From an optimization exercise on the open Yosys and OpenROAD flow, aimed at small area; shortcuts taken in it are not production practice.
Where RTL was checked, it was by simulation tests only, not by an equivalence proof against the original.
The series may have gaps, and a smaller design here may also do less where the tests do not look.
No functional check of the RTL was part of runs 11 and 12.
In runs 7 to 12 the design's own scripts or RTL, not TritonCTS, make the clock network.
No driver is modelled on the clock port, so clock power and skew are understated where the tree is cut down; a real chip needs a root buffer or a tree.

==> flow/design.v <==
module BCDCounterA(CLK, D, ENABLE, LOAD, UP, CLR, Q, CO);
input CLK, ENABLE, LOAD, UP, CLR;
input [3:0] D;
output reg CO;
output reg [3:0] Q;
always @ (posedge CLK) begin
	if(CLR == 1) begin
		if(LOAD == 1 && ENABLE == 1) begin
			Q <= D;
		end
		else if(LOAD == 0 && ENABLE == 1 && UP == 1) begin
			Q <= Q + 4'd1;
			if(Q == 4'd9) begin
				Q <= 4'd0;
				CO <= 1'b1;
			end
			else begin
				CO <= 1'b0;
			end
		end
		else if(LOAD == 0 && ENABLE == 1 && UP == 0) begin
			Q <= Q - 4'd1;
			if(Q == 4'd0) begin
				Q <= 4'd9;
				CO <= 1'b1;
			end
			else begin
				CO <= 1'b0;
			end
		end
	end
	else begin
		Q <= 4'd0;
	end
end
endmodule
module BCD4(CLK, D1, D2, D3, D4, Q1, Q2, Q3, Q4, CLR, LOAD, ENABLE);
   input CLK, LOAD, CLR, ENABLE;
   input [3:0] D1, D2, D3, D4;
   output [3:0]Q1, Q2, Q3, Q4;
   wire CO;
   wire CO2, CO3, CO4, ENABLE2, ENABLE3, ENABLE4;
   BCDCounterA T1(CLK, D1, ENABLE, LOAD, 1'b0, CLR, Q1, CO);
   BCDCounterA T2(CLK, D2, ENABLE2, LOAD, 1'b0, CLR, Q2, CO2);
   BCDCounterA T3(CLK, D3, ENABLE3, LOAD, 1'b0, CLR, Q3, CO3);
   BCDCounterA T4(CLK, D4, ENABLE4, LOAD, 1'b0, CLR, Q4, CO4);
   assign ENABLE2 = (ENABLE && ((Q1 == 4'd0))) || (LOAD == 1);
   assign ENABLE3 = (ENABLE2 && ((Q2 == 4'd0))) || (LOAD == 1);
   assign ENABLE4 = (ENABLE3 && ((Q3 == 4'd0))) || (LOAD == 1);
endmodule
module Adder9999(S1, S2, S3, S4, Q1, Q2, Q3, Q4, binVal, Load);
input [3:0] Q1, Q2, Q3, Q4;
input [13:0] binVal;
input Load;
output reg [3:0] S1, S2, S3, S4;
integer i;
reg [3:0] thousand, hundred, ten, one;
reg [14:0] binSum;
always @ (*) begin
   binSum = (((Q1) + (Q2 * 10) + (Q3 * 100) + (Q4 * 1000) + binVal) > 9999) ? 9999 : ((Q1) + (Q2 * 10) + (Q3 * 100) + (Q4 * 1000) + binVal);
   thousand = 0;
   hundred = 0;
   ten = 0;
   one = 0;
   for(i = 13; i >=0; i = i - 1) begin
      if(thousand >= 5) begin
         thousand = thousand + 3;
      end
      if(hundred >= 5) begin
         hundred = hundred + 3;
      end
      if(ten >= 5) begin
         ten = ten + 3;
      end
      if(one >= 5) begin
         one = one + 3;
      end
      thousand = thousand << 1;
      thousand[0] = hundred[3];
      hundred = hundred << 1;
      hundred[0] = ten[3];
      ten = ten << 1;
      ten[0] = one[3];
      one = one << 1;
      one[0] = binSum[i];
   end
   S4 = thousand;
   S3 = hundred;
   S2 = ten;
   S1 = one;
end
endmodule
module controllerModule(B0, B1, B2, B3, RST, _4BCD, Q1, Q2, Q3, Q4, CLK);
   input B0, B1, B2, B3, RST, CLK;
   output [15:0] _4BCD;
   wire CLR;
   reg [13:0] addTime;
   output [3:0] Q1, Q2, Q3, Q4;
   wire Enable;
   wire [3:0] S1, S2, S3, S4, D1, D2, D3, D4;
   reg Load;
   reg Load_q;
   wire Press;
   assign CLR = ~RST;
   always @ (*)
   begin
      if(B0) begin
         addTime = 50;
         Load = 1;
      end
      else if(B1) begin
         addTime = 150;
         Load = 1;
      end
      else if(B2) begin
         addTime = 200;
         Load = 1;
      end
      else if(B3) begin
         addTime = 500;
         Load = 1;
      end
      else begin
         addTime = 0;
         Load = 0;
      end
   end
   always @ (posedge CLK) begin
      if(RST) Load_q <= 1'b0;
      else Load_q <= Load;
   end
   assign Press = Load && !Load_q;
   Adder9999 adder(S1, S2, S3, S4, Q1, Q2, Q3, Q4, addTime, Press);
   assign D1 = S1;
   assign D2 = S2;
   assign D3 = S3;
   assign D4 = S4;
   BCD4 bcd(CLK, D1, D2, D3, D4, Q1, Q2, Q3, Q4, CLR, Press, Enable);
   assign _4BCD = {Q4, Q3, Q2, Q1};
   assign Enable = (({Q4, Q3, Q2, Q1} > 0) && !Load) || (Press);
endmodule
==> flow/run.sh <==
#!/bin/bash
# synth_recipe.tcl (not shown) runs the flow's synth.tcl, then flattens the netlist and writes it again
# the make line also repeats each setting of config.mk as NAME=value (left out here)
make -C /OpenROAD-flow-scripts/flow DESIGN_CONFIG=/design/flow/config.mk WORK_HOME=/design/flow/orfs CLKGATE_MAP_FILE= SYNTH_SCRIPT=/design/flow/synth_recipe.tcl finish
==> flow/config.mk <==
export PLATFORM = sky130hd
export DESIGN_NAME = controllerModule
export DESIGN_NICKNAME = controllerModule
export VERILOG_FILES = /design/flow/design.v
export SDC_FILE = /design/flow/constraint.sdc
export NUM_CORES = 4
export LEC_CHECK = 0
export CAP_MARGIN = 20
export CORE_MARGIN = 2
export CORE_UTILIZATION = 40
export SLEW_MARGIN = 20
==> flow/constraint.sdc <==
create_clock -name core_clock -period 20.0 [get_ports {CLK}]
set_input_delay 4.0000 -clock core_clock [delete_from_list [all_inputs] [get_ports {CLK}]]
set_output_delay 4.0000 -clock core_clock [all_outputs]
set_load 0.01 [all_outputs]
==> run_1/met3.png <==
Cells faint in the background.
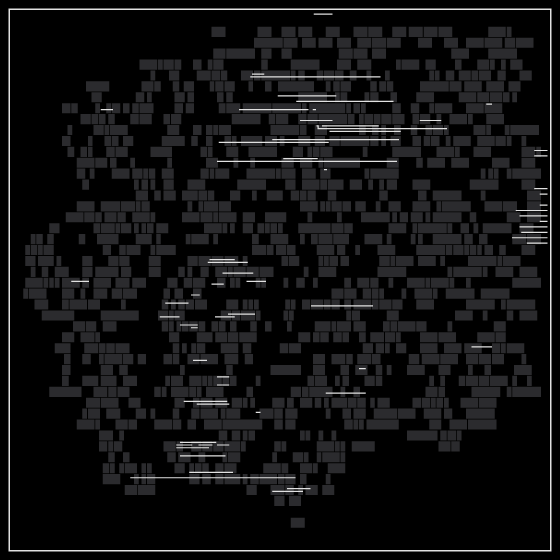
wire length on this layer = 565 um
share of all routed wire = 3.3%

==> run_1/final_placement.png <==
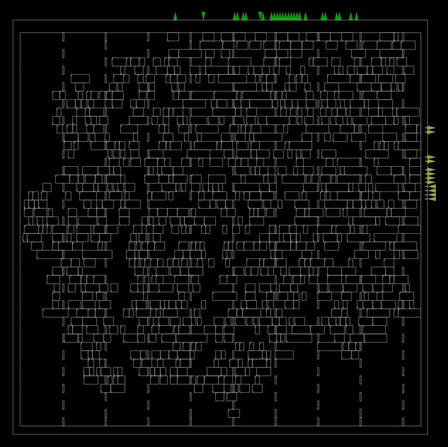
Row Count: 47
sequential share of cell area: 4.602%
FFs & Latches: 17
Final Util: 44.44%

==> run_1/pins.png <==
Bar = 50 um. Pins as bars across the die edge, other pins in gray.
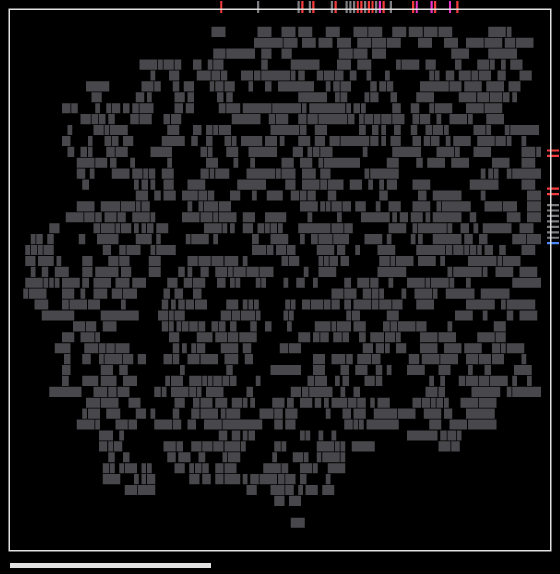
magenta -> Q2  # pins 4, direction output, edge north
blue -> B3  # pins 1, direction input, edge east
red -> _4BCD  # pins 16, direction output, edge 12 north, 4 east
all pins by edge = 26 north, 12 east

==> flow_summary_export.csv, run 1 <==
group,metric,value,unit
run_status,outcome,"no timing/DRC/antenna violations",
clock_network,cts_htree_levels,1,
clock_network,cts-root-buf,"clkbuf_16",
global_routing,antenna_found_initial,0,
placed_design,gp_congestion,0.8870,
finish,buffers,40,
synth,synth_top_family_by_area,"compound AO/OA/AOI/OAI gates",
finish,fillers,1725,
finish,stdcell_area,0.007396,mm2
run,max_cap_violations,0,
synth,ys_types,106,
setup_path,cp_max_fo,11,
finish,most-common-layout-cells,"86 x ha_1, 75 x inv_1, 68 x nand2_1",
setup_path,cp-startpoint,"B2",
setup_path,r2r-start,"bcd.T4.Q[1]$_SDFFE_PP0P_",
synth,synth_top_area_share,15.76,%
finish,multi_input_area_share,81.07,%
synth,synth_flop_cell,"dfxtp_1",
clock_network,cts_buffers,3,
sta,tightest_slew,0.7669,ns
setup_path,cp_common_cell,"ha_1",
route,dr.pass1.iters,5,
min_path,min_to,"bcd.T1.Q[0]$_SDFFE_PP0P_",
synth,netlist_instances,889,
setup_path,cp_top_family,"compound AO/OA/AOI/OAI gates",
synth,synth_warnings,3,
sta,slew_viol_final,0,
floorplanning,die_w,134.7,um
finish,register_area,340.3,um2
clock_network,cts_resized,0,
min_path,hold_depth,2,
floorplanning,boundaryPins,38,
finish,drive_above_1_share,10.07,%
route,wl_per_cell,15.05,um
finish,num_antenna_cells,0,
synth,avgSynthCellArea,7.680,um2
route,vias,6457,
finish,instances_no_fill,1124,
synth,synth_edf_count,0,
setup_path,ff2ff_path_depth,61,
finish,layout_commonest_cell,"ha_1",
clock_network,cts_setup_buffers,0,
setup_path,r2r-end,"bcd.T4.Q[2]$_SDFFE_PP0P_",
synth,yosys.area.top_type,"ha_1",
synth,synth_fa_ha_area_share,22.80,%
route,wl,16910,um
setup_path,cp-end-kind,"flip-flop",
synth,async_reset_ff_share,0,%
global_routing,grt_pass1_vias,5808,
setup_path,critPathArrivalTime,17.72,ns
finish,n_multi_input_combinational_cell,760,
route,drt_first_iter_violations,389,
==> run 1: Yosys cell counts, drive strengths merged, types with 20 or more instances <==
| master | instances |
|---|---|
| nand2 | 70 |
| nor3 | 22 |
| mux2i | 20 |
| buf | 23 |
| ha | 86 |
| fa | 24 |
| xnor2 | 28 |
| a21oi | 57 |
| nand3 | 30 |
| inv | 82 |
| nor2 | 70 |
| o21ai | 47 |
==> run 1: per-layer routing <==
metal	global-route usage [%]	up-vias	wire length [um]	share of wire, %
met2	30.77	119	7602	45
li1	-	3300	-	-
met1	27.75	3032	8643	51
met3	1.051	6	565	3.3
met4	1.579	0	102	0.60
met5	0	-	0	0
==> run 1: per-stage QoR <==
step,hold slack [ns],worst slack (ns)
floorplan,0.5645,4.140
global placement,0.6580,2.749
detailed placement,0.6583,2.296
CTS,0.6755,2.494
global route,0.7230,1.313
finish,0.6751,2.414
==> run 1: flip-flops by register name (all words and copies together) (netlist names) <==
name / count
Load_q: 1
bcd.T1.Q: 4
bcd.T2.Q: 4
bcd.T3.Q: 4
bcd.T4.Q: 4
--- run 2 (diff from run 1) ---
==> flow/design.v (replaced) <==
module controllerModule(B0, B1, B2, B3, RST, _4BCD, Q1, Q2, Q3, Q4, CLK);
   input B0, B1, B2, B3, RST, CLK;
   output [15:0] _4BCD;
   output reg [3:0] Q1, Q2, Q3, Q4;
   reg Load_q;
   wire Load  = B0 | B1 | B2 | B3;
   wire Press = Load & ~Load_q;
   wire z1 = (Q1 == 4'd0);
   wire z2 = (Q2 == 4'd0);
   wire z3 = (Q3 == 4'd0);
   wire z4 = (Q4 == 4'd0);
   wire nz = ~(z1 & z2 & z3 & z4);
   wire t5 = B0 | B1;
   wire h1 = ~B0 & B1;
   wire h2 = ~B0 & ~B1 & B2;
   wire h5 = ~B0 & ~B1 & ~B2;
   wire [4:0] ts = Q2 + (t5 ? 5'd5 : 5'd0);
   wire cT = ts > 5'd9;
   wire [3:0] tn = cT ? ts - 5'd10 : ts[3:0];
   wire [4:0] hs = Q3 + {h5, h2, h1 | h5} + cT;
   wire cH = hs > 5'd9;
   wire [3:0] hn = cH ? hs - 5'd10 : hs[3:0];
   wire [4:0] ks = Q4 + cH;
   wire sat = ks > 5'd9;
   always @(posedge CLK) begin
      if (RST) begin
         Load_q <= 1'b0;
         Q1 <= 4'd0; Q2 <= 4'd0; Q3 <= 4'd0; Q4 <= 4'd0;
      end else begin
         Load_q <= Load;
         if (Press) begin
            if (sat) begin
               Q1 <= 4'd9; Q2 <= 4'd9; Q3 <= 4'd9; Q4 <= 4'd9;
            end else begin
               Q2 <= tn; Q3 <= hn; Q4 <= ks[3:0];
            end
         end else if (!Load && nz) begin
            Q1 <= z1 ? 4'd9 : Q1 - 4'd1;
            if (z1) Q2 <= z2 ? 4'd9 : Q2 - 4'd1;
            if (z1 & z2) Q3 <= z3 ? 4'd9 : Q3 - 4'd1;
            if (z1 & z2 & z3) Q4 <= Q4 - 4'd1;
         end
      end
   end
   assign _4BCD = {Q4, Q3, Q2, Q1};
endmodule
==> run_2/pins.png <==
Bar = 20 um. Pins as bars across the die edge, other pins in gray.
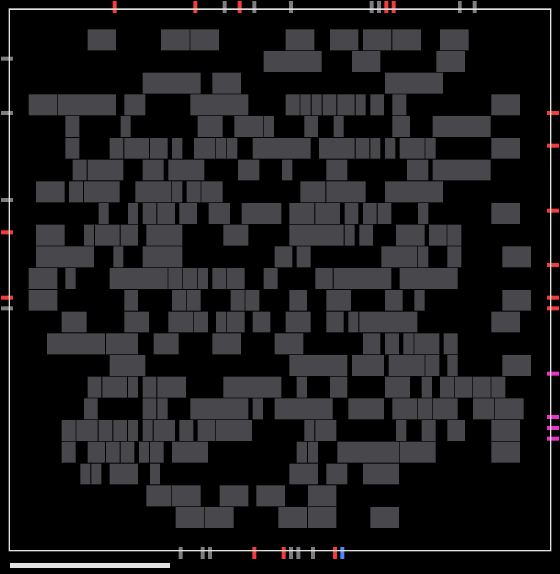
blue -> B3  # pins 1, direction input, edge south
magenta -> Q2  # pins 4, direction output, edge east
red -> _4BCD  # pins 16, direction output, edge 6 east, 5 north, 3 south, 2 west
all pins by edge = 12 north, 10 south, 10 east, 6 west
number of buffers added on ports: 37
Die Wd: 67.65 um

==> run_2/final_placement.png <==
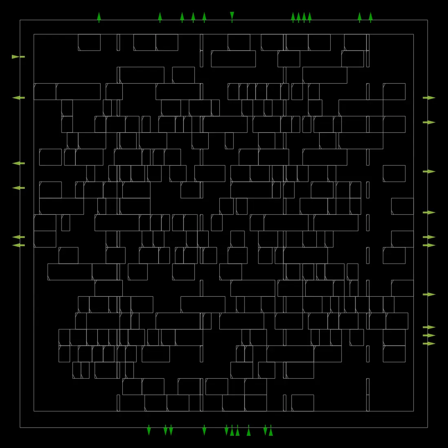
Fillers: 399
Row Count: 23
Well-Tap Cells: 50
sequential share of cell area: 17.37%

==> run 2 against run 1 <==
  * Still clean
  * Final cell count decreased by 75%
  * Sequential share of layout area increased by 13 points
  * Global-route usage decreased by 1.3 points
  * Critical path depth decreased by 36
  * Register-to-register slack improved by 9.9 ns
==> flow_summary_export.csv, run 2 <==
group,metric,value,unit
route,top_layer_used,"met3",
setup_path,ff2ff_path_depth,23,
route,wl,3804,um
global_routing,met2_usage,27.33,%
global_routing,grt.met1_usage,25.00,%
setup_path,cp_top_family,"compound AO/OA/AOI/OAI gates",
finish,stdcell_area,0.001959,mm2
finish,num_antenna_cells,0,
synth,ys_top_cells_by_count,"23 x nor2_1, 17 x a21oi_1, 17 x dfxtp_1",
global_routing,grt.busiest_layer,"met2",
floorplanning,boundaryPins,38,
finish,register_area,340.3,um2
route,wl_per_cell,13.63,um
finish,n_sequential_cell,17,
finish,buffers,37,
run,max_cap_violations,0,
run_status,outcome,"no timing/DRC/antenna violations",
synth,async_reset_ff_share,0,%
clock_network,cts_buffers,3,
setup_path,critPathArrivalTime,10.04,ns
synth,synth_flop_cell,"dfxtp_1",
synth,synth_warnings,1,
global_routing,grtUsageMet3,3.500,%
clock_network,cts_htree_levels,1,
placed_design,gp_congestion,0.8094,
synth,synth_edf_count,0,
sta,tightest_slew,0.8964,ns
==> run_2/density.png <==
7 x 7 tiles, from black (low) to pale yellow (high), 0 to 100% covered.
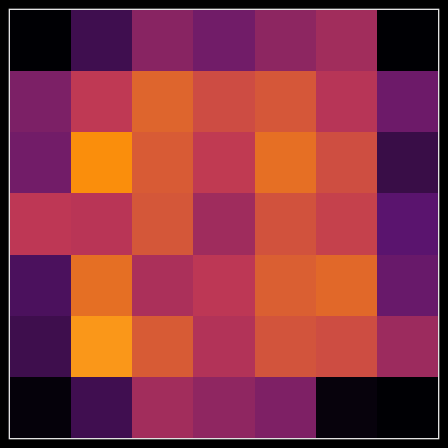
tiles over 75% full = 4.1%
fullest tile = 78%
nearly empty tiles = 10%
Final Util: 49.70%
CORE AREA: 0.003943 mm2
effective utilization at floorplan: 41.10%

-- run 2: cell types whose count changed in the layout (fill, tap and decap cells not counted), sizes merged, moves of 15 or more --
cell    before  now
nor2        70   23
a21oi       57   17
a21o        17    1
fa          24    2
o21ai       47   16
xnor2       28    4
inv         82   13
a211oi      17    2
ha          86   11
nand3       30    4
mux2i       20    2
nand2       70    7
-- run 2: path summary, 6_finish.rpt --
| path | start | to | slack [ns] |
|---|---|---|---|
| hold / removal | Q1[3]$_SDFFE_PP0P_ | Q1[3]$_SDFFE_PP0P_ | 0.54 |
| setup / recovery | B1 | Q3[1]$_SDFFE_PP0P_ | 10.11 |
| setup reg to reg | Q2[0]$_SDFFE_PP0P_ | Q3[1]$_SDFFE_PP0P_ | 14.26 |
| hold reg to reg | Q1[3]$_SDFFE_PP0P_ | Q1[3]$_SDFFE_PP0P_ | 0.54 |
-- run 2: kinds of logic after synthesis --
family	synth area share, %
flops	21.00
mux	2.625
simple gates	24.17
compound gates	26.87
buf+inv	11.66
fa+ha+maj	10.97
xor+xnor	2.703
--- run 3 (diff from run 2) ---
==> flow/design.v (replaced) <==
module controllerModule(B0, B1, B2, B3, RST, _4BCD, Q1, Q2, Q3, Q4, CLK);
   input B0, B1, B2, B3, RST, CLK;
   output [15:0] _4BCD;
   output reg [3:0] Q1, Q2, Q3, Q4;
   reg Load_q;
   wire Load  = B0 | B1 | B2 | B3;
   wire Press = Load & ~Load_q;
   wire z1 = ~(Q1[3] | Q1[2] | Q1[1] | Q1[0]);
   wire z2 = ~(Q2[3] | Q2[2] | Q2[1] | Q2[0]);
   wire z3 = ~(Q3[3] | Q3[2] | Q3[1] | Q3[0]);
   wire z4 = ~(Q4[3] | Q4[2] | Q4[1] | Q4[0]);
   wire d1 = ~Load & ~(z1 & z2 & z3 & z4);
   wire d2 = d1 & z1;
   wire d3 = d2 & z2;
   wire d4 = d3 & z3;
   function [3:0] tdec;
      input [3:0] q;
      tdec = {~q[0] & ~q[1] & ~q[2],
              ~q[0] & ~q[1] & (q[2] | q[3]),
              ~q[0] & (q[1] | q[2] | q[3]),
              1'b1};
   endfunction
   function [3:1] tup2;
      input [3:0] q;
      tup2 = {q[1] & q[2] | q[3], q[1], ~q[3]};
   endfunction
   function [3:0] tup5;
      input [3:0] q;
      tup5 = {q[3] | ~q[2] & q[1] & q[0] | q[2] & ~q[1] & ~q[0],
              ~(q[3] & ~q[0] | ~q[2] & q[1] & q[0]),
              q[0] & ~q[2] & ~q[3] | ~q[0] & (q[1] & q[2] | q[3]),
              1'b1};
   endfunction
   wire t5 = B0 | B1;
   wire cT = t5 & (Q2[3] | Q2[2] & (Q2[1] | Q2[0]));
   wire e1 = B0 ? cT : B1 & ~cT;
   wire e2 = ~B0 & (B1 ? cT : B2);
   wire e5 = ~B0 & ~B1 & ~B2;
   wire h9 = Q3[3] & Q3[0];
   wire cH = e1 & h9 | e2 & Q3[3] | e5 & (Q3[3] | Q3[2] & (Q3[1] | Q3[0]));
   wire k9 = Q4[3] & Q4[0];
   wire S = Press & cH & k9;
   wire [3:0] a2 = {4{t5}} & tup5(Q2);
   wire u3 = e2 | e1 & Q3[0];
   wire [3:0] a3 = e5 ? tup5(Q3) : {{3{u3}} & tup2(Q3), e1};
   wire u4 = cH & ~k9 & Q4[0];
   wire [3:0] a4 = {{3{u4}} & tup2(Q4), cH & ~k9};
   wire [3:0] f1 = {4{d1}} & tdec(Q1);
   wire [3:0] f2 = Press ? a2 : {4{d2}} & tdec(Q2);
   wire [3:0] f3 = Press ? a3 : {4{d3}} & tdec(Q3);
   wire [3:0] f4 = Press ? a4 : {4{d4}} & tdec(Q4);
   always @(posedge CLK) begin
      Load_q <= ~RST & Load;
      Q1 <= RST ? 4'd0 : S ? 4'd9 : Q1 ^ f1;
      Q2 <= RST ? 4'd0 : S ? 4'd9 : Q2 ^ f2;
      Q3 <= RST ? 4'd0 : S ? 4'd9 : Q3 ^ f3;
      Q4 <= RST ? 4'd0 : Q4 ^ f4;
   end
   assign _4BCD = {Q4, Q3, Q2, Q1};
endmodule
==> flow/flow/run.sh (new file) <==
#!/bin/bash
# Own layout flow: the standard ORFS flow, with three changes that only
# affect how the layout is made:
#  - ABC maps the logic with an area-oriented script (flow/abc_area.script)
#    instead of the speed script (the clock period leaves plenty of slack);
#  - every input and output port still gets its own buffer, but a buf_1;
#  - the clock tree uses small clock buffers (CTS_BUF_LIST in config.mk).
set -euo pipefail
W=$(pwd)
rm -rf "$W/scripts"
cp -r "$FLOW_HOME/scripts" "$W/scripts"
cp "$W/flow/abc_area.script" "$W/scripts/abc_speed.script"
export SCRIPTS_DIR="$W/scripts"
export BUFFER_PORTS_ARGS="-buffer_cell sky130_fd_sc_hd__buf_1"
bash standard.sh > "$W/standard.log" 2>&1
==> flow/flow/abc_area.script (new file) <==
strash
&get -n
&deepsyn -T 30
&put
dch -f
&get -n
&nf -a -R 1000
&put
==> flow/standard.sh (new file) <==
#!/bin/bash
# synth_recipe.tcl (not shown) runs the flow's synth.tcl, then flattens the netlist and writes it again
# the make line also repeats each setting of config.mk as NAME=value (left out here)
make -C /OpenROAD-flow-scripts/flow DESIGN_CONFIG=/design/flow/config.mk WORK_HOME=/design/flow/orfs CLKGATE_MAP_FILE= SYNTH_SCRIPT=/design/flow/synth_recipe.tcl "${@:-finish}"
--- a/flow/config.mk
+++ b/flow/config.mk
@@ -10,2 +10,5 @@
 export CORE_UTILIZATION = 40
+export CTS_BUF_LIST = sky130_fd_sc_hd__clkbuf_4
+export CTS_CLUSTER_DIAMETER = 200
+export CTS_CLUSTER_SIZE = 30
 export SLEW_MARGIN = 20
removed: flow/run.sh
==> run_3/zoom.png <==
Bar = 10 um. Region (0, 24) to (30, 54) um. Cells in gray, sequential cells in the stronger gray; small squares are vias.
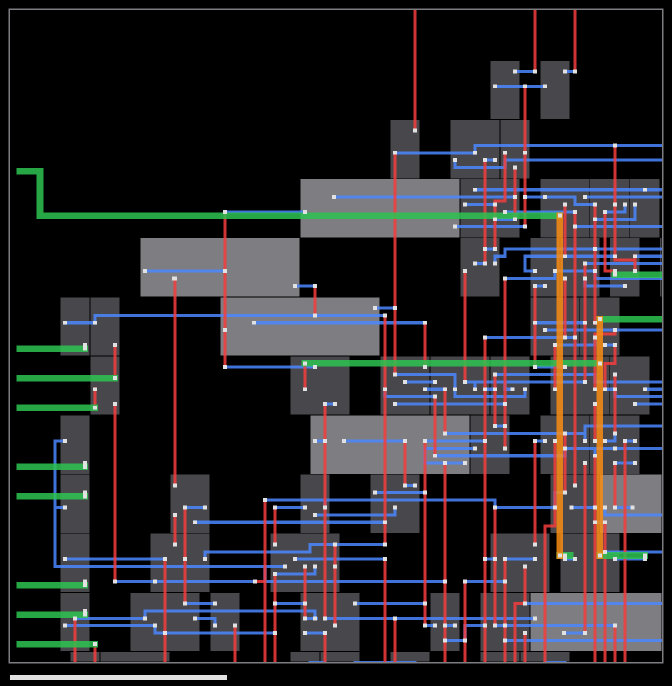
blue -> met1
orange -> met4
green -> met3
red -> met2
cells with their middle in the window = 49
sequential cells in the window = 5
most frequent = buf_1 (10), dfxtp_1 (5), nor2_1 (5)
netlist names of flops here include = Q2 (2), Q4 (2)

==> run_3/pins.png <==
Bar = 20 um. Pins as bars across the die edge, other pins in gray.
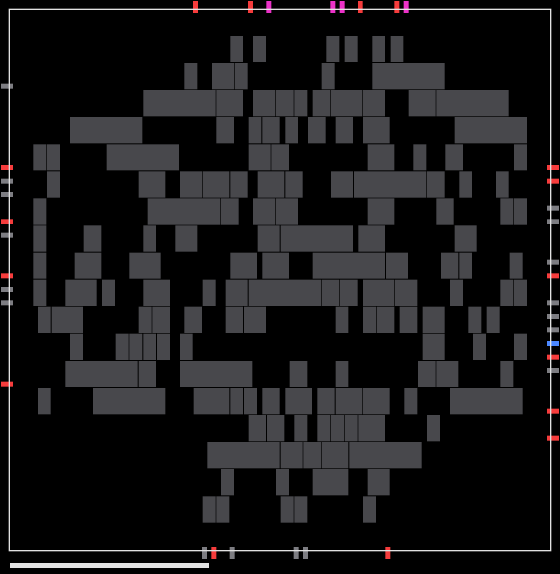
red -> _4BCD  # pins 16, direction output, edge 6 east, 4 west, 4 north, 2 south
magenta -> Q2  # pins 4, direction output, edge north
blue -> B3  # pins 1, direction input, edge east
all pins by edge = 14 east, 10 west, 8 north, 6 south
Die Wd: 54.24 um
die span in y: 54.24 um

==> run 3 against run 2 <==
  * Global-route usage decreased by 0.69 points
  * Largest cell class unchanged
  * Highest routed layer is now met4
  * Critical path depth decreased by 9
  * Non-clock buffer count unchanged
==> flow_summary_export.csv, run 3 <==
group,metric,value,unit
min_path,min_to,"Q1[1]$_SDFF_PP0_",
placed_design,gp_congestion,0.7804,
finish,num_antenna_cells,0,
clock_network,cts_buffers,3,
setup_path,cp-end-kind,"flip-flop",
setup_path,critPathArrivalTime,7.85,ns
sta,slew_viol_final,0,
run,max_cap_violations,0,
sta,tightest_slew,0.7365,ns
synth,ys_top_cells_by_count,"19 x nor2_1, 17 x dfxtp_1, 16 x buf_4",
route,top_layer_used,"met4",
route,route.met2.wl,996,um
global_routing,grt.busiest_layer,"met2",
synth,synth_edf_count,0,
setup_path,regToRegSetupSlack,16.25,ns
global_routing,grt.met1_usage,21.94,%
clock_network,cts_setup_buffers,0,
sta,holdWs,0.5230,ns
min_path,hold_depth,2,
synth,yosys.area.top_type,"dfxtp_1",
clock_network,cts-root-buf,"clkbuf_4",
finish,stdcell_area,0.001096,mm2
synth,synth_top_area_share,33.71,%
route,drt-met1-wl,1097,um
global_routing,grt_pass1_vias,778,
placed_design,port_buffers,37,
route,vias,995,
synth,avgSynthCellArea,7.649,um2
floorplanning,boundaryPins,38,
global_routing,grtUsageMet3,6.011,%
floorplanning,start_util,41.51,%
run_status,outcome,"no timing/DRC/antenna violations",
finish,instances_no_fill,187,
synth,synth_most_common_cell,"nor2_1",
min_path,hp-start,"Q1[1]$_SDFF_PP0_",
setup_path,cp_max_fo,6,
synth,synth_warnings,1,
==> run_3/final_placement.png <==
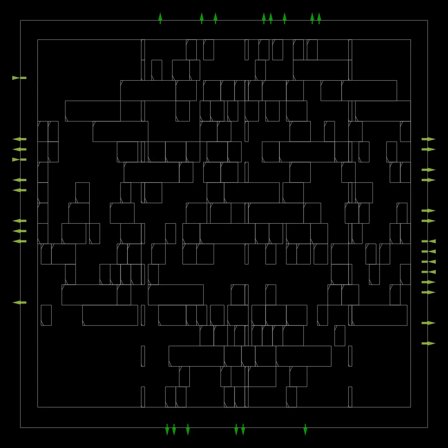
Fillers: 268
CORE AREA: 0.002432 mm2
Row Count: 18
Well-Tap Cells: 30
Final Util: 45.06%

[run 3: kinds of logic (layout without fill, tap and decap cells)]
logic type             after synthesis  after routing  share of synthesized area (%)
buffers and inverters               17             42                          12.27
AND/OR/NAND/NOR                     55             55                          27.01
AO/OA/AOI/OAI                       39             39                          23.42
flip-flops                          17             17                          33.71
multiplexers                         1              1                         0.9914
XOR/XNOR                             3              3                          2.603
[run 3: cell type report]
| cell class | instances | area (um2) | area share [%] |
|---|---|---|---|
| Multi-Input combinational cell | 98 | 545.5 | 49.77 |
| Inverter | 1 | 3.754 | 0.3425 |
| Sequential cell | 17 | 340.3 | 31.05 |
| Clock buffer | 4 | 30.03 | 2.740 |
| Tap cell | 30 | 37.54 | 3.425 |
| Timing Repair Buffer | 37 | 138.9 | 12.67 |
[run 3: how the worst max path moves through the flow]
stage                     start  cells past startpoint                to
after global routing         B0                     16  Q4[2]$_SDFF_PP0_
after floorplan              B0                     15  Q4[2]$_SDFF_PP0_
after CTS                    B0                     16  Q4[2]$_SDFF_PP0_
final                        B0                     16  Q4[2]$_SDFF_PP0_
after global placement       B0                     16  Q4[2]$_SDFF_PP0_
after detailed placement     B0                     16  Q4[2]$_SDFF_PP0_
--- run 4 (diff from run 3) ---
--- a/flow/flow/run.sh
+++ b/flow/flow/run.sh
@@ -14,2 +14,3 @@
 export BUFFER_PORTS_ARGS="-buffer_cell sky130_fd_sc_hd__buf_1"
+export CTS_ARGS="-buf_list sky130_fd_sc_hd__clkbuf_4 -root_buf sky130_fd_sc_hd__clkbuf_4 -dont_use_dummy_load -repair_clock_nets"
 bash standard.sh > "$W/standard.log" 2>&1
--- a/flow/config.mk
+++ b/flow/config.mk
@@ -11,4 +11,2 @@
 export CTS_BUF_LIST = sky130_fd_sc_hd__clkbuf_4
-export CTS_CLUSTER_DIAMETER = 200
-export CTS_CLUSTER_SIZE = 30
 export SLEW_MARGIN = 20
==> run_4/met3.png <==
Cells faint in the background.
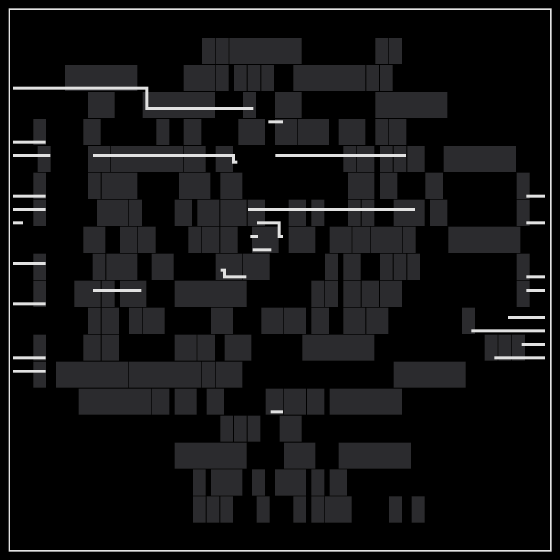
share of all routed wire = 5.9%
longest straight run = 16.6 um
main direction = horizontal
Vias: 999
WL final: 2298 um
met3 Use GR: 2.459%

==> run_4/zoom.png <==
Bar = 10 um. Region (0, 24) to (30, 54) um. Cells in gray, sequential cells in the stronger gray; small squares are vias.
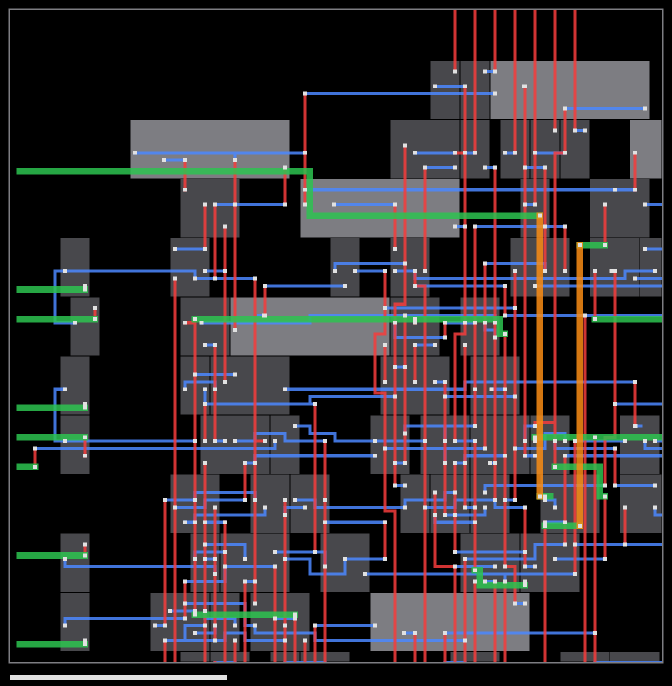
green -> met3
red -> met2
blue -> met1
orange -> met4
most frequent = buf_1 (14), a21oi_1 (6), dfxtp_1 (5)
sequential cells in the window = 5
cells with their middle in the window = 56
netlist names of flops here include = Q1 (2), Q3 (2)

==> run 4 against run 3 <==
  * Still clean
  * Largest cell class unchanged
  * Synthesized area is 0.87% higher
  * Sequential share of layout area hardly changed
  * Register-to-register slack better by 0.10 ns
  * Non-clock buffer count stayed put
  * Worst setup slack better by 0.20 ns
  * Cell area is 0.11% higher
  * Clock skew is 0.00069 ns higher
==> flow_summary_export.csv, run 4 <==
group,metric,value,unit
global_routing,antenna_found_initial,0,
setup_path,cp_top_family,"simple AND/OR/NAND/NOR gates",
route,dr.pass1.iters,4,
finish,drive_above_1_share,1.923,%
synth,netlist_instances,132,
synth,yosys.area.top_type,"dfxtp_1",
min_path,min_to,"Q4[2]$_SDFF_PP0_",
setup_path,r2r-start,"Q1[0]$_SDFF_PP0_",
placed_design,port_buffers,37,
setup_path,cp-startpoint,"B0",
finish,instances_no_fill,186,
synth,ys_top_cells_by_count,"17 x dfxtp_1, 16 x buf_4, 16 x nor2_1",
route,route.met2.wl,1086,um
route,wl_per_cell,12.35,um
clock_network,cts_buffers,3,
synth,synth_flop_cell,"dfxtp_1",
floorplanning,core-area,0.002455,mm2
setup_path,cp-end-kind,"flip-flop",
min_path,hp-start,"Q4[2]$_SDFF_PP0_",
floorplanning,row_count,18,
floorplanning,die_w,54.46,um
setup_path,ff2ff_path_depth,13,
floorplanning,start_util,41.49,%
route,top_layer_used,"met4",
setup_path,crit_end,"Q4[2]$_SDFF_PP0_",
finish,fillers,259,
route,wl_met3,134,um
placed_design,preCtsSetupSlack,12.26,ns
setup_path,critPathArrivalTime,7.65,ns
run_status,outcome,"no timing/DRC/antenna violations",
==> run_4/density.png <==
11 x 11 tiles, from black (low) to pale yellow (high), 0 to 100% covered.
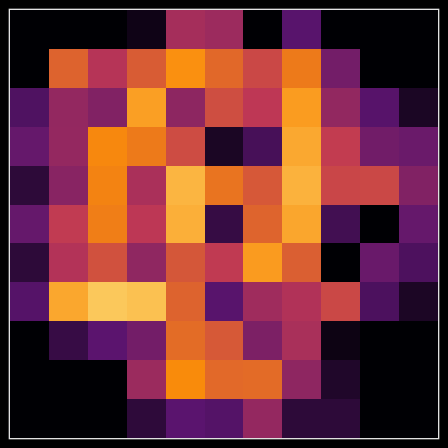
fullest tile = 88%
densest ninth of the die = center
tiles over 75% full = 9.9%

[run 4: kinds of logic (layout without fill, tap and decap cells)]
logic type             Yosys count  after routing  synth area share [%]
multiplexers                     1              1                0.9828
AND/OR/NAND/NOR                 54             54                 25.80
flip-flops                      17             17                 33.42
buffers and inverters           18             42                 12.53
AO/OA/AOI/OAI                   38             38                 23.83
XOR/XNOR                         4              4                 3.440
[run 4: per-stage QoR]
step	cell area, um2	utilization (%)	hold WS [ns]
final	1097	44.70	0.5321
after global routing	1097	44.70	0.5583
after CTS	1097	44.70	0.5341
after detailed placement	1075	43.78	0.5038
after global placement	1075	43.78	0.4866
after floorplan	1018	-	0.5103
[run 4: cell type report]
type | count | area (um2) | share of cell area (%)
well taps | 30 | 37.54 | 3.421
inverters | 2 | 7.507 | 0.6842
repair buffers | 37 | 138.9 | 12.66
flip-flops and latches | 17 | 340.3 | 31.01
multi-input cells | 97 | 550.5 | 50.17
clock buffers | 3 | 22.52 | 2.052
--- run 5 (diff from run 4) ---
--- a/flow/config.mk
+++ b/flow/config.mk
@@ -8,5 +8,5 @@
 export CAP_MARGIN = 20
-export CORE_MARGIN = 2
-export CORE_UTILIZATION = 40
+export CORE_AREA = 2 2 66 66
 export CTS_BUF_LIST = sky130_fd_sc_hd__clkbuf_4
+export DIE_AREA = 0 0 68 68
 export SLEW_MARGIN = 20
==> run_5/final_placement.png <==
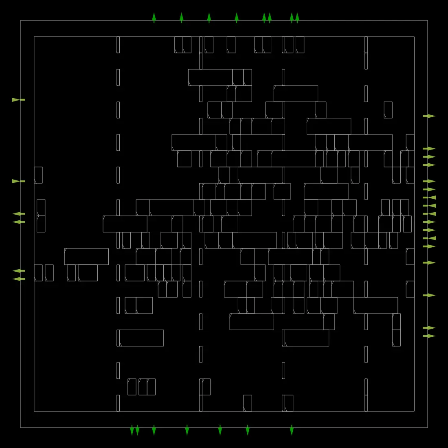
Row Count: 23
Fillers: 456
Final Util: 28.04%
final cell count without fillers: 206

==> run_5/met3.png <==
Cells faint in the background.
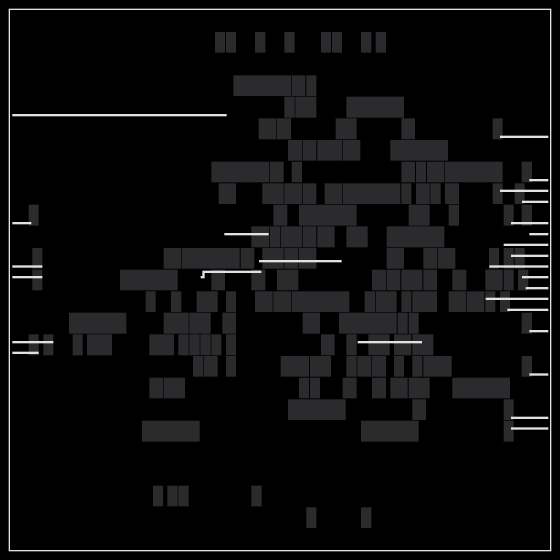
wire length on this layer = 145 um
longest straight run = 26.7 um
share of all routed wire = 6.2%
met3 Use GR: 3.454%
WL final: 2360 um
Vias: 980

==> run 5 against run 4 <==
  * Clock skew is 0.011 ns higher
  * Via count down 1.9%
  * Fmax shrank 3.6%
  * Utilization shrank 17 points
  * Worst setup slack lost 0.28 ns
  * Global-route usage decreased by 7.3 points
  * Register-to-register slack worse by 0.18 ns
  * Clock-buffer cell count stayed put
  * Sequential share of layout area down 0.45 points
==> flow_summary_export.csv, run 5 <==
group,metric,value,unit
run_status,outcome,"no timing/DRC/antenna violations",
floorplanning,die_w,68,um
route,route.met2.wl,987,um
synth,yosys.area.top_type,"dfxtp_1",
global_routing,grt_pass1_vias,798,
setup_path,cp-end-kind,"flip-flop",
placed_design,postPlaceCellArea,0.001091,mm2
finish,drive_above_1_share,1.923,%
global_routing,met2_usage,15.90,%
synth,synth_top_area_share,33.71,%
synth,synth_flop_cell,"dfxtp_1",
sta,worst_slack,12.25,ns
placed_design,gp_congestion,0.7708,
finish,num_antenna_cells,0,
setup_path,cp_top_family,"simple AND/OR/NAND/NOR gates",
run,max_cap_violations,0,
synth,synth_edf_count,0,
clock_network,cts_buffers,3,
setup_path,ff2ff_path_depth,14,
route,wl_met3,145,um
global_routing,grt.met1_usage,14.30,%
route,drt_first_iter_violations,60,
placed_design,preCtsSetupSlack,11.98,ns
clock_network,cts_htree_levels,1,
==> run_5/density.png <==
7 x 7 tiles, from black (low) to pale yellow (high), 0 to 100% covered.
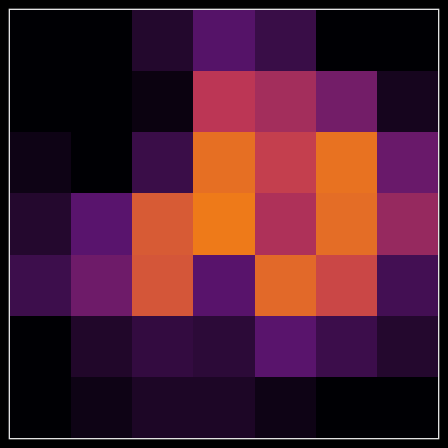
emptiest ninth of the die = north-west
nearly empty tiles = 22%
densest ninth of the die = center
mean over tiles = 23%
fullest tile = 70%
CORE AREA: 0.003971 mm2
effective utilization at floorplan: 25.43%

## run 5: cell families after synthesis
family | after synthesis | synth area share (%)
AOI/OAI and AO/OA | 39 | 23.42
buffers and inverters | 17 | 12.27
and+or+nand+nor | 55 | 27.01
DFF | 17 | 33.71
muxes | 1 | 0.9914
xor gates and xnor gates | 3 | 2.603
## run 5: worst paths after layout
path / startpoint / end / slack [ns]
worst max-delay path: B0 / Q4[2]$_SDFF_PP0_ / 12.25
worst min register to register: Q1[1]$_SDFF_PP0_ / Q1[1]$_SDFF_PP0_ / 0.51
worst max register to register: Q1[0]$_SDFF_PP0_ / Q4[2]$_SDFF_PP0_ / 16.17
worst min-delay path: Q1[1]$_SDFF_PP0_ / Q1[1]$_SDFF_PP0_ / 0.51
## run 5: worst min-delay path, delay by kind of cell (launching register included)
kind / cells / cell delay (ns)
and+or+nand+nor: 1 / 0.07
AOI/OAI and AO/OA: 1 / 0.05
DFF: 1 / 0.36
## run 5: area by class of cell
class,count,area (um2)
Tap cell,50,62.56
Fill cell,456,2858
Clock buffer,3,22.52
Multi-Input combinational cell,98,545.5
Timing Repair Buffer,37,138.9
Sequential cell,17,340.3
Inverter,1,3.754
--- run 6 (diff from run 5) ---
--- a/flow/flow/run.sh
+++ b/flow/flow/run.sh
@@ -14,3 +14,3 @@
 export BUFFER_PORTS_ARGS="-buffer_cell sky130_fd_sc_hd__buf_1"
-export CTS_ARGS="-buf_list sky130_fd_sc_hd__clkbuf_4 -root_buf sky130_fd_sc_hd__clkbuf_4 -dont_use_dummy_load -repair_clock_nets"
+export CTS_ARGS="-buf_list sky130_fd_sc_hd__clkbuf_8 -root_buf sky130_fd_sc_hd__clkbuf_8 -dont_use_dummy_load -repair_clock_nets"
 bash standard.sh > "$W/standard.log" 2>&1
--- a/flow/config.mk
+++ b/flow/config.mk
@@ -8,5 +8,5 @@
 export CAP_MARGIN = 20
-export CORE_AREA = 2 2 66 66
+export CORE_MARGIN = 2
+export CORE_UTILIZATION = 40
 export CTS_BUF_LIST = sky130_fd_sc_hd__clkbuf_4
-export DIE_AREA = 0 0 68 68
 export SLEW_MARGIN = 20
==> run_6/final_placement.png <==
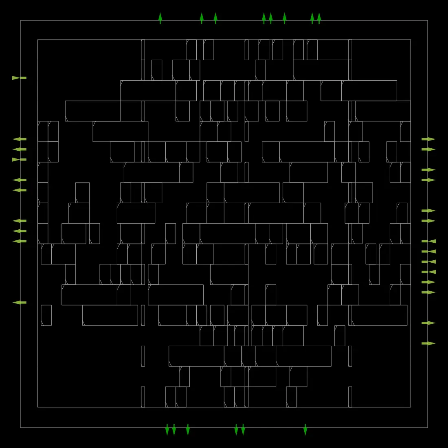
final cell count without fillers: 186
sequential share of cell area: 30.73%
Fillers: 265

==> run_6/density.png <==
11 x 11 tiles, from black (low) to pale yellow (high), 0 to 100% covered.
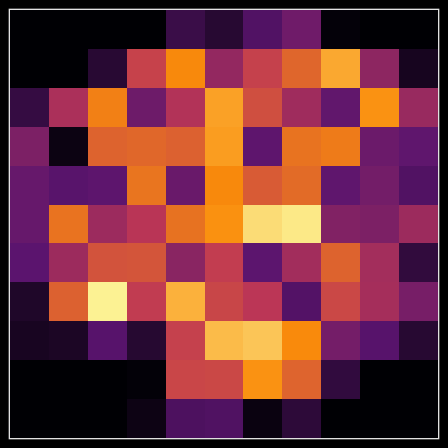
nearly empty tiles = 17%
emptiest ninth of the die = south-west
tiles over 75% full = 9.9%
fullest tile = 97%

==> run 6 against run 5 <==
  * Critical path depth unchanged
  * Register-to-register slack better by 0.09 ns
  * Final cell count shrank 9.7%
  * Via count grew 1.6%
==> flow_summary_export.csv, run 6 <==
group,metric,value,unit
run_status,outcome,"no timing/DRC/antenna violations",
synth,synth_xor_xnor_area_share,2.602,%
synth,synth_compound_area_share,23.42,%
finish,fin_util,45.52,%
route,top_layer_used,"met4",
clock_network,cts-root-buf,"clkbuf_8",
floorplanning,start_util,41.51,%
finish,drive_above_1_share,1.923,%
synth,synth_edf_count,0,
sta,slew_viol_final,0,
placed_design,preCtsSetupSlack,12.01,ns
clock_network,cts_setup_buffers,0,
route,drt-met1-wl,1095,um
global_routing,met2_usage,27.31,%
finish,most-common-layout-cells,"37 x buf_1, 19 x nor2_1, 17 x dfxtp_1",
synth,synth_top_area_share,33.71,%
synth,synth_flop_cell,"dfxtp_1",
clock_network,cts_resized,0,
placed_design,port_buffers,37,
floorplanning,die_height,54.24,um
finish,register_area,340.3,um2
placed_design,postPlaceCellArea,0.001066,mm2
sta,holdWs,0.5178,ns
route,drt_first_iter_violations,10,
finish,layout_commonest_cell,"buf_1",
synth,synth_most_common_cell,"nor2_1",
synth,synth_fa_ha_area_share,0,%
route,wl_met3,181,um
route,wl_per_cell,12.56,um
synth,synth-simple-area-share,27.01,%
synth,ys_types,29,
==> run_6/met3.png <==
Cells faint in the background.
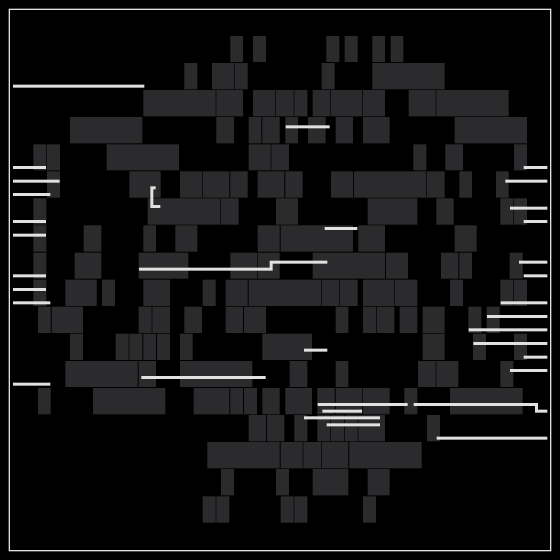
longest straight run = 13.1 um
wire length on this layer = 182 um
nets with wire on the layer = 31
met3 Use GR: 6.011%
WL final: 2337 um

-- run 6: cell counts after synthesis --
Identical to the previous run, type by type.
-- run 6: worst paths after layout --
check,start,end,slack [ns],depth (start not counted)
min reg2reg,Q1[1]$_SDFF_PP0_,Q1[1]$_SDFF_PP0_,0.52,2
max,B0,Q4[2]$_SDFF_PP0_,12.28,16
min,Q1[1]$_SDFF_PP0_,Q1[1]$_SDFF_PP0_,0.52,2
max reg2reg,Q1[0]$_SDFF_PP0_,Q4[2]$_SDFF_PP0_,16.26,14
-- run 6: critical path, cell delays in order --
cell and delay, ns:
buf_1 0.12, or3_1 0.47, or3_1 0.39, or2_0 0.24, nor3_1 0.35, nand2_1 0.15, nor3_1 0.38, nand2_1 0.17
or3_1 0.40, or4_1 0.47, nor2_1 0.21, nor3_1 0.09, nor2_1 0.16, nor2_1 0.08, o21bai_1 0.12, a21oi_1 0.05
-- run 6: layout make-up --
| type | count | share of cell area [%] |
|---|---|---|
| multi-input combinational | 98 | 49.27 |
| inverter | 1 | 0.3390 |
| sequential | 17 | 30.73 |
| timing repair buffer | 37 | 12.54 |
| clock buffer | 3 | 3.729 |
| tap | 30 | 3.390 |
--- run 7 (diff from run 6) ---
--- a/flow/flow/run.sh
+++ b/flow/flow/run.sh
@@ -15,2 +15,3 @@
 export CTS_ARGS="-buf_list sky130_fd_sc_hd__clkbuf_8 -root_buf sky130_fd_sc_hd__clkbuf_8 -dont_use_dummy_load -repair_clock_nets"
+export POST_CTS_TCL="$W/flow/post_cts.tcl"
 bash standard.sh > "$W/standard.log" 2>&1
==> flow/flow/post_cts.tcl (new file) <==
# Collapse the clock tree to its root buffer: the design has only 17 registers,
# which one clock buffer drives within the slew limit.
set block [ord::get_db_block]
set root [$block findInst clkbuf_0_CLK]
set root_net [[$root findITerm X] getNet]
foreach inst [$block getInsts] {
  set name [$inst getName]
  if { $inst eq $root } { continue }
  if { ![string match "clkbuf_*" $name] } { continue }
  set in_net [[$inst findITerm A] getNet]
  if { $in_net eq "NULL" || [$in_net getName] ne [$root_net getName] } { continue }
  set onet [[$inst findITerm X] getNet]
  foreach it [$onet getITerms] {
    if { [[$it getInst] getName] eq $name } { continue }
    $it disconnect
    $it connect $root_net
  }
  [$inst findITerm A] disconnect
  [$inst findITerm X] disconnect
  odb::dbInst_destroy $inst
  odb::dbNet_destroy $onet
  puts "post_cts: removed clock buffer $name"
}
detailed_placement
check_placement -verbose
estimate_parasitics -placement
report_clock_min_period
--- a/flow/config.mk
+++ b/flow/config.mk
@@ -8,5 +8,5 @@
 export CAP_MARGIN = 20
-export CORE_MARGIN = 2
-export CORE_UTILIZATION = 40
-export CTS_BUF_LIST = sky130_fd_sc_hd__clkbuf_4
+export CORE_AREA = 2 2 66 66
+export CTS_BUF_LIST = sky130_fd_sc_hd__clkbuf_8
+export DIE_AREA = 0 0 68 68
 export SLEW_MARGIN = 20
==> run_7/zoom.png <==
Bar = 10 um. Region (2, 36) to (32, 66) um. Cells in gray, sequential cells in the stronger gray; small squares are vias.
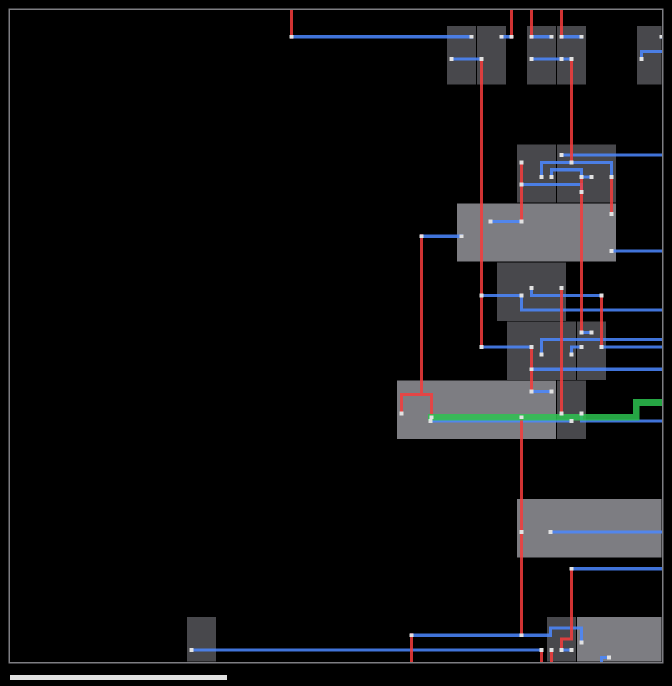
blue -> met1
green -> met3
red -> met2
netlist names of flops here include = Q4 (3), Q3 (1)
most frequent = buf_1 (6), dfxtp_1 (4), nor2_1 (3)
cells with their middle in the window = 17
sequential cells in the window = 4

==> run_7/density.png <==
7 x 7 tiles, from black (low) to pale yellow (high), 0 to 100% covered.
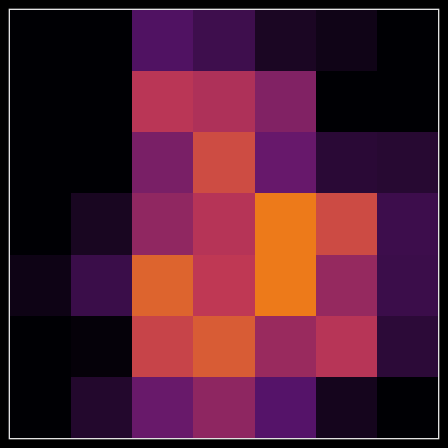
fullest tile = 70%
nearly empty tiles = 29%
mean over tiles = 23%
densest ninth of the die = center
effective utilization at floorplan: 26.24%
Final Util: 28.64%

==> run 7 against run 6 <==
  * Still clean on timing, DRC and antenna
  * Via count up 5.0%
  * Hold slack hardly changed
  * Utilization down 17 points
  * Sequential share of layout area decreased by 0.81 points
  * Clock-buffer cell count fell by 2
  * Cell area grew 2.7%
  * Wire length grew 9.6%
  * Critical path type unchanged
  * Critical endpoint is now Q3[0]$_SDFF_PP0_
  * Largest cell class unchanged
==> flow_summary_export.csv, run 7 <==
group,metric,value,unit
run_status,outcome,"no timing/DRC/antenna violations",
route,vias,1046,
synth,async_reset_ff_share,0,%
placed_design,postPlaceCellArea,0.001124,mm2
global_routing,grt_pass1_vias,899,
route,top_layer_used,"met4",
finish,stdcell_area,0.001137,mm2
floorplanning,row_count,23,
finish,num_antenna_cells,0,
run,max_cap_violations,0,
setup_path,ff2ff_path_depth,13,
floorplanning,core-area,0.003971,mm2
setup_path,crit_chain,"buf_1 -> or3_1 -> or3_1 -> or2_0 -> nand2b_1 -> or3_1 -> or3_1 -> nor3_1 -> nand2b_1 -> nor4_1 -> nor2_1 -> a311oi_1 -> o21ai_0 -> a21oi_1 -> nor2_1",
sta,worst_slack,12.02,ns
setup_path,cp_max_fo,7,
setup_path,r2r-end,"Q3[0]$_SDFF_PP0_",
setup_path,critPathSlowestCell,"nor4_1",
synth,ys_top_cells_by_count,"20 x nor2_1, 17 x dfxtp_1, 16 x buf_4",
setup_path,critPathMaxStageDelay,0.79,ns
synth,synth-simple-area-share,26.53,%
global_routing,grt.busiest_layer,"met2",
floorplanning,boundaryPins,38,
route,route.met2.wl,1152,um
global_routing,grtUsageMet3,2.303,%
synth,synth_xor_xnor_area_share,2.521,%
synth,ys_types,26,
route,wl_per_cell,12.14,um
synth,synth_top_area_share,32.65,%
setup_path,critPathArrivalTime,8.04,ns
setup_path,cp-end-kind,"flip-flop",
synth,synth_most_common_cell,"nor2_1",
finish,drive_above_1_share,0.6211,%
route,drt_first_iter_violations,80,
synth,synth_top_family_by_area,"simple AND/OR/NAND/NOR gates",
synth,synth_compound_area_share,22.81,%
setup_path,crit_end,"Q3[0]$_SDFF_PP0_",
min_path,min_to,"Q4[2]$_SDFF_PP0_",
route,drt-met1-wl,1220,um
setup_path,cp-startpoint,"B0",
global_routing,met2_usage,21.12,%
min_path,hp-start,"Q4[2]$_SDFF_PP0_",
synth,yosys.area.top_type,"dfxtp_1",
finish,layout_commonest_cell,"buf_1",
sta,holdWs,0.5180,ns
global_routing,antenna_found_initial,0,
min_path,hold_depth,1,
synth,synth_fa_ha_area_share,0,%
floorplanning,die_height,68,um
route,dr.pass1.iters,4,
==> run_7/final_placement.png <==
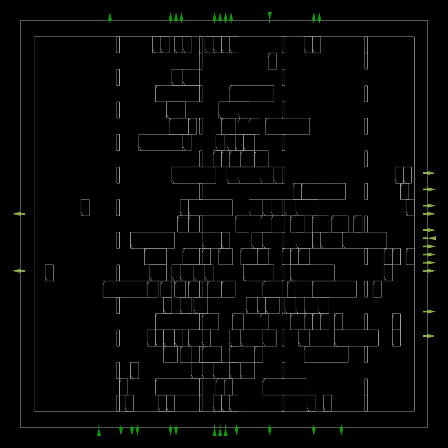
final cell count without fillers: 211
Fillers: 437

[run 7: cell types whose count changed in the layout (fill, tap and decap cells not counted), moves of 2 or more]
cell and change:
a311oi_1 +2, a31oi_1 -3, clkbuf_8 -2, clkinv_1 +2
mux2i_1 +2, nand2_1 +3, nand3_1 +2, nor2b_1 -3
nor4_1 +3, o211ai_1 -2, o21ai_0 -2, o22ai_1 +2
[run 7: critical path, delay by kind of cell]
family                 cells  cell delay (ns)
AO/OA/AOI/OAI              3             0.53
buffers and inverters      1             0.13
AND/OR/NAND/NOR           11             3.37
[run 7: cell type report]
| type | instances | area (um2) | area share (%) |
|---|---|---|---|
| clock buffer | 1 | 13.76 | 1.210 |
| sequential | 17 | 340.3 | 29.92 |
| multi-input combinational | 103 | 570.5 | 50.17 |
| timing repair buffer | 37 | 138.9 | 12.21 |
| inverter | 3 | 11.26 | 0.9901 |
| tap | 50 | 62.56 | 5.501 |
--- run 8 (changed files replaced; the others as in run 7) ---
==> flow/design.v <==
module controllerModule(B0, B1, B2, B3, RST, _4BCD, Q1, Q2, Q3, Q4, CLK);
  input B0, B1, B2, B3, RST, CLK;
  output [15:0] _4BCD;
  output reg [3:0] Q1, Q2, Q3, Q4;
  reg Load_q;
  wire nLoad_q;
  wire [3:0] nQ1, nQ2, nQ3, nQ4;
  wire new_n40, new_n41, new_n42, new_n43, new_n44, new_n45, new_n46, new_n47, new_n48, new_n49, new_n50, new_n51, new_n52, new_n53, new_n54, new_n55, new_n56, new_n57, new_n58, new_n59, new_n60, new_n61, new_n62, new_n63, new_n64, new_n65, new_n66, new_n67, new_n68, new_n69, new_n70, new_n71, new_n72, new_n73, new_n74, new_n75, new_n76, new_n77, new_n78, new_n79, new_n80, new_n81, new_n82, new_n83, new_n84, new_n85, new_n87, new_n88, new_n89, new_n90, new_n91, new_n92, new_n93, new_n94, new_n96, new_n97, new_n98, new_n99, new_n100, new_n102, new_n103, new_n106, new_n107, new_n108, new_n110, new_n111, new_n112, new_n113, new_n114, new_n116, new_n117, new_n118, new_n119, new_n120, new_n122, new_n123, new_n124, new_n126, new_n127, new_n128, new_n130, new_n131, new_n132, new_n133, new_n134, new_n135, new_n136, new_n138, new_n139, new_n140, new_n141, new_n142, new_n143, new_n144, new_n145, new_n146, new_n148, new_n149, new_n150, new_n151, new_n153, new_n154, new_n155, new_n157, new_n158, new_n159, new_n160, new_n162, new_n163, new_n164, new_n165, new_n166, new_n168;
  assign new_n40 = ~B1 & ~B0;
  assign new_n41 = ~B2 & new_n40;
  assign new_n42 = ~B3 & new_n41;
  assign new_n43 = ~Q2[2] & ~Q2[3];
  assign new_n44 = ~Q1[0] & new_n42;
  assign new_n45 = ~Q1[1] & new_n44;
  assign new_n46 = ~Q1[2] & new_n45;
  assign new_n47 = ~Q1[3] & new_n46;
  assign new_n48 = ~Load_q & ~new_n42;
  assign new_n49 = ~new_n40 & new_n48;
  assign new_n50 = ~new_n47 & ~new_n49;
  assign new_n51 = ~Q2[0] & ~new_n50;
  assign new_n52 = ~Q2[1] & new_n51;
  assign new_n53 = new_n47 & new_n52;
  assign new_n54 = new_n43 & new_n53;
  assign new_n55 = ~Q3[0] & ~Q3[1];
  assign new_n56 = new_n41 & ~new_n55;
  assign new_n57 = new_n54 & ~new_n56;
  assign new_n58 = ~new_n43 & ~new_n52;
  assign new_n59 = Q2[3] & new_n52;
  assign new_n60 = new_n49 & ~new_n59;
  assign new_n61 = ~new_n58 & new_n60;
  assign new_n62 = B0 & new_n61;
  assign new_n63 = new_n48 & ~new_n62;
  assign new_n64 = ~B0 & ~new_n41;
  assign new_n65 = ~new_n61 & new_n64;
  assign new_n66 = new_n63 & ~new_n65;
  assign new_n67 = ~new_n54 & ~new_n66;
  assign new_n68 = ~Q3[0] & ~new_n67;
  assign new_n69 = new_n49 & new_n68;
  assign new_n70 = new_n63 & ~new_n69;
  assign new_n71 = Q3[2] & new_n56;
  assign new_n72 = ~Q3[3] & ~new_n71;
  assign new_n73 = new_n70 & ~new_n72;
  assign new_n74 = ~Q3[1] & ~new_n41;
  assign new_n75 = new_n70 & ~new_n74;
  assign new_n76 = new_n72 & ~new_n75;
  assign new_n77 = ~new_n73 & ~new_n76;
  assign new_n78 = ~Q3[2] & ~new_n77;
  assign new_n79 = new_n57 & new_n78;
  assign new_n80 = ~Q4[0] & new_n79;
  assign new_n81 = ~Q4[2] & ~Q4[3];
  assign new_n82 = ~Q4[1] & new_n80;
  assign new_n83 = new_n81 & new_n82;
  assign new_n84 = ~RST & ~new_n83;
  assign new_n85 = ~new_n80 & new_n84;
  assign nLoad_q = ~new_n42 & new_n85;
  assign new_n87 = Q1[0] & ~new_n42;
  assign new_n88 = Q4[0] & new_n73;
  assign new_n89 = Q4[3] & new_n88;
  assign new_n90 = ~new_n79 & new_n85;
  assign new_n91 = ~new_n89 & new_n90;
  assign new_n92 = ~new_n54 & new_n91;
  assign new_n93 = ~new_n44 & new_n92;
  assign new_n94 = ~new_n87 & new_n93;
  assign nQ1[0] = new_n84 & ~new_n94;
  assign new_n96 = ~new_n47 & new_n92;
  assign new_n97 = Q1[3] & new_n93;
  assign new_n98 = new_n96 & ~new_n97;
  assign new_n99 = Q1[1] & new_n93;
  assign new_n100 = ~new_n45 & ~new_n99;
  assign nQ1[1] = new_n98 & ~new_n100;
  assign new_n102 = Q1[2] & ~new_n45;
  assign new_n103 = ~new_n46 & ~new_n102;
  assign nQ1[2] = new_n98 & ~new_n103;
  assign nQ1[3] = new_n84 & ~new_n98;
  assign new_n106 = Q2[0] & new_n50;
  assign new_n107 = ~new_n51 & new_n92;
  assign new_n108 = ~new_n106 & new_n107;
  assign nQ2[0] = new_n84 & ~new_n108;
  assign new_n110 = Q2[1] & new_n107;
  assign new_n111 = ~new_n52 & ~new_n110;
  assign new_n112 = new_n61 & ~new_n111;
  assign new_n113 = new_n92 & ~new_n112;
  assign new_n114 = ~new_n61 & new_n111;
  assign nQ2[1] = new_n113 & ~new_n114;
  assign new_n116 = ~new_n53 & ~new_n60;
  assign new_n117 = ~Q2[2] & new_n116;
  assign new_n118 = new_n92 & ~new_n117;
  assign new_n119 = ~Q2[2] & ~new_n110;
  assign new_n120 = ~new_n116 & ~new_n119;
  assign nQ2[2] = new_n118 & ~new_n120;
  assign new_n122 = ~Q2[3] & new_n113;
  assign new_n123 = new_n84 & ~nQ2[1];
  assign new_n124 = ~nQ2[2] & new_n123;
  assign nQ2[3] = ~new_n122 & new_n124;
  assign new_n126 = Q3[0] & new_n67;
  assign new_n127 = ~new_n68 & new_n91;
  assign new_n128 = ~new_n126 & new_n127;
  assign nQ3[0] = new_n84 & ~new_n128;
  assign new_n130 = new_n63 & ~new_n73;
  assign new_n131 = ~Q3[1] & new_n130;
  assign new_n132 = Q3[1] & ~new_n130;
  assign new_n133 = ~new_n131 & ~new_n132;
  assign new_n134 = ~new_n68 & new_n133;
  assign new_n135 = new_n91 & ~new_n134;
  assign new_n136 = ~new_n127 & ~new_n133;
  assign nQ3[1] = new_n135 & ~new_n136;
  assign new_n138 = ~new_n56 & new_n73;
  assign new_n139 = new_n75 & ~new_n138;
  assign new_n140 = ~new_n57 & ~new_n139;
  assign new_n141 = ~Q3[2] & new_n140;
  assign new_n142 = Q3[1] & new_n56;
  assign new_n143 = ~nQ3[0] & new_n142;
  assign new_n144 = ~Q3[2] & ~new_n143;
  assign new_n145 = ~new_n140 & ~new_n144;
  assign new_n146 = new_n91 & ~new_n145;
  assign nQ3[2] = ~new_n141 & new_n146;
  assign new_n148 = ~new_n77 & new_n91;
  assign new_n149 = new_n88 & new_n148;
  assign new_n150 = new_n84 & ~new_n149;
  assign new_n151 = ~nQ3[2] & new_n150;
  assign nQ3[3] = ~new_n148 & new_n151;
  assign new_n153 = Q4[0] & new_n90;
  assign new_n154 = ~new_n73 & ~new_n153;
  assign new_n155 = new_n85 & new_n154;
  assign nQ4[0] = new_n150 & ~new_n155;
  assign new_n157 = new_n85 & ~new_n149;
  assign new_n158 = Q4[1] & ~new_n157;
  assign new_n159 = new_n84 & ~new_n158;
  assign new_n160 = ~Q4[1] & new_n157;
  assign nQ4[1] = new_n159 & ~new_n160;
  assign new_n162 = ~new_n151 & ~new_n159;
  assign new_n163 = ~new_n82 & ~new_n162;
  assign new_n164 = Q4[2] & ~new_n163;
  assign new_n165 = new_n84 & ~new_n164;
  assign new_n166 = ~Q4[2] & new_n163;
  assign nQ4[2] = new_n165 & ~new_n166;
  assign new_n168 = ~new_n81 & new_n85;
  assign nQ4[3] = ~nQ4[2] & new_n168;
  always @(posedge CLK) begin
    Load_q <= nLoad_q;
    Q1 <= nQ1;
    Q2 <= nQ2;
    Q3 <= nQ3;
    Q4 <= nQ4;
  end
  assign _4BCD = {Q4, Q3, Q2, Q1};
endmodule
==> flow/flow/run.sh <==
#!/bin/bash
# Own layout flow: the standard ORFS flow, with changes that only
# affect how the layout is made:
#  - ABC optimises and maps the logic for area (flow/abc_area.script: a
#    deterministic &deepsyn run, then area mapping) instead of the speed
#    script, as the clock period leaves plenty of slack; half/full adders are
#    not extracted before ABC;
#  - every input and output port still gets its own buffer, but a buf_1;
#  - the clock tree is a single buf_6 (CTS builds a root and two leaves,
#    flow/post_cts.tcl moves the leaves' registers to the root's net).
# Each tool's log stays under orfs/logs/; make's own output goes to standard.log.
set -euo pipefail
W=$(pwd)
rm -rf "$W/scripts"
cp -r "$FLOW_HOME/scripts" "$W/scripts"
cp "$W/flow/abc_area.script" "$W/scripts/abc_speed.script"
export SCRIPTS_DIR="$W/scripts"
# no separate half/full-adder extraction: ABC sees all of the logic
export ADDER_MAP_FILE=
export BUFFER_PORTS_ARGS="-buffer_cell sky130_fd_sc_hd__buf_1"
export CTS_ARGS="-buf_list sky130_fd_sc_hd__buf_6 -root_buf sky130_fd_sc_hd__buf_6 -dont_use_dummy_load -repair_clock_nets"
export POST_CTS_TCL="$W/flow/post_cts.tcl"
bash standard.sh > "$W/standard.log" 2>&1
==> flow/flow/abc_area.script <==
strash
&get -n
&deepsyn -J 200 -S 0
&dch -f
&nf -a -R 1000 -p
&put
==> flow/config.mk <==
export PLATFORM = sky130hd
export DESIGN_NAME = controllerModule
export DESIGN_NICKNAME = controllerModule
export VERILOG_FILES = /design/flow/design.v
export SDC_FILE = /design/flow/constraint.sdc
export NUM_CORES = 4
export LEC_CHECK = 0
export CAP_MARGIN = 20
export CORE_AREA = 2 2 66 66
export CTS_BUF_LIST = sky130_fd_sc_hd__clkbuf_4
export DIE_AREA = 0 0 68 68
export SLEW_MARGIN = 20
==> run_8/met3.png <==
Cells faint in the background.
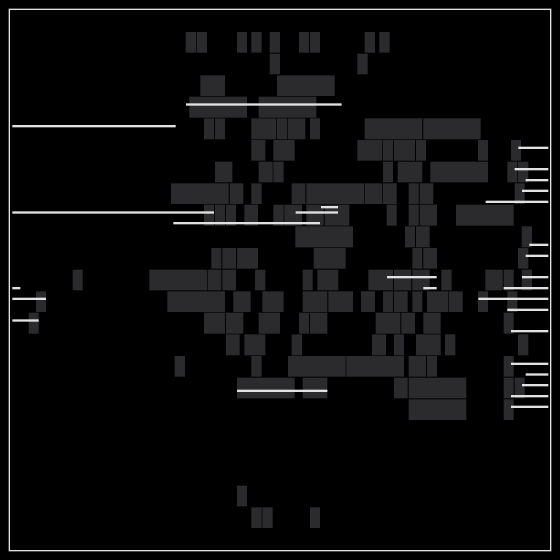
main direction = horizontal
share of all routed wire = 9.2%
wire length on this layer = 185 um
Vias: 853
WL final: 2005 um
met3 Use GR: 2.961%

==> run_8/density.png <==
7 x 7 tiles, from black (low) to pale yellow (high), 0 to 100% covered.
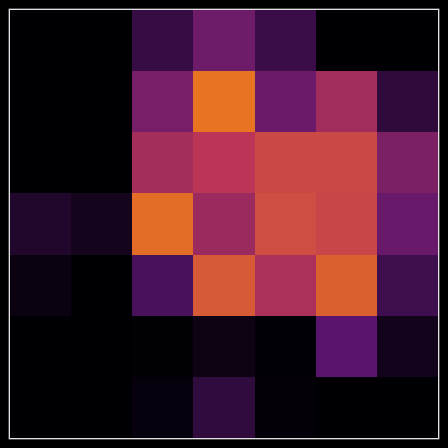
fullest tile = 68%
emptiest ninth of the die = south-west
densest ninth of the die = center
mean over tiles = 21%
nearly empty tiles = 39%
Final Util: 25.39%
effective utilization at floorplan: 23.06%

==> run 8 against run 7 <==
  * Critical endpoint is now Q4[3]$_DFF_P_
  * Via count decreased by 18%
  * Sequential share of layout area increased by 3.8 points
  * Still clean
  * Clock skew decreased by 0.00055 ns
==> flow_summary_export.csv, run 8 <==
group,metric,value,unit
run_status,outcome,"no timing/DRC/antenna violations",
synth,synth_top_family_by_area,"simple AND/OR/NAND/NOR gates",
global_routing,antenna_found_initial,0,
synth,synth_most_common_cell,"nor2_1",
synth,synth_flop_cell,"dfxtp_1",
setup_path,r2r-end,"Q4[3]$_DFF_P_",
finish,stdcell_area,0.001008,mm2
setup_path,cp-end-kind,"flip-flop",
synth,ys_types,25,
floorplanning,core-area,0.003971,mm2
synth,synth_top_area_share,37.16,%
floorplanning,row_count,23,
setup_path,regToRegSetupSlack,14.54,ns
route,dr.pass1.iters,5,
finish,most-common-layout-cells,"37 x buf_1, 21 x nor2_1, 17 x dfxtp_1",
sta,worst_slack,10.15,ns
floorplanning,boundaryPins,38,
finish,multiInputGateArea,447.9,um2
synth,ys_top_cells_by_count,"21 x nor2_1, 17 x dfxtp_1, 16 x buf_4",
setup_path,cp_max_fo,10,
global_routing,grt_pass1_vias,703,
synth,yosys.area.top_type,"dfxtp_1",
finish,drive_above_1_share,0.7299,%
min_path,hp-start,"Q2[0]$_DFF_P_",
==> run_8/pins.png <==
Bar = 20 um. Pins as bars across the die edge, other pins in gray.
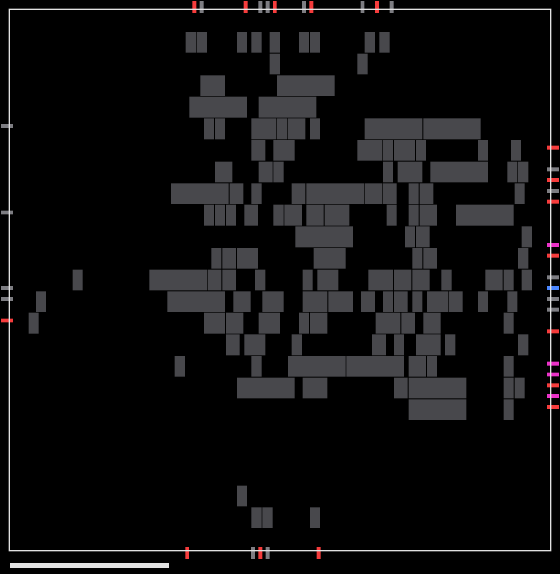
blue -> B3  # pins 1, direction input, edge east
magenta -> Q2  # pins 4, direction output, edge east
red -> _4BCD  # pins 16, direction output, edge 7 east, 5 north, 3 south, 1 west
all pins by edge = 17 east, 11 north, 5 west, 5 south
die span in y: 68 um
Die Wd: 68 um

## run 8: routing by layer
metal | GRT usage (%) | routed length [um]
met5 | 0 | 0
met4 | 2.750 | 12
met3 | 2.961 | 185
met2 | 16.14 | 890
met1 | 13.90 | 918
## run 8: cells by family (layout without fill, tap and decap cells)
kind of cell	count (synthesis)	in the layout
and+or+nand+nor	47	47
AOI/OAI and AO/OA	24	24
buffers and inverters	18	40
DFF	17	17
xor gates and xnor gates	9	9
## run 8: area by class of cell
class	count	share of cell area (%)
flip-flops and latches	17	33.75
multi-input cells	80	44.42
clock buffers	1	1.117
inverters	2	0.7444
repair buffers	37	13.77
well taps	50	6.203
## run 8: critical path: stages
cell	delay (ns)
buf_1	0.13
nor4_1	0.73
nand2b_1	0.23
or4_1	0.53
a21oi_1	0.32
nand2_1	0.15
a211oi_1	0.54
a211o_1	0.24
o21ai_0	0.14
nand2b_1	0.14
o21bai_1	0.09
nor2_1	0.27
a21oi_1	0.08
or4_1	0.48
nor3_1	0.22
a21o_1	0.36
a31oi_1	0.15
nand2_1	0.21
nor2_1	0.07
or2_0	0.26
a21oi_1	0.19
xor2_1	0.15
nor2_1	0.07
nor4_1	0.16
--- run 9 (changed files replaced; the others as in run 8) ---
==> flow/design.v <==
module controllerModule(B0, B1, B2, B3, RST, _4BCD, Q1, Q2, Q3, Q4, CLK);
  input B0, B1, B2, B3, RST, CLK;
  output [15:0] _4BCD;
  output reg [3:0] Q1, Q2, Q3, Q4;
  reg Load_q;
  wire nLoad_q;
  wire [3:0] nQ1, nQ2, nQ3, nQ4;
  wire new_n40, new_n41, new_n42, new_n43, new_n44, new_n45, new_n46, new_n47, new_n48, new_n49, new_n50, new_n51, new_n52, new_n53, new_n54, new_n55, new_n56, new_n57, new_n58, new_n59, new_n60, new_n61, new_n62, new_n63, new_n64, new_n65, new_n66, new_n67, new_n68, new_n69, new_n70, new_n71, new_n72, new_n74, new_n75, new_n76, new_n77, new_n78, new_n79, new_n80, new_n81, new_n82, new_n83, new_n84, new_n85, new_n86, new_n87, new_n88, new_n89, new_n90, new_n91, new_n92, new_n93, new_n94, new_n95, new_n96, new_n98, new_n99, new_n100, new_n102, new_n103, new_n105, new_n106, new_n108, new_n109, new_n110, new_n112, new_n113, new_n114, new_n115, new_n116, new_n118, new_n119, new_n120, new_n121, new_n122, new_n123, new_n124, new_n126, new_n128, new_n129, new_n130, new_n132, new_n133, new_n134, new_n135, new_n136, new_n137, new_n138, new_n139, new_n141, new_n142, new_n143, new_n144, new_n145, new_n146, new_n147, new_n148, new_n149, new_n150, new_n152, new_n153, new_n154, new_n155, new_n156, new_n158, new_n160, new_n161, new_n162, new_n163, new_n165, new_n166, new_n167, new_n168, new_n169, new_n171;
  assign new_n40 = ~B1 & ~B0;
  assign new_n41 = ~B2 & new_n40;
  assign new_n42 = ~B3 & new_n41;
  assign new_n43 = ~Q3[2] & ~Q3[3];
  assign new_n44 = ~Load_q & ~new_n42;
  assign new_n45 = ~new_n40 & new_n44;
  assign new_n46 = ~Q1[0] & new_n42;
  assign new_n47 = ~Q1[1] & new_n46;
  assign new_n48 = ~Q1[2] & new_n47;
  assign new_n49 = ~Q1[3] & new_n48;
  assign new_n50 = ~new_n45 & ~new_n49;
  assign new_n51 = ~Q2[0] & ~new_n50;
  assign new_n52 = ~Q2[1] & new_n51;
  assign new_n53 = ~Q2[2] & ~new_n45;
  assign new_n54 = new_n52 & new_n53;
  assign new_n55 = Q2[3] & new_n53;
  assign new_n56 = new_n54 & ~new_n55;
  assign new_n57 = ~Q2[3] & new_n45;
  assign new_n58 = Q2[2] & ~new_n52;
  assign new_n59 = new_n57 & ~new_n58;
  assign new_n60 = ~Q3[0] & new_n59;
  assign new_n61 = Q3[0] & ~new_n59;
  assign new_n62 = ~new_n60 & ~new_n61;
  assign new_n63 = ~Q3[1] & new_n62;
  assign new_n64 = new_n56 & new_n63;
  assign new_n65 = new_n43 & new_n64;
  assign new_n66 = ~Q4[0] & new_n65;
  assign new_n67 = ~Q4[1] & new_n66;
  assign new_n68 = ~Q4[2] & ~Q4[3];
  assign new_n69 = new_n67 & new_n68;
  assign new_n70 = ~RST & ~new_n69;
  assign new_n71 = ~new_n66 & new_n70;
  assign new_n72 = ~new_n65 & new_n71;
  assign nLoad_q = ~new_n42 & new_n72;
  assign new_n74 = Q1[0] & ~new_n42;
  assign new_n75 = new_n41 & new_n44;
  assign new_n76 = ~new_n43 & new_n75;
  assign new_n77 = ~Q3[3] & new_n75;
  assign new_n78 = ~new_n56 & ~new_n77;
  assign new_n79 = new_n63 & ~new_n78;
  assign new_n80 = new_n76 & ~new_n79;
  assign new_n81 = new_n44 & ~new_n60;
  assign new_n82 = B0 & new_n45;
  assign new_n83 = ~new_n76 & new_n78;
  assign new_n84 = ~new_n82 & new_n83;
  assign new_n85 = new_n62 & ~new_n84;
  assign new_n86 = Q3[3] & ~new_n85;
  assign new_n87 = new_n81 & new_n86;
  assign new_n88 = ~new_n80 & ~new_n87;
  assign new_n89 = Q4[3] & ~new_n88;
  assign new_n90 = Q4[0] & new_n72;
  assign new_n91 = new_n71 & ~new_n90;
  assign new_n92 = new_n89 & ~new_n91;
  assign new_n93 = new_n72 & ~new_n92;
  assign new_n94 = ~new_n56 & new_n93;
  assign new_n95 = ~new_n46 & new_n94;
  assign new_n96 = ~new_n74 & new_n95;
  assign nQ1[0] = new_n70 & ~new_n96;
  assign new_n98 = ~new_n49 & new_n93;
  assign new_n99 = Q1[1] & new_n95;
  assign new_n100 = ~new_n47 & ~new_n99;
  assign nQ1[1] = new_n98 & ~new_n100;
  assign new_n102 = Q1[2] & ~new_n47;
  assign new_n103 = ~new_n48 & ~new_n102;
  assign nQ1[2] = new_n98 & ~new_n103;
  assign new_n105 = ~Q1[3] & new_n98;
  assign new_n106 = new_n70 & ~nQ1[1];
  assign nQ1[3] = ~new_n105 & new_n106;
  assign new_n108 = Q2[0] & new_n50;
  assign new_n109 = ~new_n51 & new_n94;
  assign new_n110 = ~new_n108 & new_n109;
  assign nQ2[0] = new_n70 & ~new_n110;
  assign new_n112 = Q2[1] & new_n109;
  assign new_n113 = ~new_n52 & ~new_n112;
  assign new_n114 = ~new_n59 & new_n113;
  assign new_n115 = new_n59 & ~new_n113;
  assign new_n116 = new_n94 & ~new_n115;
  assign nQ2[1] = ~new_n114 & new_n116;
  assign new_n118 = ~new_n55 & new_n116;
  assign new_n119 = new_n52 & new_n118;
  assign new_n120 = ~new_n52 & new_n53;
  assign new_n121 = ~Q2[2] & ~new_n112;
  assign new_n122 = new_n57 & ~new_n121;
  assign new_n123 = new_n94 & ~new_n122;
  assign new_n124 = ~new_n120 & new_n123;
  assign nQ2[2] = ~new_n119 & new_n124;
  assign new_n126 = new_n70 & ~new_n118;
  assign nQ2[3] = ~new_n124 & new_n126;
  assign new_n128 = ~new_n62 & new_n84;
  assign new_n129 = ~new_n85 & ~new_n92;
  assign new_n130 = ~new_n128 & new_n129;
  assign nQ3[0] = new_n70 & ~new_n130;
  assign new_n132 = ~new_n88 & new_n98;
  assign new_n133 = new_n81 & ~new_n132;
  assign new_n134 = ~new_n129 & ~new_n133;
  assign new_n135 = ~new_n85 & new_n133;
  assign new_n136 = ~new_n134 & ~new_n135;
  assign new_n137 = ~Q3[1] & new_n136;
  assign new_n138 = Q3[1] & ~new_n136;
  assign new_n139 = new_n93 & ~new_n138;
  assign nQ3[1] = ~new_n137 & new_n139;
  assign new_n141 = new_n135 & ~new_n139;
  assign new_n142 = ~new_n77 & ~new_n79;
  assign new_n143 = new_n80 & ~nQ3[1];
  assign new_n144 = new_n142 & ~new_n143;
  assign new_n145 = new_n141 & ~new_n144;
  assign new_n146 = ~Q3[2] & ~new_n145;
  assign new_n147 = ~new_n141 & new_n144;
  assign new_n148 = ~new_n146 & ~new_n147;
  assign new_n149 = new_n93 & ~new_n148;
  assign new_n150 = new_n146 & new_n147;
  assign nQ3[2] = new_n149 & ~new_n150;
  assign new_n152 = ~Q3[3] & new_n149;
  assign new_n153 = new_n90 & new_n132;
  assign new_n154 = new_n70 & ~new_n153;
  assign new_n155 = ~new_n132 & new_n154;
  assign new_n156 = ~nQ3[1] & new_n155;
  assign nQ3[3] = ~new_n152 & new_n156;
  assign new_n158 = new_n91 & new_n155;
  assign nQ4[0] = new_n154 & ~new_n158;
  assign new_n160 = new_n71 & ~new_n153;
  assign new_n161 = Q4[1] & ~new_n160;
  assign new_n162 = new_n70 & ~new_n161;
  assign new_n163 = ~Q4[1] & new_n160;
  assign nQ4[1] = new_n162 & ~new_n163;
  assign new_n165 = ~nQ4[0] & ~new_n162;
  assign new_n166 = ~new_n67 & ~new_n165;
  assign new_n167 = Q4[2] & new_n166;
  assign new_n168 = ~Q4[2] & ~new_n166;
  assign new_n169 = ~new_n167 & ~new_n168;
  assign nQ4[2] = new_n70 & ~new_n169;
  assign new_n171 = ~new_n68 & new_n71;
  assign nQ4[3] = ~nQ4[2] & new_n171;
  always @(posedge CLK) begin
    Load_q <= nLoad_q;
    Q1 <= nQ1;
    Q2 <= nQ2;
    Q3 <= nQ3;
    Q4 <= nQ4;
  end
  assign _4BCD = {Q4, Q3, Q2, Q1};
endmodule
==> flow/flow/abc_area.script <==
strash
&get -n
&deepsyn -J 200 -S 7
&dch -f
&nf -a -R 1000 -p
&put
==> run_9/zoom.png <==
Bar = 10 um. Region (2, 36) to (32, 66) um. Cells in gray, sequential cells in the stronger gray; small squares are vias.
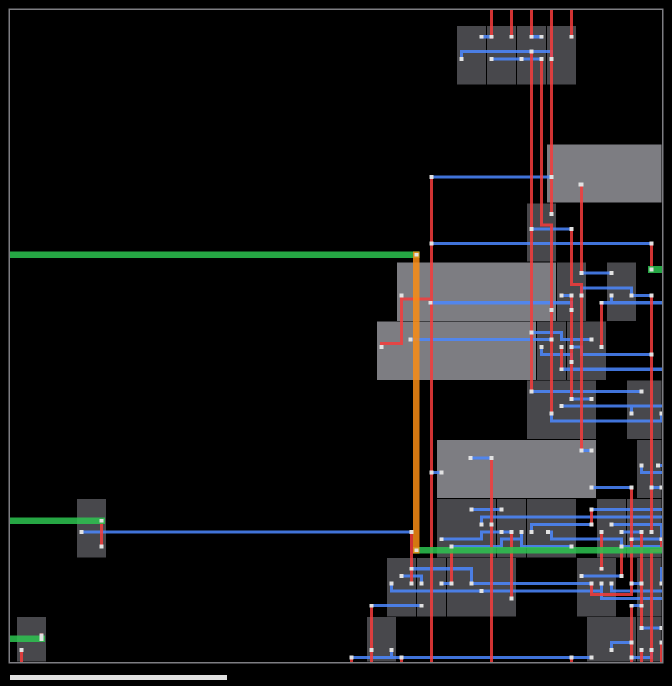
blue -> met1
orange -> met4
green -> met3
red -> met2
cells with their middle in the window = 31
most frequent = nor2_1 (7), buf_1 (7), dfxtp_1 (4)
sequential cells in the window = 4
netlist names of flops here include = Q1 (3), Q3 (1)

==> run_9/final_placement.png <==
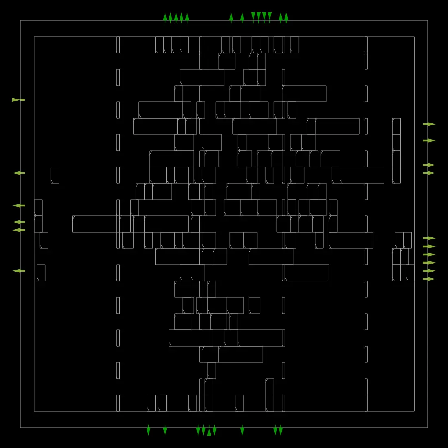
Fillers: 461
final cell count without fillers: 195
Well-Tap Cells: 50
sequential share of cell area: 32.46%
Final Util: 26.40%

==> run 9 against run 8 <==
  * Still clean
  * Critical path depth is 2 lower
  * Non-clock buffer count unchanged
  * Clock skew increased by 0.0034 ns
  * Critical path type unchanged
==> flow_summary_export.csv, run 9 <==
group,metric,value,unit
run_status,outcome,"no timing/DRC/antenna violations",
placed_design,port_buffers,37,
setup_path,cp_top_family,"simple AND/OR/NAND/NOR gates",
floorplanning,die_w,68,um
setup_path,path_buf_inv,1,
synth,synth.mux.area_fraction,0,%
min_path,hold_depth,1,
setup_path,cp-end-kind,"flip-flop",
finish,num_antenna_cells,0,
global_routing,grt_pass1_vias,705,
floorplanning,start_util,24.07,%
global_routing,grt.busiest_layer,"met2",
synth,yosys.area.top_type,"dfxtp_1",
floorplanning,boundaryPins,38,
synth,synth_top_family_by_area,"simple AND/OR/NAND/NOR gates",
synth,synth_top_area_share,35.60,%
route,wl,2100,um
synth,ys_types,27,
route,vias,892,
finish,most-common-layout-cells,"37 x buf_1, 24 x nor2_1, 17 x dfxtp_1",
setup_path,r2r-end,"Q3[3]$_DFF_P_",
setup_path,cp_common_cell,"nand2b_1",
setup_path,r2r-start,"Q1[0]$_DFF_P_",
route,top_layer_used,"met4",
floorplanning,die_height,68,um
placed_design,preCtsSetupSlack,10.64,ns
synth,synth-simple-area-share,32.59,%
setup_path,regToRegSetupSlack,14.93,ns
global_routing,grt.met1_usage,14.56,%
setup_path,critPathArrivalTime,9.23,ns
setup_path,path_depth,22,
setup_path,ff2ff_path_depth,20,
finish,register_area,340.3,um2
route,drt_first_iter_violations,54,
route,wl_per_cell,10.77,um
route,wl_met3,128,um
==> run_9/density.png <==
7 x 7 tiles, from black (low) to pale yellow (high), 0 to 100% covered.
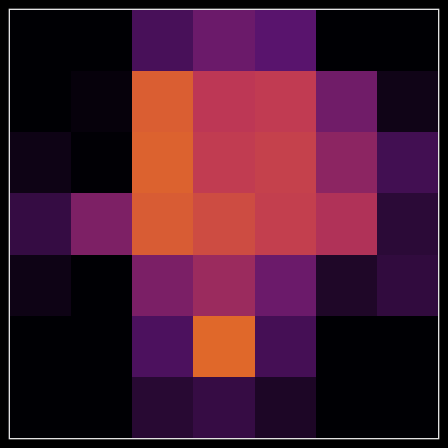
emptiest ninth of the die = south-west
fullest tile = 64%
densest ninth of the die = center

run 9: cell type report:
cell class              count  area share, %
well taps                  50          5.967
clock buffers               1          1.074
multi-input cells          90          47.26
repair buffers             37          13.25
flip-flops and latches     17          32.46
run 9: metrics by stage:
stage	utilization (%)	hold WS, ns
floorplan	-	0.5452
global placement	26.12	0.5294
detailed placement	26.12	0.5391
global route	26.40	0.5852
finish	26.40	0.5533
run 9: how the worst min path moves through the flow:
stage,startpoint,to,slack (ns)
2_1_floorplan,Q4[2]$_DFF_P_,Q4[2]$_DFF_P_,0.55
3_3_place_gp,Q4[2]$_DFF_P_,Q4[2]$_DFF_P_,0.53
3_5_place_dp,Q1[3]$_DFF_P_,Q1[3]$_DFF_P_,0.54
5_1_grt,Q4[1]$_DFF_P_,Q4[1]$_DFF_P_,0.59
6_report,Q4[2]$_DFF_P_,Q4[2]$_DFF_P_,0.55
==> run 10: a larger rewrite; changed files in full <==
==> flow/design.v <==
module controllerModule(B0, B1, B2, B3, RST, _4BCD, Q1, Q2, Q3, Q4, CLK);
  input B0, B1, B2, B3, RST, CLK;
  output [15:0] _4BCD;
  output reg [3:0] Q1, Q2, Q3, Q4;
  reg Load_q;
  wire nLoad_q;
  wire [3:0] nQ1, nQ2, nQ3, nQ4;
  wire new_n40, new_n41, new_n42, new_n43, new_n44, new_n45, new_n46, new_n47, new_n48, new_n49, new_n50, new_n51, new_n52, new_n53, new_n54, new_n55, new_n56, new_n57, new_n58, new_n59, new_n60, new_n61, new_n62, new_n64, new_n65, new_n66, new_n67, new_n68, new_n69, new_n70, new_n71, new_n72, new_n73, new_n74, new_n75, new_n76, new_n77, new_n78, new_n79, new_n80, new_n81, new_n82, new_n83, new_n84, new_n85, new_n86, new_n87, new_n88, new_n90, new_n91, new_n92, new_n93, new_n94, new_n96, new_n97, new_n98, new_n101, new_n102, new_n103, new_n105, new_n106, new_n107, new_n108, new_n109, new_n111, new_n112, new_n113, new_n114, new_n115, new_n116, new_n117, new_n119, new_n120, new_n121, new_n123, new_n124, new_n125, new_n127, new_n128, new_n129, new_n130, new_n131, new_n132, new_n133, new_n135, new_n136, new_n137, new_n138, new_n139, new_n140, new_n141, new_n142, new_n143, new_n144, new_n145, new_n146, new_n148, new_n149, new_n150, new_n151, new_n153, new_n154, new_n155, new_n156, new_n157, new_n159, new_n160, new_n161, new_n162, new_n164, new_n165, new_n166, new_n167, new_n168, new_n170, new_n171;
  assign new_n40 = ~B1 & ~B0;
  assign new_n41 = ~B2 & new_n40;
  assign new_n42 = ~B3 & new_n41;
  assign new_n43 = ~Q3[0] & ~Q3[1];
  assign new_n44 = ~Load_q & ~new_n40;
  assign new_n45 = ~Q1[0] & new_n42;
  assign new_n46 = ~Q1[1] & new_n45;
  assign new_n47 = ~Q1[2] & new_n46;
  assign new_n48 = ~Q1[3] & new_n47;
  assign new_n49 = ~new_n44 & ~new_n48;
  assign new_n50 = ~Q2[0] & ~new_n49;
  assign new_n51 = ~Q2[1] & new_n50;
  assign new_n52 = ~new_n44 & new_n51;
  assign new_n53 = ~Q2[2] & ~Q2[3];
  assign new_n54 = new_n52 & new_n53;
  assign new_n55 = new_n43 & new_n54;
  assign new_n56 = ~Q3[2] & ~Q3[3];
  assign new_n57 = new_n55 & new_n56;
  assign new_n58 = ~Q4[0] & new_n57;
  assign new_n59 = ~Q4[1] & new_n58;
  assign new_n60 = ~Q4[2] & ~Q4[3];
  assign new_n61 = new_n59 & new_n60;
  assign new_n62 = ~RST & ~new_n61;
  assign nLoad_q = ~new_n42 & new_n62;
  assign new_n64 = ~Q2[3] & new_n44;
  assign new_n65 = Q2[2] & ~new_n51;
  assign new_n66 = new_n64 & ~new_n65;
  assign new_n67 = B0 & new_n66;
  assign new_n68 = ~Load_q & ~new_n42;
  assign new_n69 = ~new_n67 & new_n68;
  assign new_n70 = ~B0 & ~new_n41;
  assign new_n71 = ~new_n66 & new_n70;
  assign new_n72 = new_n69 & ~new_n71;
  assign new_n73 = ~new_n54 & ~new_n72;
  assign new_n74 = ~Q3[0] & ~new_n73;
  assign new_n75 = ~new_n41 & new_n74;
  assign new_n76 = new_n69 & ~new_n75;
  assign new_n77 = Q3[2] & ~new_n43;
  assign new_n78 = new_n41 & new_n77;
  assign new_n79 = ~Q3[3] & ~new_n78;
  assign new_n80 = new_n76 & ~new_n79;
  assign new_n81 = Q4[0] & new_n80;
  assign new_n82 = Q4[3] & new_n81;
  assign new_n83 = ~new_n57 & ~new_n82;
  assign new_n84 = new_n62 & new_n83;
  assign new_n85 = ~new_n54 & new_n84;
  assign new_n86 = Q1[0] & ~new_n42;
  assign new_n87 = ~new_n45 & ~new_n86;
  assign new_n88 = new_n85 & new_n87;
  assign nQ1[0] = new_n62 & ~new_n88;
  assign new_n90 = Q1[1] & ~new_n45;
  assign new_n91 = ~new_n46 & ~new_n90;
  assign new_n92 = Q1[3] & ~new_n47;
  assign new_n93 = ~new_n48 & ~new_n92;
  assign new_n94 = new_n84 & new_n93;
  assign nQ1[1] = ~new_n91 & new_n94;
  assign new_n96 = Q1[2] & ~new_n46;
  assign new_n97 = ~Q1[3] & ~new_n96;
  assign new_n98 = ~new_n92 & ~new_n97;
  assign nQ1[2] = new_n84 & new_n98;
  assign nQ1[3] = new_n62 & ~new_n94;
  assign new_n101 = Q2[0] & new_n49;
  assign new_n102 = ~new_n50 & ~new_n101;
  assign new_n103 = new_n84 & new_n102;
  assign nQ2[0] = new_n62 & ~new_n103;
  assign new_n105 = Q2[1] & ~new_n50;
  assign new_n106 = ~new_n51 & ~new_n105;
  assign new_n107 = new_n66 & ~new_n106;
  assign new_n108 = new_n85 & ~new_n107;
  assign new_n109 = ~new_n66 & new_n106;
  assign nQ2[1] = new_n108 & ~new_n109;
  assign new_n111 = ~Q2[2] & ~new_n105;
  assign new_n112 = new_n44 & new_n106;
  assign new_n113 = ~new_n52 & ~new_n64;
  assign new_n114 = ~new_n112 & new_n113;
  assign new_n115 = ~new_n111 & ~new_n114;
  assign new_n116 = ~Q2[2] & new_n114;
  assign new_n117 = ~new_n115 & ~new_n116;
  assign nQ2[2] = new_n85 & new_n117;
  assign new_n119 = ~Q2[3] & new_n108;
  assign new_n120 = new_n62 & ~nQ2[2];
  assign new_n121 = ~nQ2[1] & new_n120;
  assign nQ2[3] = ~new_n119 & new_n121;
  assign new_n123 = Q3[0] & new_n73;
  assign new_n124 = ~new_n74 & ~new_n123;
  assign new_n125 = ~new_n82 & new_n124;
  assign nQ3[0] = new_n62 & ~new_n125;
  assign new_n127 = new_n69 & ~new_n80;
  assign new_n128 = Q3[1] & new_n127;
  assign new_n129 = ~Q3[1] & ~new_n127;
  assign new_n130 = ~new_n128 & ~new_n129;
  assign new_n131 = new_n74 & new_n130;
  assign new_n132 = ~new_n74 & ~new_n130;
  assign new_n133 = new_n84 & ~new_n132;
  assign nQ3[1] = ~new_n131 & new_n133;
  assign new_n135 = ~Q3[1] & ~new_n41;
  assign new_n136 = new_n76 & ~new_n135;
  assign new_n137 = new_n43 & new_n80;
  assign new_n138 = new_n84 & new_n137;
  assign new_n139 = new_n136 & ~new_n138;
  assign new_n140 = ~new_n55 & ~new_n139;
  assign new_n141 = Q3[1] & new_n41;
  assign new_n142 = ~nQ3[1] & new_n141;
  assign new_n143 = ~Q3[2] & ~new_n142;
  assign new_n144 = ~new_n140 & ~new_n143;
  assign new_n145 = ~Q3[2] & new_n140;
  assign new_n146 = new_n84 & ~new_n145;
  assign nQ3[2] = ~new_n144 & new_n146;
  assign new_n148 = new_n79 & ~new_n136;
  assign new_n149 = ~new_n80 & ~new_n148;
  assign new_n150 = new_n83 & ~new_n149;
  assign new_n151 = new_n62 & ~new_n150;
  assign nQ3[3] = ~nQ3[2] & new_n151;
  assign new_n153 = new_n81 & new_n84;
  assign new_n154 = Q4[0] & ~new_n57;
  assign new_n155 = ~new_n58 & ~new_n154;
  assign new_n156 = ~new_n80 & new_n155;
  assign new_n157 = new_n62 & ~new_n156;
  assign nQ4[0] = ~new_n153 & new_n157;
  assign new_n159 = ~new_n58 & ~new_n153;
  assign new_n160 = ~Q4[1] & new_n159;
  assign new_n161 = Q4[1] & ~new_n159;
  assign new_n162 = new_n62 & ~new_n161;
  assign nQ4[1] = ~new_n160 & new_n162;
  assign new_n164 = Q4[1] & new_n153;
  assign new_n165 = ~new_n59 & ~new_n164;
  assign new_n166 = Q4[2] & ~new_n165;
  assign new_n167 = ~Q4[2] & new_n165;
  assign new_n168 = ~new_n166 & ~new_n167;
  assign nQ4[2] = new_n62 & new_n168;
  assign new_n170 = ~RST & ~new_n60;
  assign new_n171 = ~new_n58 & new_n170;
  assign nQ4[3] = ~new_n168 & new_n171;
  always @(posedge CLK) begin
    Load_q <= nLoad_q;
    Q1 <= nQ1;
    Q2 <= nQ2;
    Q3 <= nQ3;
    Q4 <= nQ4;
  end
  assign _4BCD = {Q4, Q3, Q2, Q1};
endmodule
==> flow/flow/abc_area.script <==
strash
&get -n
&deepsyn -J 200 -S 0
&dch -f
&nf -a -R 1000 -p
&put
==> run_10/density.png <==
7 x 7 tiles, from black (low) to pale yellow (high), 0 to 100% covered.
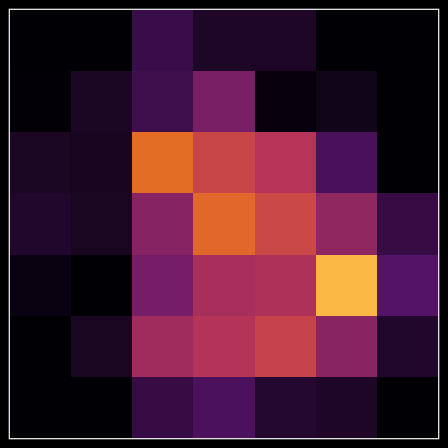
mean over tiles = 21%
densest ninth of the die = center
fullest tile = 84%
effective utilization at floorplan: 23.16%
Final Util: 25.49%

==> run_10/met3.png <==
Cells faint in the background.
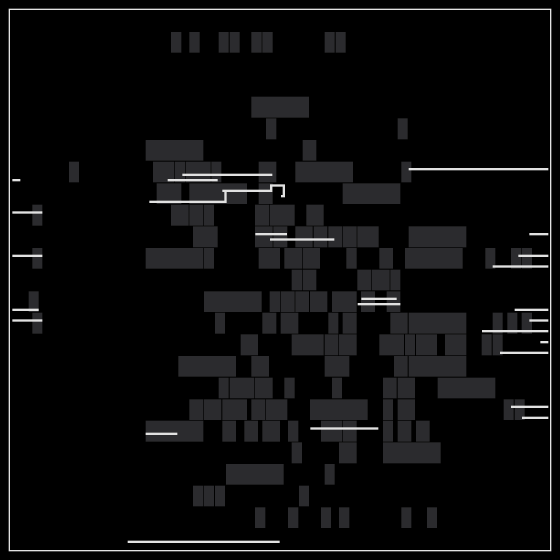
wire length on this layer = 160 um
longest straight run = 18.9 um
share of all routed wire = 7.7%
Vias: 873
WL final: 2086 um
met3 Use GR: 1.645%

==> run 10 against run 9 <==
  * Still clean on timing, DRC and antenna
  * Sequential share of layout area grew 1.2 points
  * Final cell count down 4.6%
  * Critical endpoint is now Q4[3]$_DFF_P_
  * Largest cell class unchanged
  * Highest routed layer is now met3
==> flow_summary_export.csv, run 10 <==
group,metric,value,unit
finish,stdcell_area,0.001012,mm2
setup_path,crit_chain,"buf_1 -> or3_1 -> or4_1 -> or3_1 -> a21oi_1 -> nand2b_1 -> a211oi_1 -> a211o_1 -> or2_0 -> a21oi_1 -> a21oi_1 -> nor2b_1 -> nand3_1 -> o31ai_1 -> nor2_1 -> and3_1 -> a21oi_1 -> xor2_1 -> nor4b_1",
sta,worst_slack,11.36,ns
synth,netlist_instances,114,
synth,async_reset_ff_share,0,%
finish,buffers,37,
synth,ys_types,26,
floorplanning,row_count,23,
finish,multi_input_area_share,45.36,%
setup_path,path_buf_inv,1,
run,max_cap_violations,0,
synth,synth_edf_count,0,
finish,biggestCellCategory,"multi-input combinational cells",
floorplanning,core-area,0.003971,mm2
placed_design,postPlaceCellArea,0.001001,mm2
finish,fillers,456,
finish,num_antenna_cells,0,
finish,multiInputGateArea,459.2,um2
setup_path,critPathSlowestCell,"or4_1",
synth,synth_flop_cell,"dfxtp_1",
floorplanning,die_w,68,um
setup_path,cp_common_cell,"a21oi_1",
finish,n_sequential_cell,17,
sta,tightest_slew,0.5455,ns
floorplanning,die_height,68,um
floorplanning,n_tap_cell,50,
finish,instances_no_fill,186,
setup_path,cp_max_fo,8,
synth,ys_top_cells_by_count,"17 x dfxtp_1, 16 x buf_4, 14 x nor2_1",
setup_path,critPathArrivalTime,8.70,ns
run_status,outcome,"no timing/DRC/antenna violations",
global_routing,grt_pass1_vias,679,
floorplanning,boundaryPins,38,
finish,n_all_inverters,0,
setup_path,critPathMaxStageDelay,0.49,ns
placed_design,preCtsSetupSlack,11.22,ns
synth,synth_warnings,1,
sta,slew_viol_final,0,
sta,holdWs,0.5063,ns
setup_path,cp_top_family,"simple AND/OR/NAND/NOR gates",
finish,layout_commonest_cell,"buf_1",
finish,nClkBuffers,1,
synth,synth_top_area_share,37.01,%
route,wl_per_cell,11.22,um
finish,seqAreaFraction,33.62,%
==> run_10/pins.png <==
Bar = 20 um. Pins as bars across the die edge, other pins in gray.
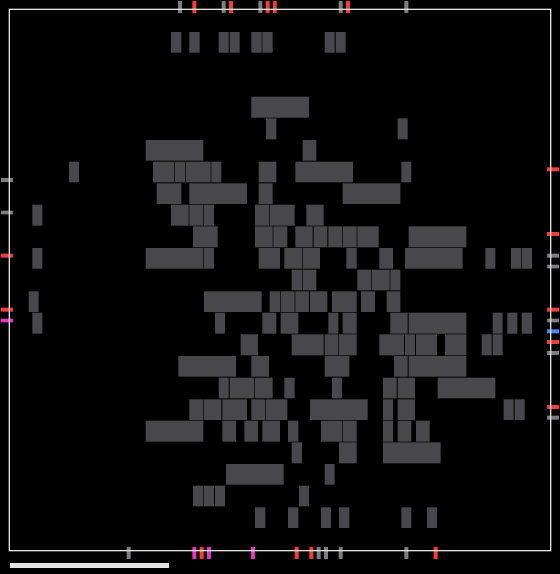
magenta -> Q2  # pins 4, direction output, edge 3 south, 1 west
blue -> B3  # pins 1, direction input, edge east
red -> _4BCD  # pins 16, direction output, edge 5 east, 5 north, 4 south, 2 west
all pins by edge = 12 south, 11 east, 10 north, 5 west

run 10: layer usage:
layer	routed length [um]	up-vias	global-route usage [%]	share of wire (%)
met5	0	-	0	0
met4	0	0	2.250	0
met3	160	0	1.645	7.7
met2	986	40	16.99	47
met1	939	390	14.71	45
li1	-	443	-	-
run 10: tightest hold or removal path, delay by kind of cell (launching register included):
family	cells	cell delay, ns
AOI/OAI and AO/OA	2	0.13
DFF	1	0.35
run 10: path summary, 6_finish.rpt:
path | from | to | slack, ns | cells after the start
worst min register to register | Q1[1]$_DFF_P_ | Q1[1]$_DFF_P_ | 0.51 | 2
worst min-delay path | Q1[1]$_DFF_P_ | Q1[1]$_DFF_P_ | 0.51 | 2
worst max-delay path | B0 | Q4[3]$_DFF_P_ | 11.36 | 19
worst max register to register | Q1[0]$_DFF_P_ | Q4[3]$_DFF_P_ | 15.30 | 17
run 10: logic make-up (layout without fill, tap and decap cells):
logic type	count (synthesis)	after routing	share of synthesized area [%]
buffers and inverters	16	38	13.06
AND/OR/NAND/NOR	48	48	26.67
flip-flops	17	17	37.01
AO/OA/AOI/OAI	28	28	18.50
XOR/XNOR	5	5	4.763
--- run 11: outline of the changes from run 10 ---
flow/design.v: 150 -> 968 lines; modules unchanged: 0
  controllerModule: edited, 150 -> 968 lines
==> flow/flow/run.sh (replaced) <==
#!/bin/bash
# Own layout flow: the standard ORFS flow, with three changes that only
# affect how the layout is made:
#  - ABC maps the logic with an area-oriented script (flow/abc_area.script)
#    instead of the speed script (the clock period leaves plenty of slack);
#  - every input and output port still gets its own buffer, but a buf_1;
#  - the clock tree is a single clkbuf_8 (CTS builds a root and two leaves,
#    flow/post_cts.tcl moves the leaves' registers to the root's net).
# Each tool's log stays under orfs/logs/; make's own output goes to standard.log.
set -euo pipefail
W=$(pwd)
rm -rf "$W/scripts"
cp -r "$FLOW_HOME/scripts" "$W/scripts"
cp "$W/flow/abc_area.script" "$W/scripts/abc_speed.script"
export SCRIPTS_DIR="$W/scripts"
export BUFFER_PORTS_ARGS="-buffer_cell sky130_fd_sc_hd__buf_1"
export CTS_ARGS="-buf_list sky130_fd_sc_hd__clkbuf_8 -root_buf sky130_fd_sc_hd__clkbuf_8 -dont_use_dummy_load -repair_clock_nets"
export POST_CTS_TCL="$W/flow/post_cts.tcl"
bash standard.sh > "$W/standard.log" 2>&1
--- a/flow/config.mk
+++ b/flow/config.mk
@@ -8,5 +8,5 @@
 export CAP_MARGIN = 20
 export CORE_AREA = 2 2 66 66
-export CTS_BUF_LIST = sky130_fd_sc_hd__clkbuf_4
+export CTS_BUF_LIST = sky130_fd_sc_hd__clkbuf_8
 export DIE_AREA = 0 0 68 68
 export SLEW_MARGIN = 20
==> run_11/final_placement.png <==
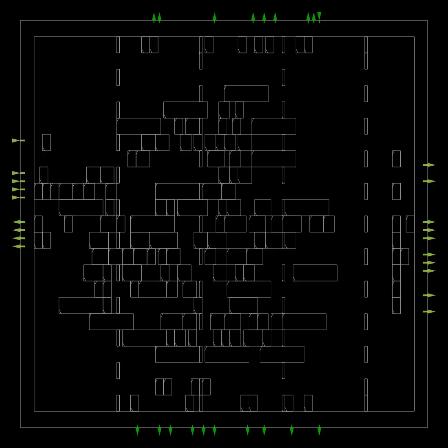
sequential share of cell area: 30.32%
Fillers: 453
Final Util: 28.26%
final cell count without fillers: 200

==> run_11/zoom.png <==
Bar = 10 um. Region (2, 36) to (32, 66) um. Cells in gray, sequential cells in the stronger gray; small squares are vias.
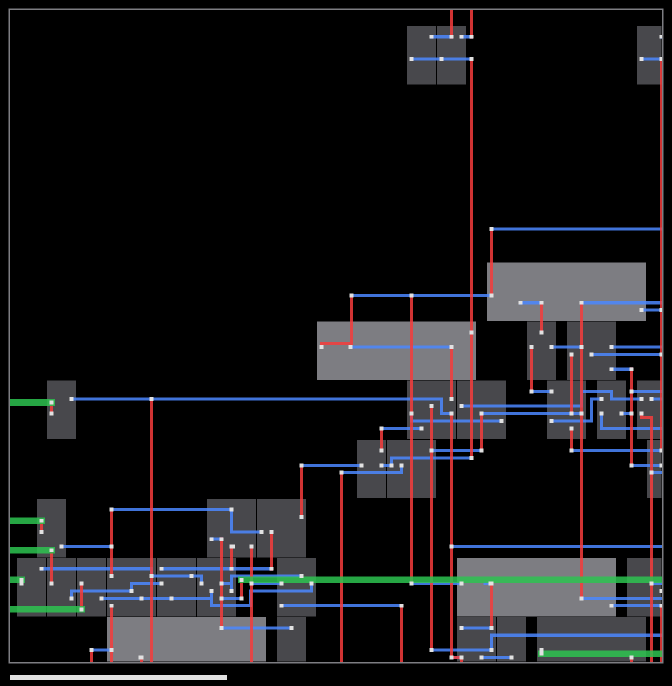
green -> met3
red -> met2
blue -> met1
sequential cells in the window = 4
most frequent = buf_1 (8), dfxtp_1 (4), a21oi_1 (3)
cells with their middle in the window = 32
netlist names of flops here include = Q1 (2)

==> run 11 against run 10 <==
  * Still clean
  * Global-route usage grew 1.7 points
  * Worst setup slack gained 0.78 ns
  * Fmax grew 9.9%
  * Clock skew is essentially flat
  * Clock-buffer cell count is the same
  * Via count grew 9.2%
  * Synthesized cell count grew 12%
  * Critical endpoint is now Q2[2]$_DFF_P_
  * Largest cell class unchanged
==> flow_summary_export.csv, run 11 <==
group,metric,value,unit
min_path,hp-start,"Q1[0]$_DFF_P_",
route,wl_per_cell,11.52,um
setup_path,critPathMaxStageDelay,0.50,ns
floorplanning,die_height,68,um
route,drt_first_iter_violations,32,
run,max_cap_violations,0,
synth,synth_edf_count,0,
global_routing,grt_pass1_vias,780,
route,wl_met3,181,um
synth,yosys.area.top_type,"dfxtp_1",
route,top_layer_used,"met4",
setup_path,path_depth,17,
setup_path,cp-startpoint,"B0",
placed_design,preCtsSetupSlack,11.93,ns
global_routing,grt.met1_usage,19.13,%
synth,synth_compound_area_share,14.49,%
route,dr.pass1.iters,4,
setup_path,cp_top_family,"simple AND/OR/NAND/NOR gates",
placed_design,postPlaceCellArea,0.001109,mm2
finish,drive_above_1_share,0.6667,%
sta,worst_slack,12.13,ns
synth,synth_top_area_share,33.13,%
min_path,hold_depth,2,
synth,synth_flop_cell,"dfxtp_1",
setup_path,crit_chain,"buf_1 -> nor4_1 -> nand2b_1 -> or2_0 -> nand3b_1 -> or4_1 -> a21o_1 -> fa_1 -> nand2b_1 -> and3b_1 -> nor4_1 -> a221oi_1 -> a21oi_1 -> o21a_1 -> nor3b_1 -> a21oi_1 -> nor2_1",
placed_design,gp_congestion,0.7683,
finish,stdcell_area,0.001122,mm2
setup_path,path_buf_inv,1,
floorplanning,start_util,25.87,%
setup_path,cp_max_fo,5,
sta,slew_viol_final,0,
placed_design,port_buffers,37,
finish,most-common-layout-cells,"37 x buf_1, 17 x dfxtp_1, 17 x nor2_1",
clock_network,cts_sinks,17,
synth,ys_types,30,
sta,holdWs,0.5189,ns
floorplanning,core-area,0.003971,mm2
global_routing,met2_usage,16.99,%
synth,avgSynthCellArea,8.025,um2
route,route.met2.wl,1024,um
sta,tightest_slew,0.7149,ns
synth,synth_xor_xnor_area_share,5.116,%
synth,async_reset_ff_share,0,%
setup_path,critPathArrivalTime,7.98,ns
route,drt-met1-wl,1052,um
finish,layout_commonest_cell,"buf_1",
synth,synth.mux.area_fraction,0,%
floorplanning,boundaryPins,38,
global_routing,antenna_found_initial,0,
run_status,outcome,"no timing/DRC/antenna violations",
synth,synth_fa_ha_area_share,5.603,%
synth,ys_top_cells_by_count,"17 x dfxtp_1, 17 x nor2_1, 16 x buf_4",
synth,netlist_instances,128,
==> run_11/met3.png <==
Cells faint in the background.
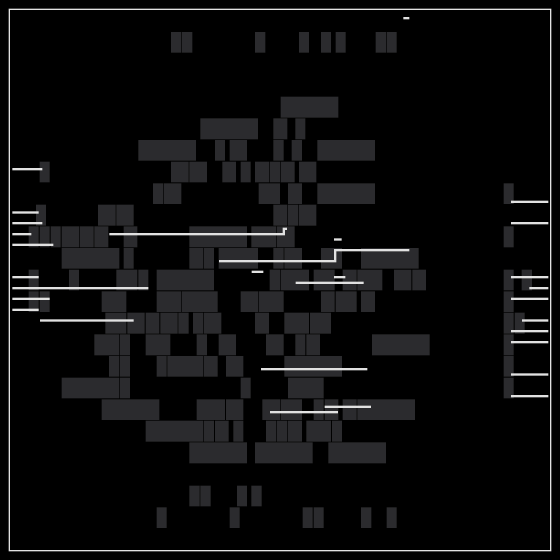
main direction = horizontal
share of all routed wire = 7.9%
wire length on this layer = 182 um
WL final: 2304 um
Vias: 953
met3 Use GR: 2.303%

## run 11: changes by cell type in the layout (fill, tap and decap cells not counted), sizes merged, moves of 3 or more
cell	change
clkinv	+6
nor4	+3
nor2	+3
nand2b	+4
ha	+3
## run 11: final cells by class
type	instances	area, um2
Fill cell	453	2849
Multi-Input combinational cell	89	544.3
Sequential cell	17	340.3
Timing Repair Buffer	37	138.9
Tap cell	50	62.56
Inverter	6	22.52
Clock buffer	1	13.76
## run 11: path summary, 6_finish.rpt
path              slack (ns)       endpoint
setup / recovery       12.13  Q2[2]$_DFF_P_
hold / removal          0.52  Q1[0]$_DFF_P_
setup reg to reg       16.16  Q2[2]$_DFF_P_
hold reg to reg         0.52  Q1[0]$_DFF_P_
## run 11: cells by family after synthesis
family,after synthesis
AOI/OAI and AO/OA,24
xor gates and xnor gates,6
adders and majority gates,4
buffers and inverters,22
DFF,17
and+or+nand+nor,55
--- run 12 (diff from run 11) ---
--- a/flow/flow/run.sh
+++ b/flow/flow/run.sh
@@ -1,6 +1,8 @@
 #!/bin/bash
-# Own layout flow: the standard ORFS flow, with three changes that only
+# Own layout flow: the standard ORFS flow, with changes that only
 # affect how the layout is made:
-#  - ABC maps the logic with an area-oriented script (flow/abc_area.script)
-#    instead of the speed script (the clock period leaves plenty of slack);
+#  - ABC optimises and maps the logic for area (flow/abc_area.script: a
+#    deterministic &deepsyn run, then area mapping) instead of the speed
+#    script, as the clock period leaves plenty of slack; half/full adders are
+#    not extracted before ABC;
 #  - every input and output port still gets its own buffer, but a buf_1;
@@ -15,2 +17,4 @@
 export SCRIPTS_DIR="$W/scripts"
+# no separate half/full-adder extraction: ABC sees all of the logic
+export ADDER_MAP_FILE=
 export BUFFER_PORTS_ARGS="-buffer_cell sky130_fd_sc_hd__buf_1"
==> run_12/pins.png <==
Bar = 20 um. Pins as bars across the die edge, other pins in gray.
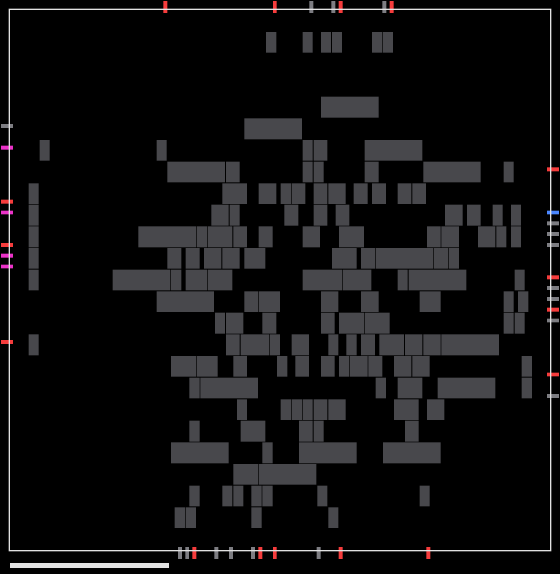
red -> _4BCD  # pins 16, direction output, edge 5 south, 4 north, 4 east, 3 west
blue -> B3  # pins 1, direction input, edge east
magenta -> Q2  # pins 4, direction output, edge west

==> run_12/met3.png <==
Cells faint in the background.
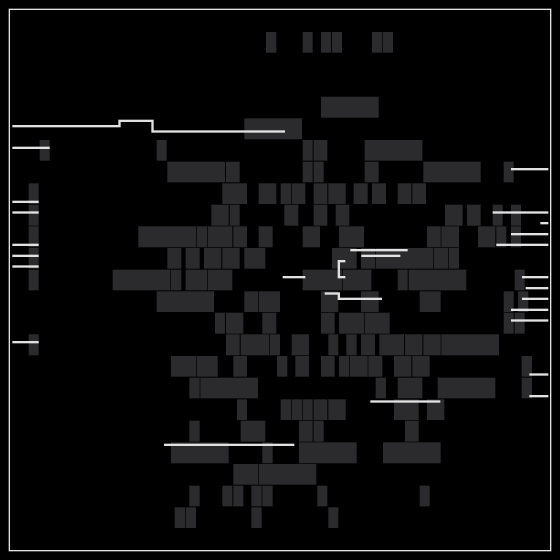
longest straight run = 16.6 um
nets with wire on the layer = 24

==> run 12 against run 11 <==
  * First-iteration DRC count grew to 3.0 times the previous value
  * Clock skew hardly changed
  * Clock-buffer cell count stayed put
  * Synthesized area is 1.9% lower
  * Critical path type unchanged
  * Largest cell class unchanged
  * Cell area is 1.8% lower
==> flow_summary_export.csv, run 12 <==
group,metric,value,unit
run_status,outcome,"no timing/DRC/antenna violations",
finish,n_all_inverters,4,
placed_design,port_buffers,37,
synth,async_reset_ff_share,0,%
synth,synth_flop_cell,"dfxtp_1",
synth,synth_edf_count,0,
synth,synth_top_area_share,33.79,%
min_path,min_to,"Q4[3]$_DFF_P_",
route,vias,939,
placed_design,gp_congestion,0.7955,
setup_path,ff2ff_path_depth,18,
synth,avgSynthCellArea,7.808,um2
placed_design,preCtsSetupSlack,12.25,ns
finish,register_area,340.3,um2
finish,buffers,37,
synth,netlist_instances,129,
synth,synth-simple-area-share,25.96,%
finish,fin_util,27.76,%
finish,most-common-layout-cells,"37 x buf_1, 17 x dfxtp_1, 16 x a21oi_1",
global_routing,grt_pass1_vias,822,
synth,yosys.area.top_type,"dfxtp_1",
sta,worst_slack,12.41,ns
synth,synth_top_family_by_area,"simple AND/OR/NAND/NOR gates",
setup_path,cp-end-kind,"flip-flop",
floorplanning,die_height,68,um
setup_path,r2r-end,"Q2[2]$_DFF_P_",
floorplanning,start_util,25.36,%
synth,synth_most_common_cell,"dfxtp_1",
route,wl,2310,um
clock_network,cts_sinks,17,
global_routing,antenna_found_initial,0,
finish,seqAreaFraction,30.87,%
setup_path,r2r-start,"Q2[0]$_DFF_P_",
finish,biggestCellCategory,"multi-input combinational cells",
synth,synth_xor_xnor_area_share,9.565,%
setup_path,regToRegSetupSlack,16.04,ns
floorplanning,row_count,23,
floorplanning,core-area,0.003971,mm2
finish,n_multi_input_combinational_cell,92,
finish,layout.nonclk_buf_share,12.60,%
setup_path,cp_max_fo,5,
synth,synth_warnings,1,
run,max_cap_violations,0,
placed_design,postPlaceCellArea,0.001089,mm2
finish,multiInputGateArea,531.8,um2
==> run_12/zoom.png <==
Bar = 10 um. Region (2, 36) to (32, 66) um. Cells in gray, sequential cells in the stronger gray; small squares are vias.
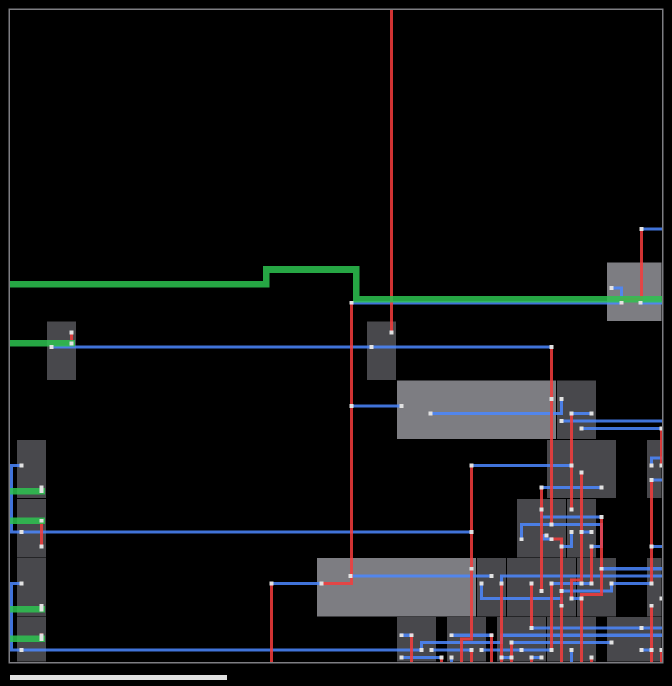
green -> met3
red -> met2
blue -> met1
most frequent = buf_1 (6), a21oi_1 (4)
sequential cells in the window = 2
cells with their middle in the window = 20
netlist names of flops here include = Q2 (2)

==> run 12: cell types whose count changed in the layout (fill, tap and decap cells not counted), moves of 3 or more <==
cell / previous run / this run
and2_0: 0 / 3
a21oi_1: 11 / 16
nand2b_1: 6 / 3
xnor2_1: 4 / 7
ha_1: 3 / 0
==> run 12: cell families (layout without fill, tap and decap cells) <==
family,count (synthesis),count (layout)
AND/OR/NAND/NOR,52,52
flip-flops,17,17
AO/OA/AOI/OAI,28,28
XOR/XNOR,11,11
adder cells (fa/ha/maj),1,1
buffers and inverters,20,42
==> run 12: metal layers <==
layer,track usage [%],part of all wire [%],up-vias,routed length [um]
li1,-,-,480,-
met3,2.467,6.5,4,151
met4,2.500,1.3,0,31
met5,0,0,-,0
met1,16.77,48,422,1120
met2,19.90,44,33,1007
==> run 12: critical path: stages <==
cell,delay [ns]
buf_1,0.11
nor3_1,0.21
nand2b_1,0.15
nor3_1,0.20
nand3_1,0.19
nor3_1,0.30
o21bai_1,0.20
maj3_1,0.44
or3_1,0.42
nand2_1,0.14
nand4_1,0.15
nand3_1,0.15
clkinv_1,0.10
a221o_1,0.37
a21oi_1,0.15
o21a_1,0.16
nor3b_1,0.05
a21oi_1,0.11
nor2_1,0.05

==> notes/layouts.md <==
Pictures saved along the way, in no particular order.

Signal wires on met3.
Cells faint in the background.
Plate I
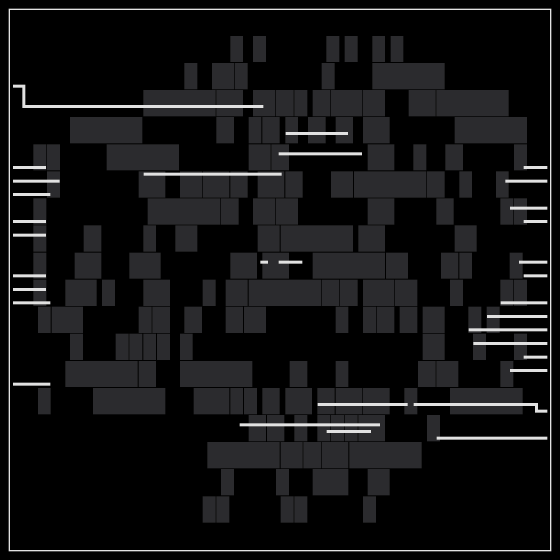
Plate II
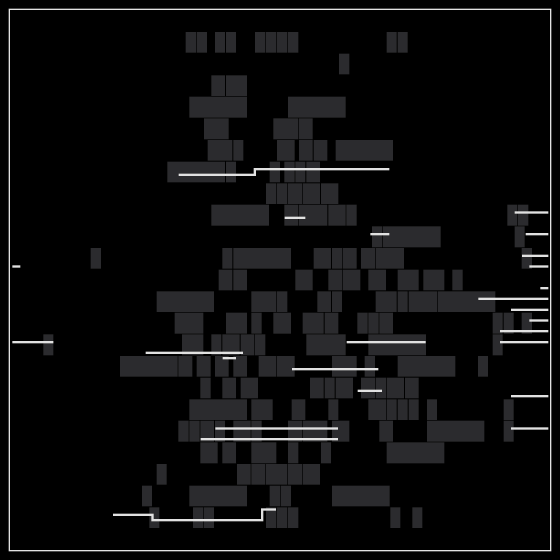
Plate III
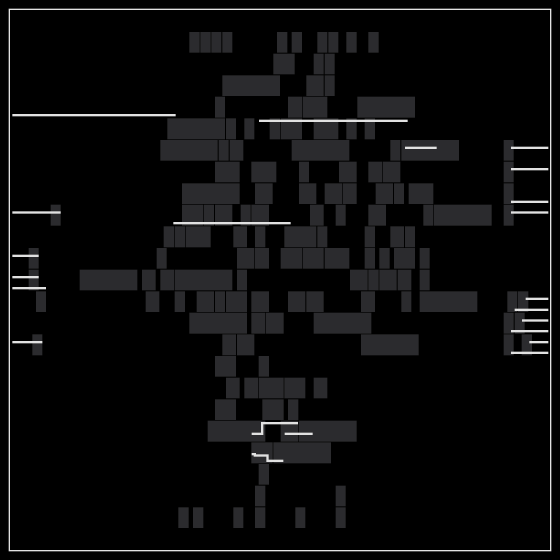
Plate IV
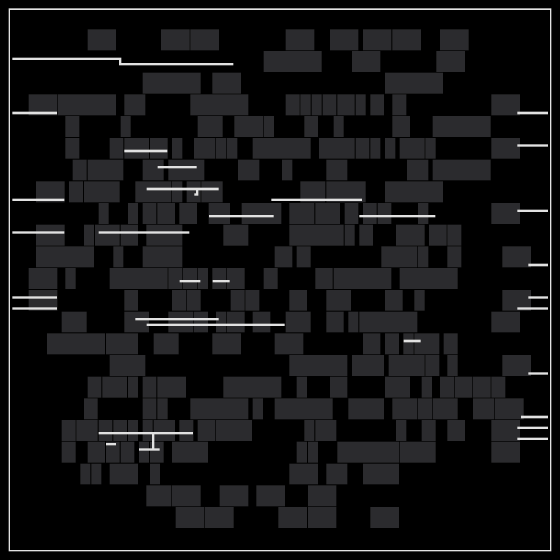
- Plate I = run 3
- Plate III = run 9
- Plate II = run 7
- Plate IV = run 2

Key to Plate III:
wire length on this layer = 128 um
nets with wire on the layer = 18
share of all routed wire = 6.1%


## Gallery

Cell placement.
shot_01.png
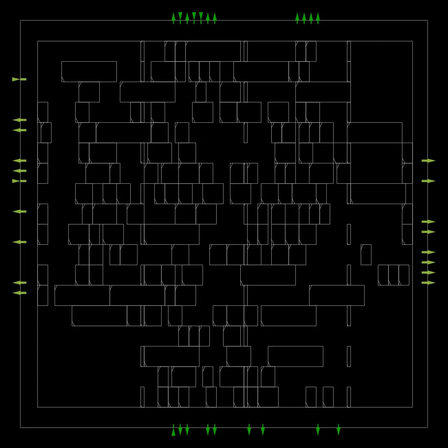
shot_02.png
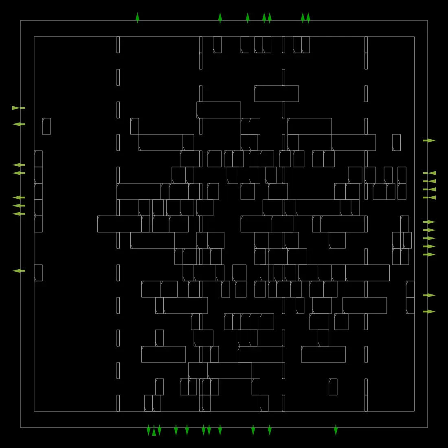
shot_03.png
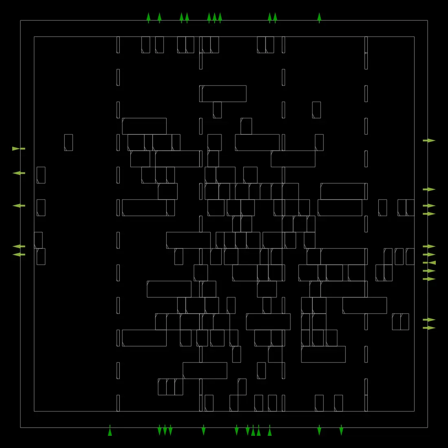
shot_04.png
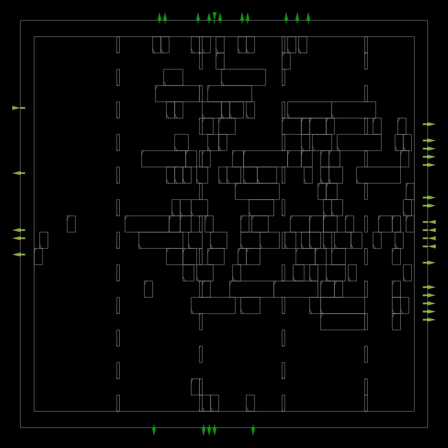
shot_03.png: run 10
shot_04.png: run 8
shot_02.png: run 12
shot_01.png: run 4
The one with the highest utilization is shot_01.png.

separate check: timing with driven ports:
Ports are ideal in the flow. The routed layouts listed here were re-timed in OpenROAD.
Step 1 sets driving cells, clkbuf_16 on the clock port and buf_2 on the other inputs (assumed; they add their load-dependent delay and slew).
Step 2 moves the port delays by t, midway between the first and last clock arrival at a register: inputs arrive t later, outputs are due t later. That takes back most of the time a late clock gives input paths.
Three values: ideal ports, drivers, drivers and shift; two values: the first two.
run	t, ns	setup slack, ns	worst setup path at the end	slew at the worst register clock pin (ns)	worst data-port slew with drivers (ns)
run 1	0.275	2.414 / 2.414 / 2.140	input to register	0.05 / 0.05	0.03
run 2	0.279	10.114 / 10.117 / 9.838	input to register	0.07 / 0.07	0.03
run 3	0.315	12.331 / 12.332 / 12.018	input to register	0.10 / 0.10	0.03
run 4	0.305	12.531 / 12.529 / 12.224	input to register	0.10 / 0.10	0.03
run 5	0.309	12.249 / 12.248 / 11.939	input to register	0.11 / 0.11	0.03
run 6	0.276	12.278 / 12.284 / 12.008	input to register	0.06 / 0.06	0.03
run 7	0.190	12.016 / 12.019 / 11.829	input to register	0.11 / 0.11	0.03
run 8	0.162	10.148 / 10.153 / 9.992	input to register	0.11 / 0.11	0.03
run 9	0.169	10.808 / 10.814 / 10.645	input to register	0.12 / 0.12	0.03
run 10	0.164	11.357 / 11.361 / 11.197	input to register	0.12 / 0.12	0.03
run 11	0.189	12.135 / 12.139 / 11.950	input to register	0.11 / 0.11	0.03
run 12	0.189	12.415 / 12.418 / 12.229	input to register	0.11 / 0.11	0.03
After both steps setup and hold are still met in every run listed. The setup slack of run 3, which loses most, moves by +0.001 ns with the drivers and by -0.313 ns with both steps.
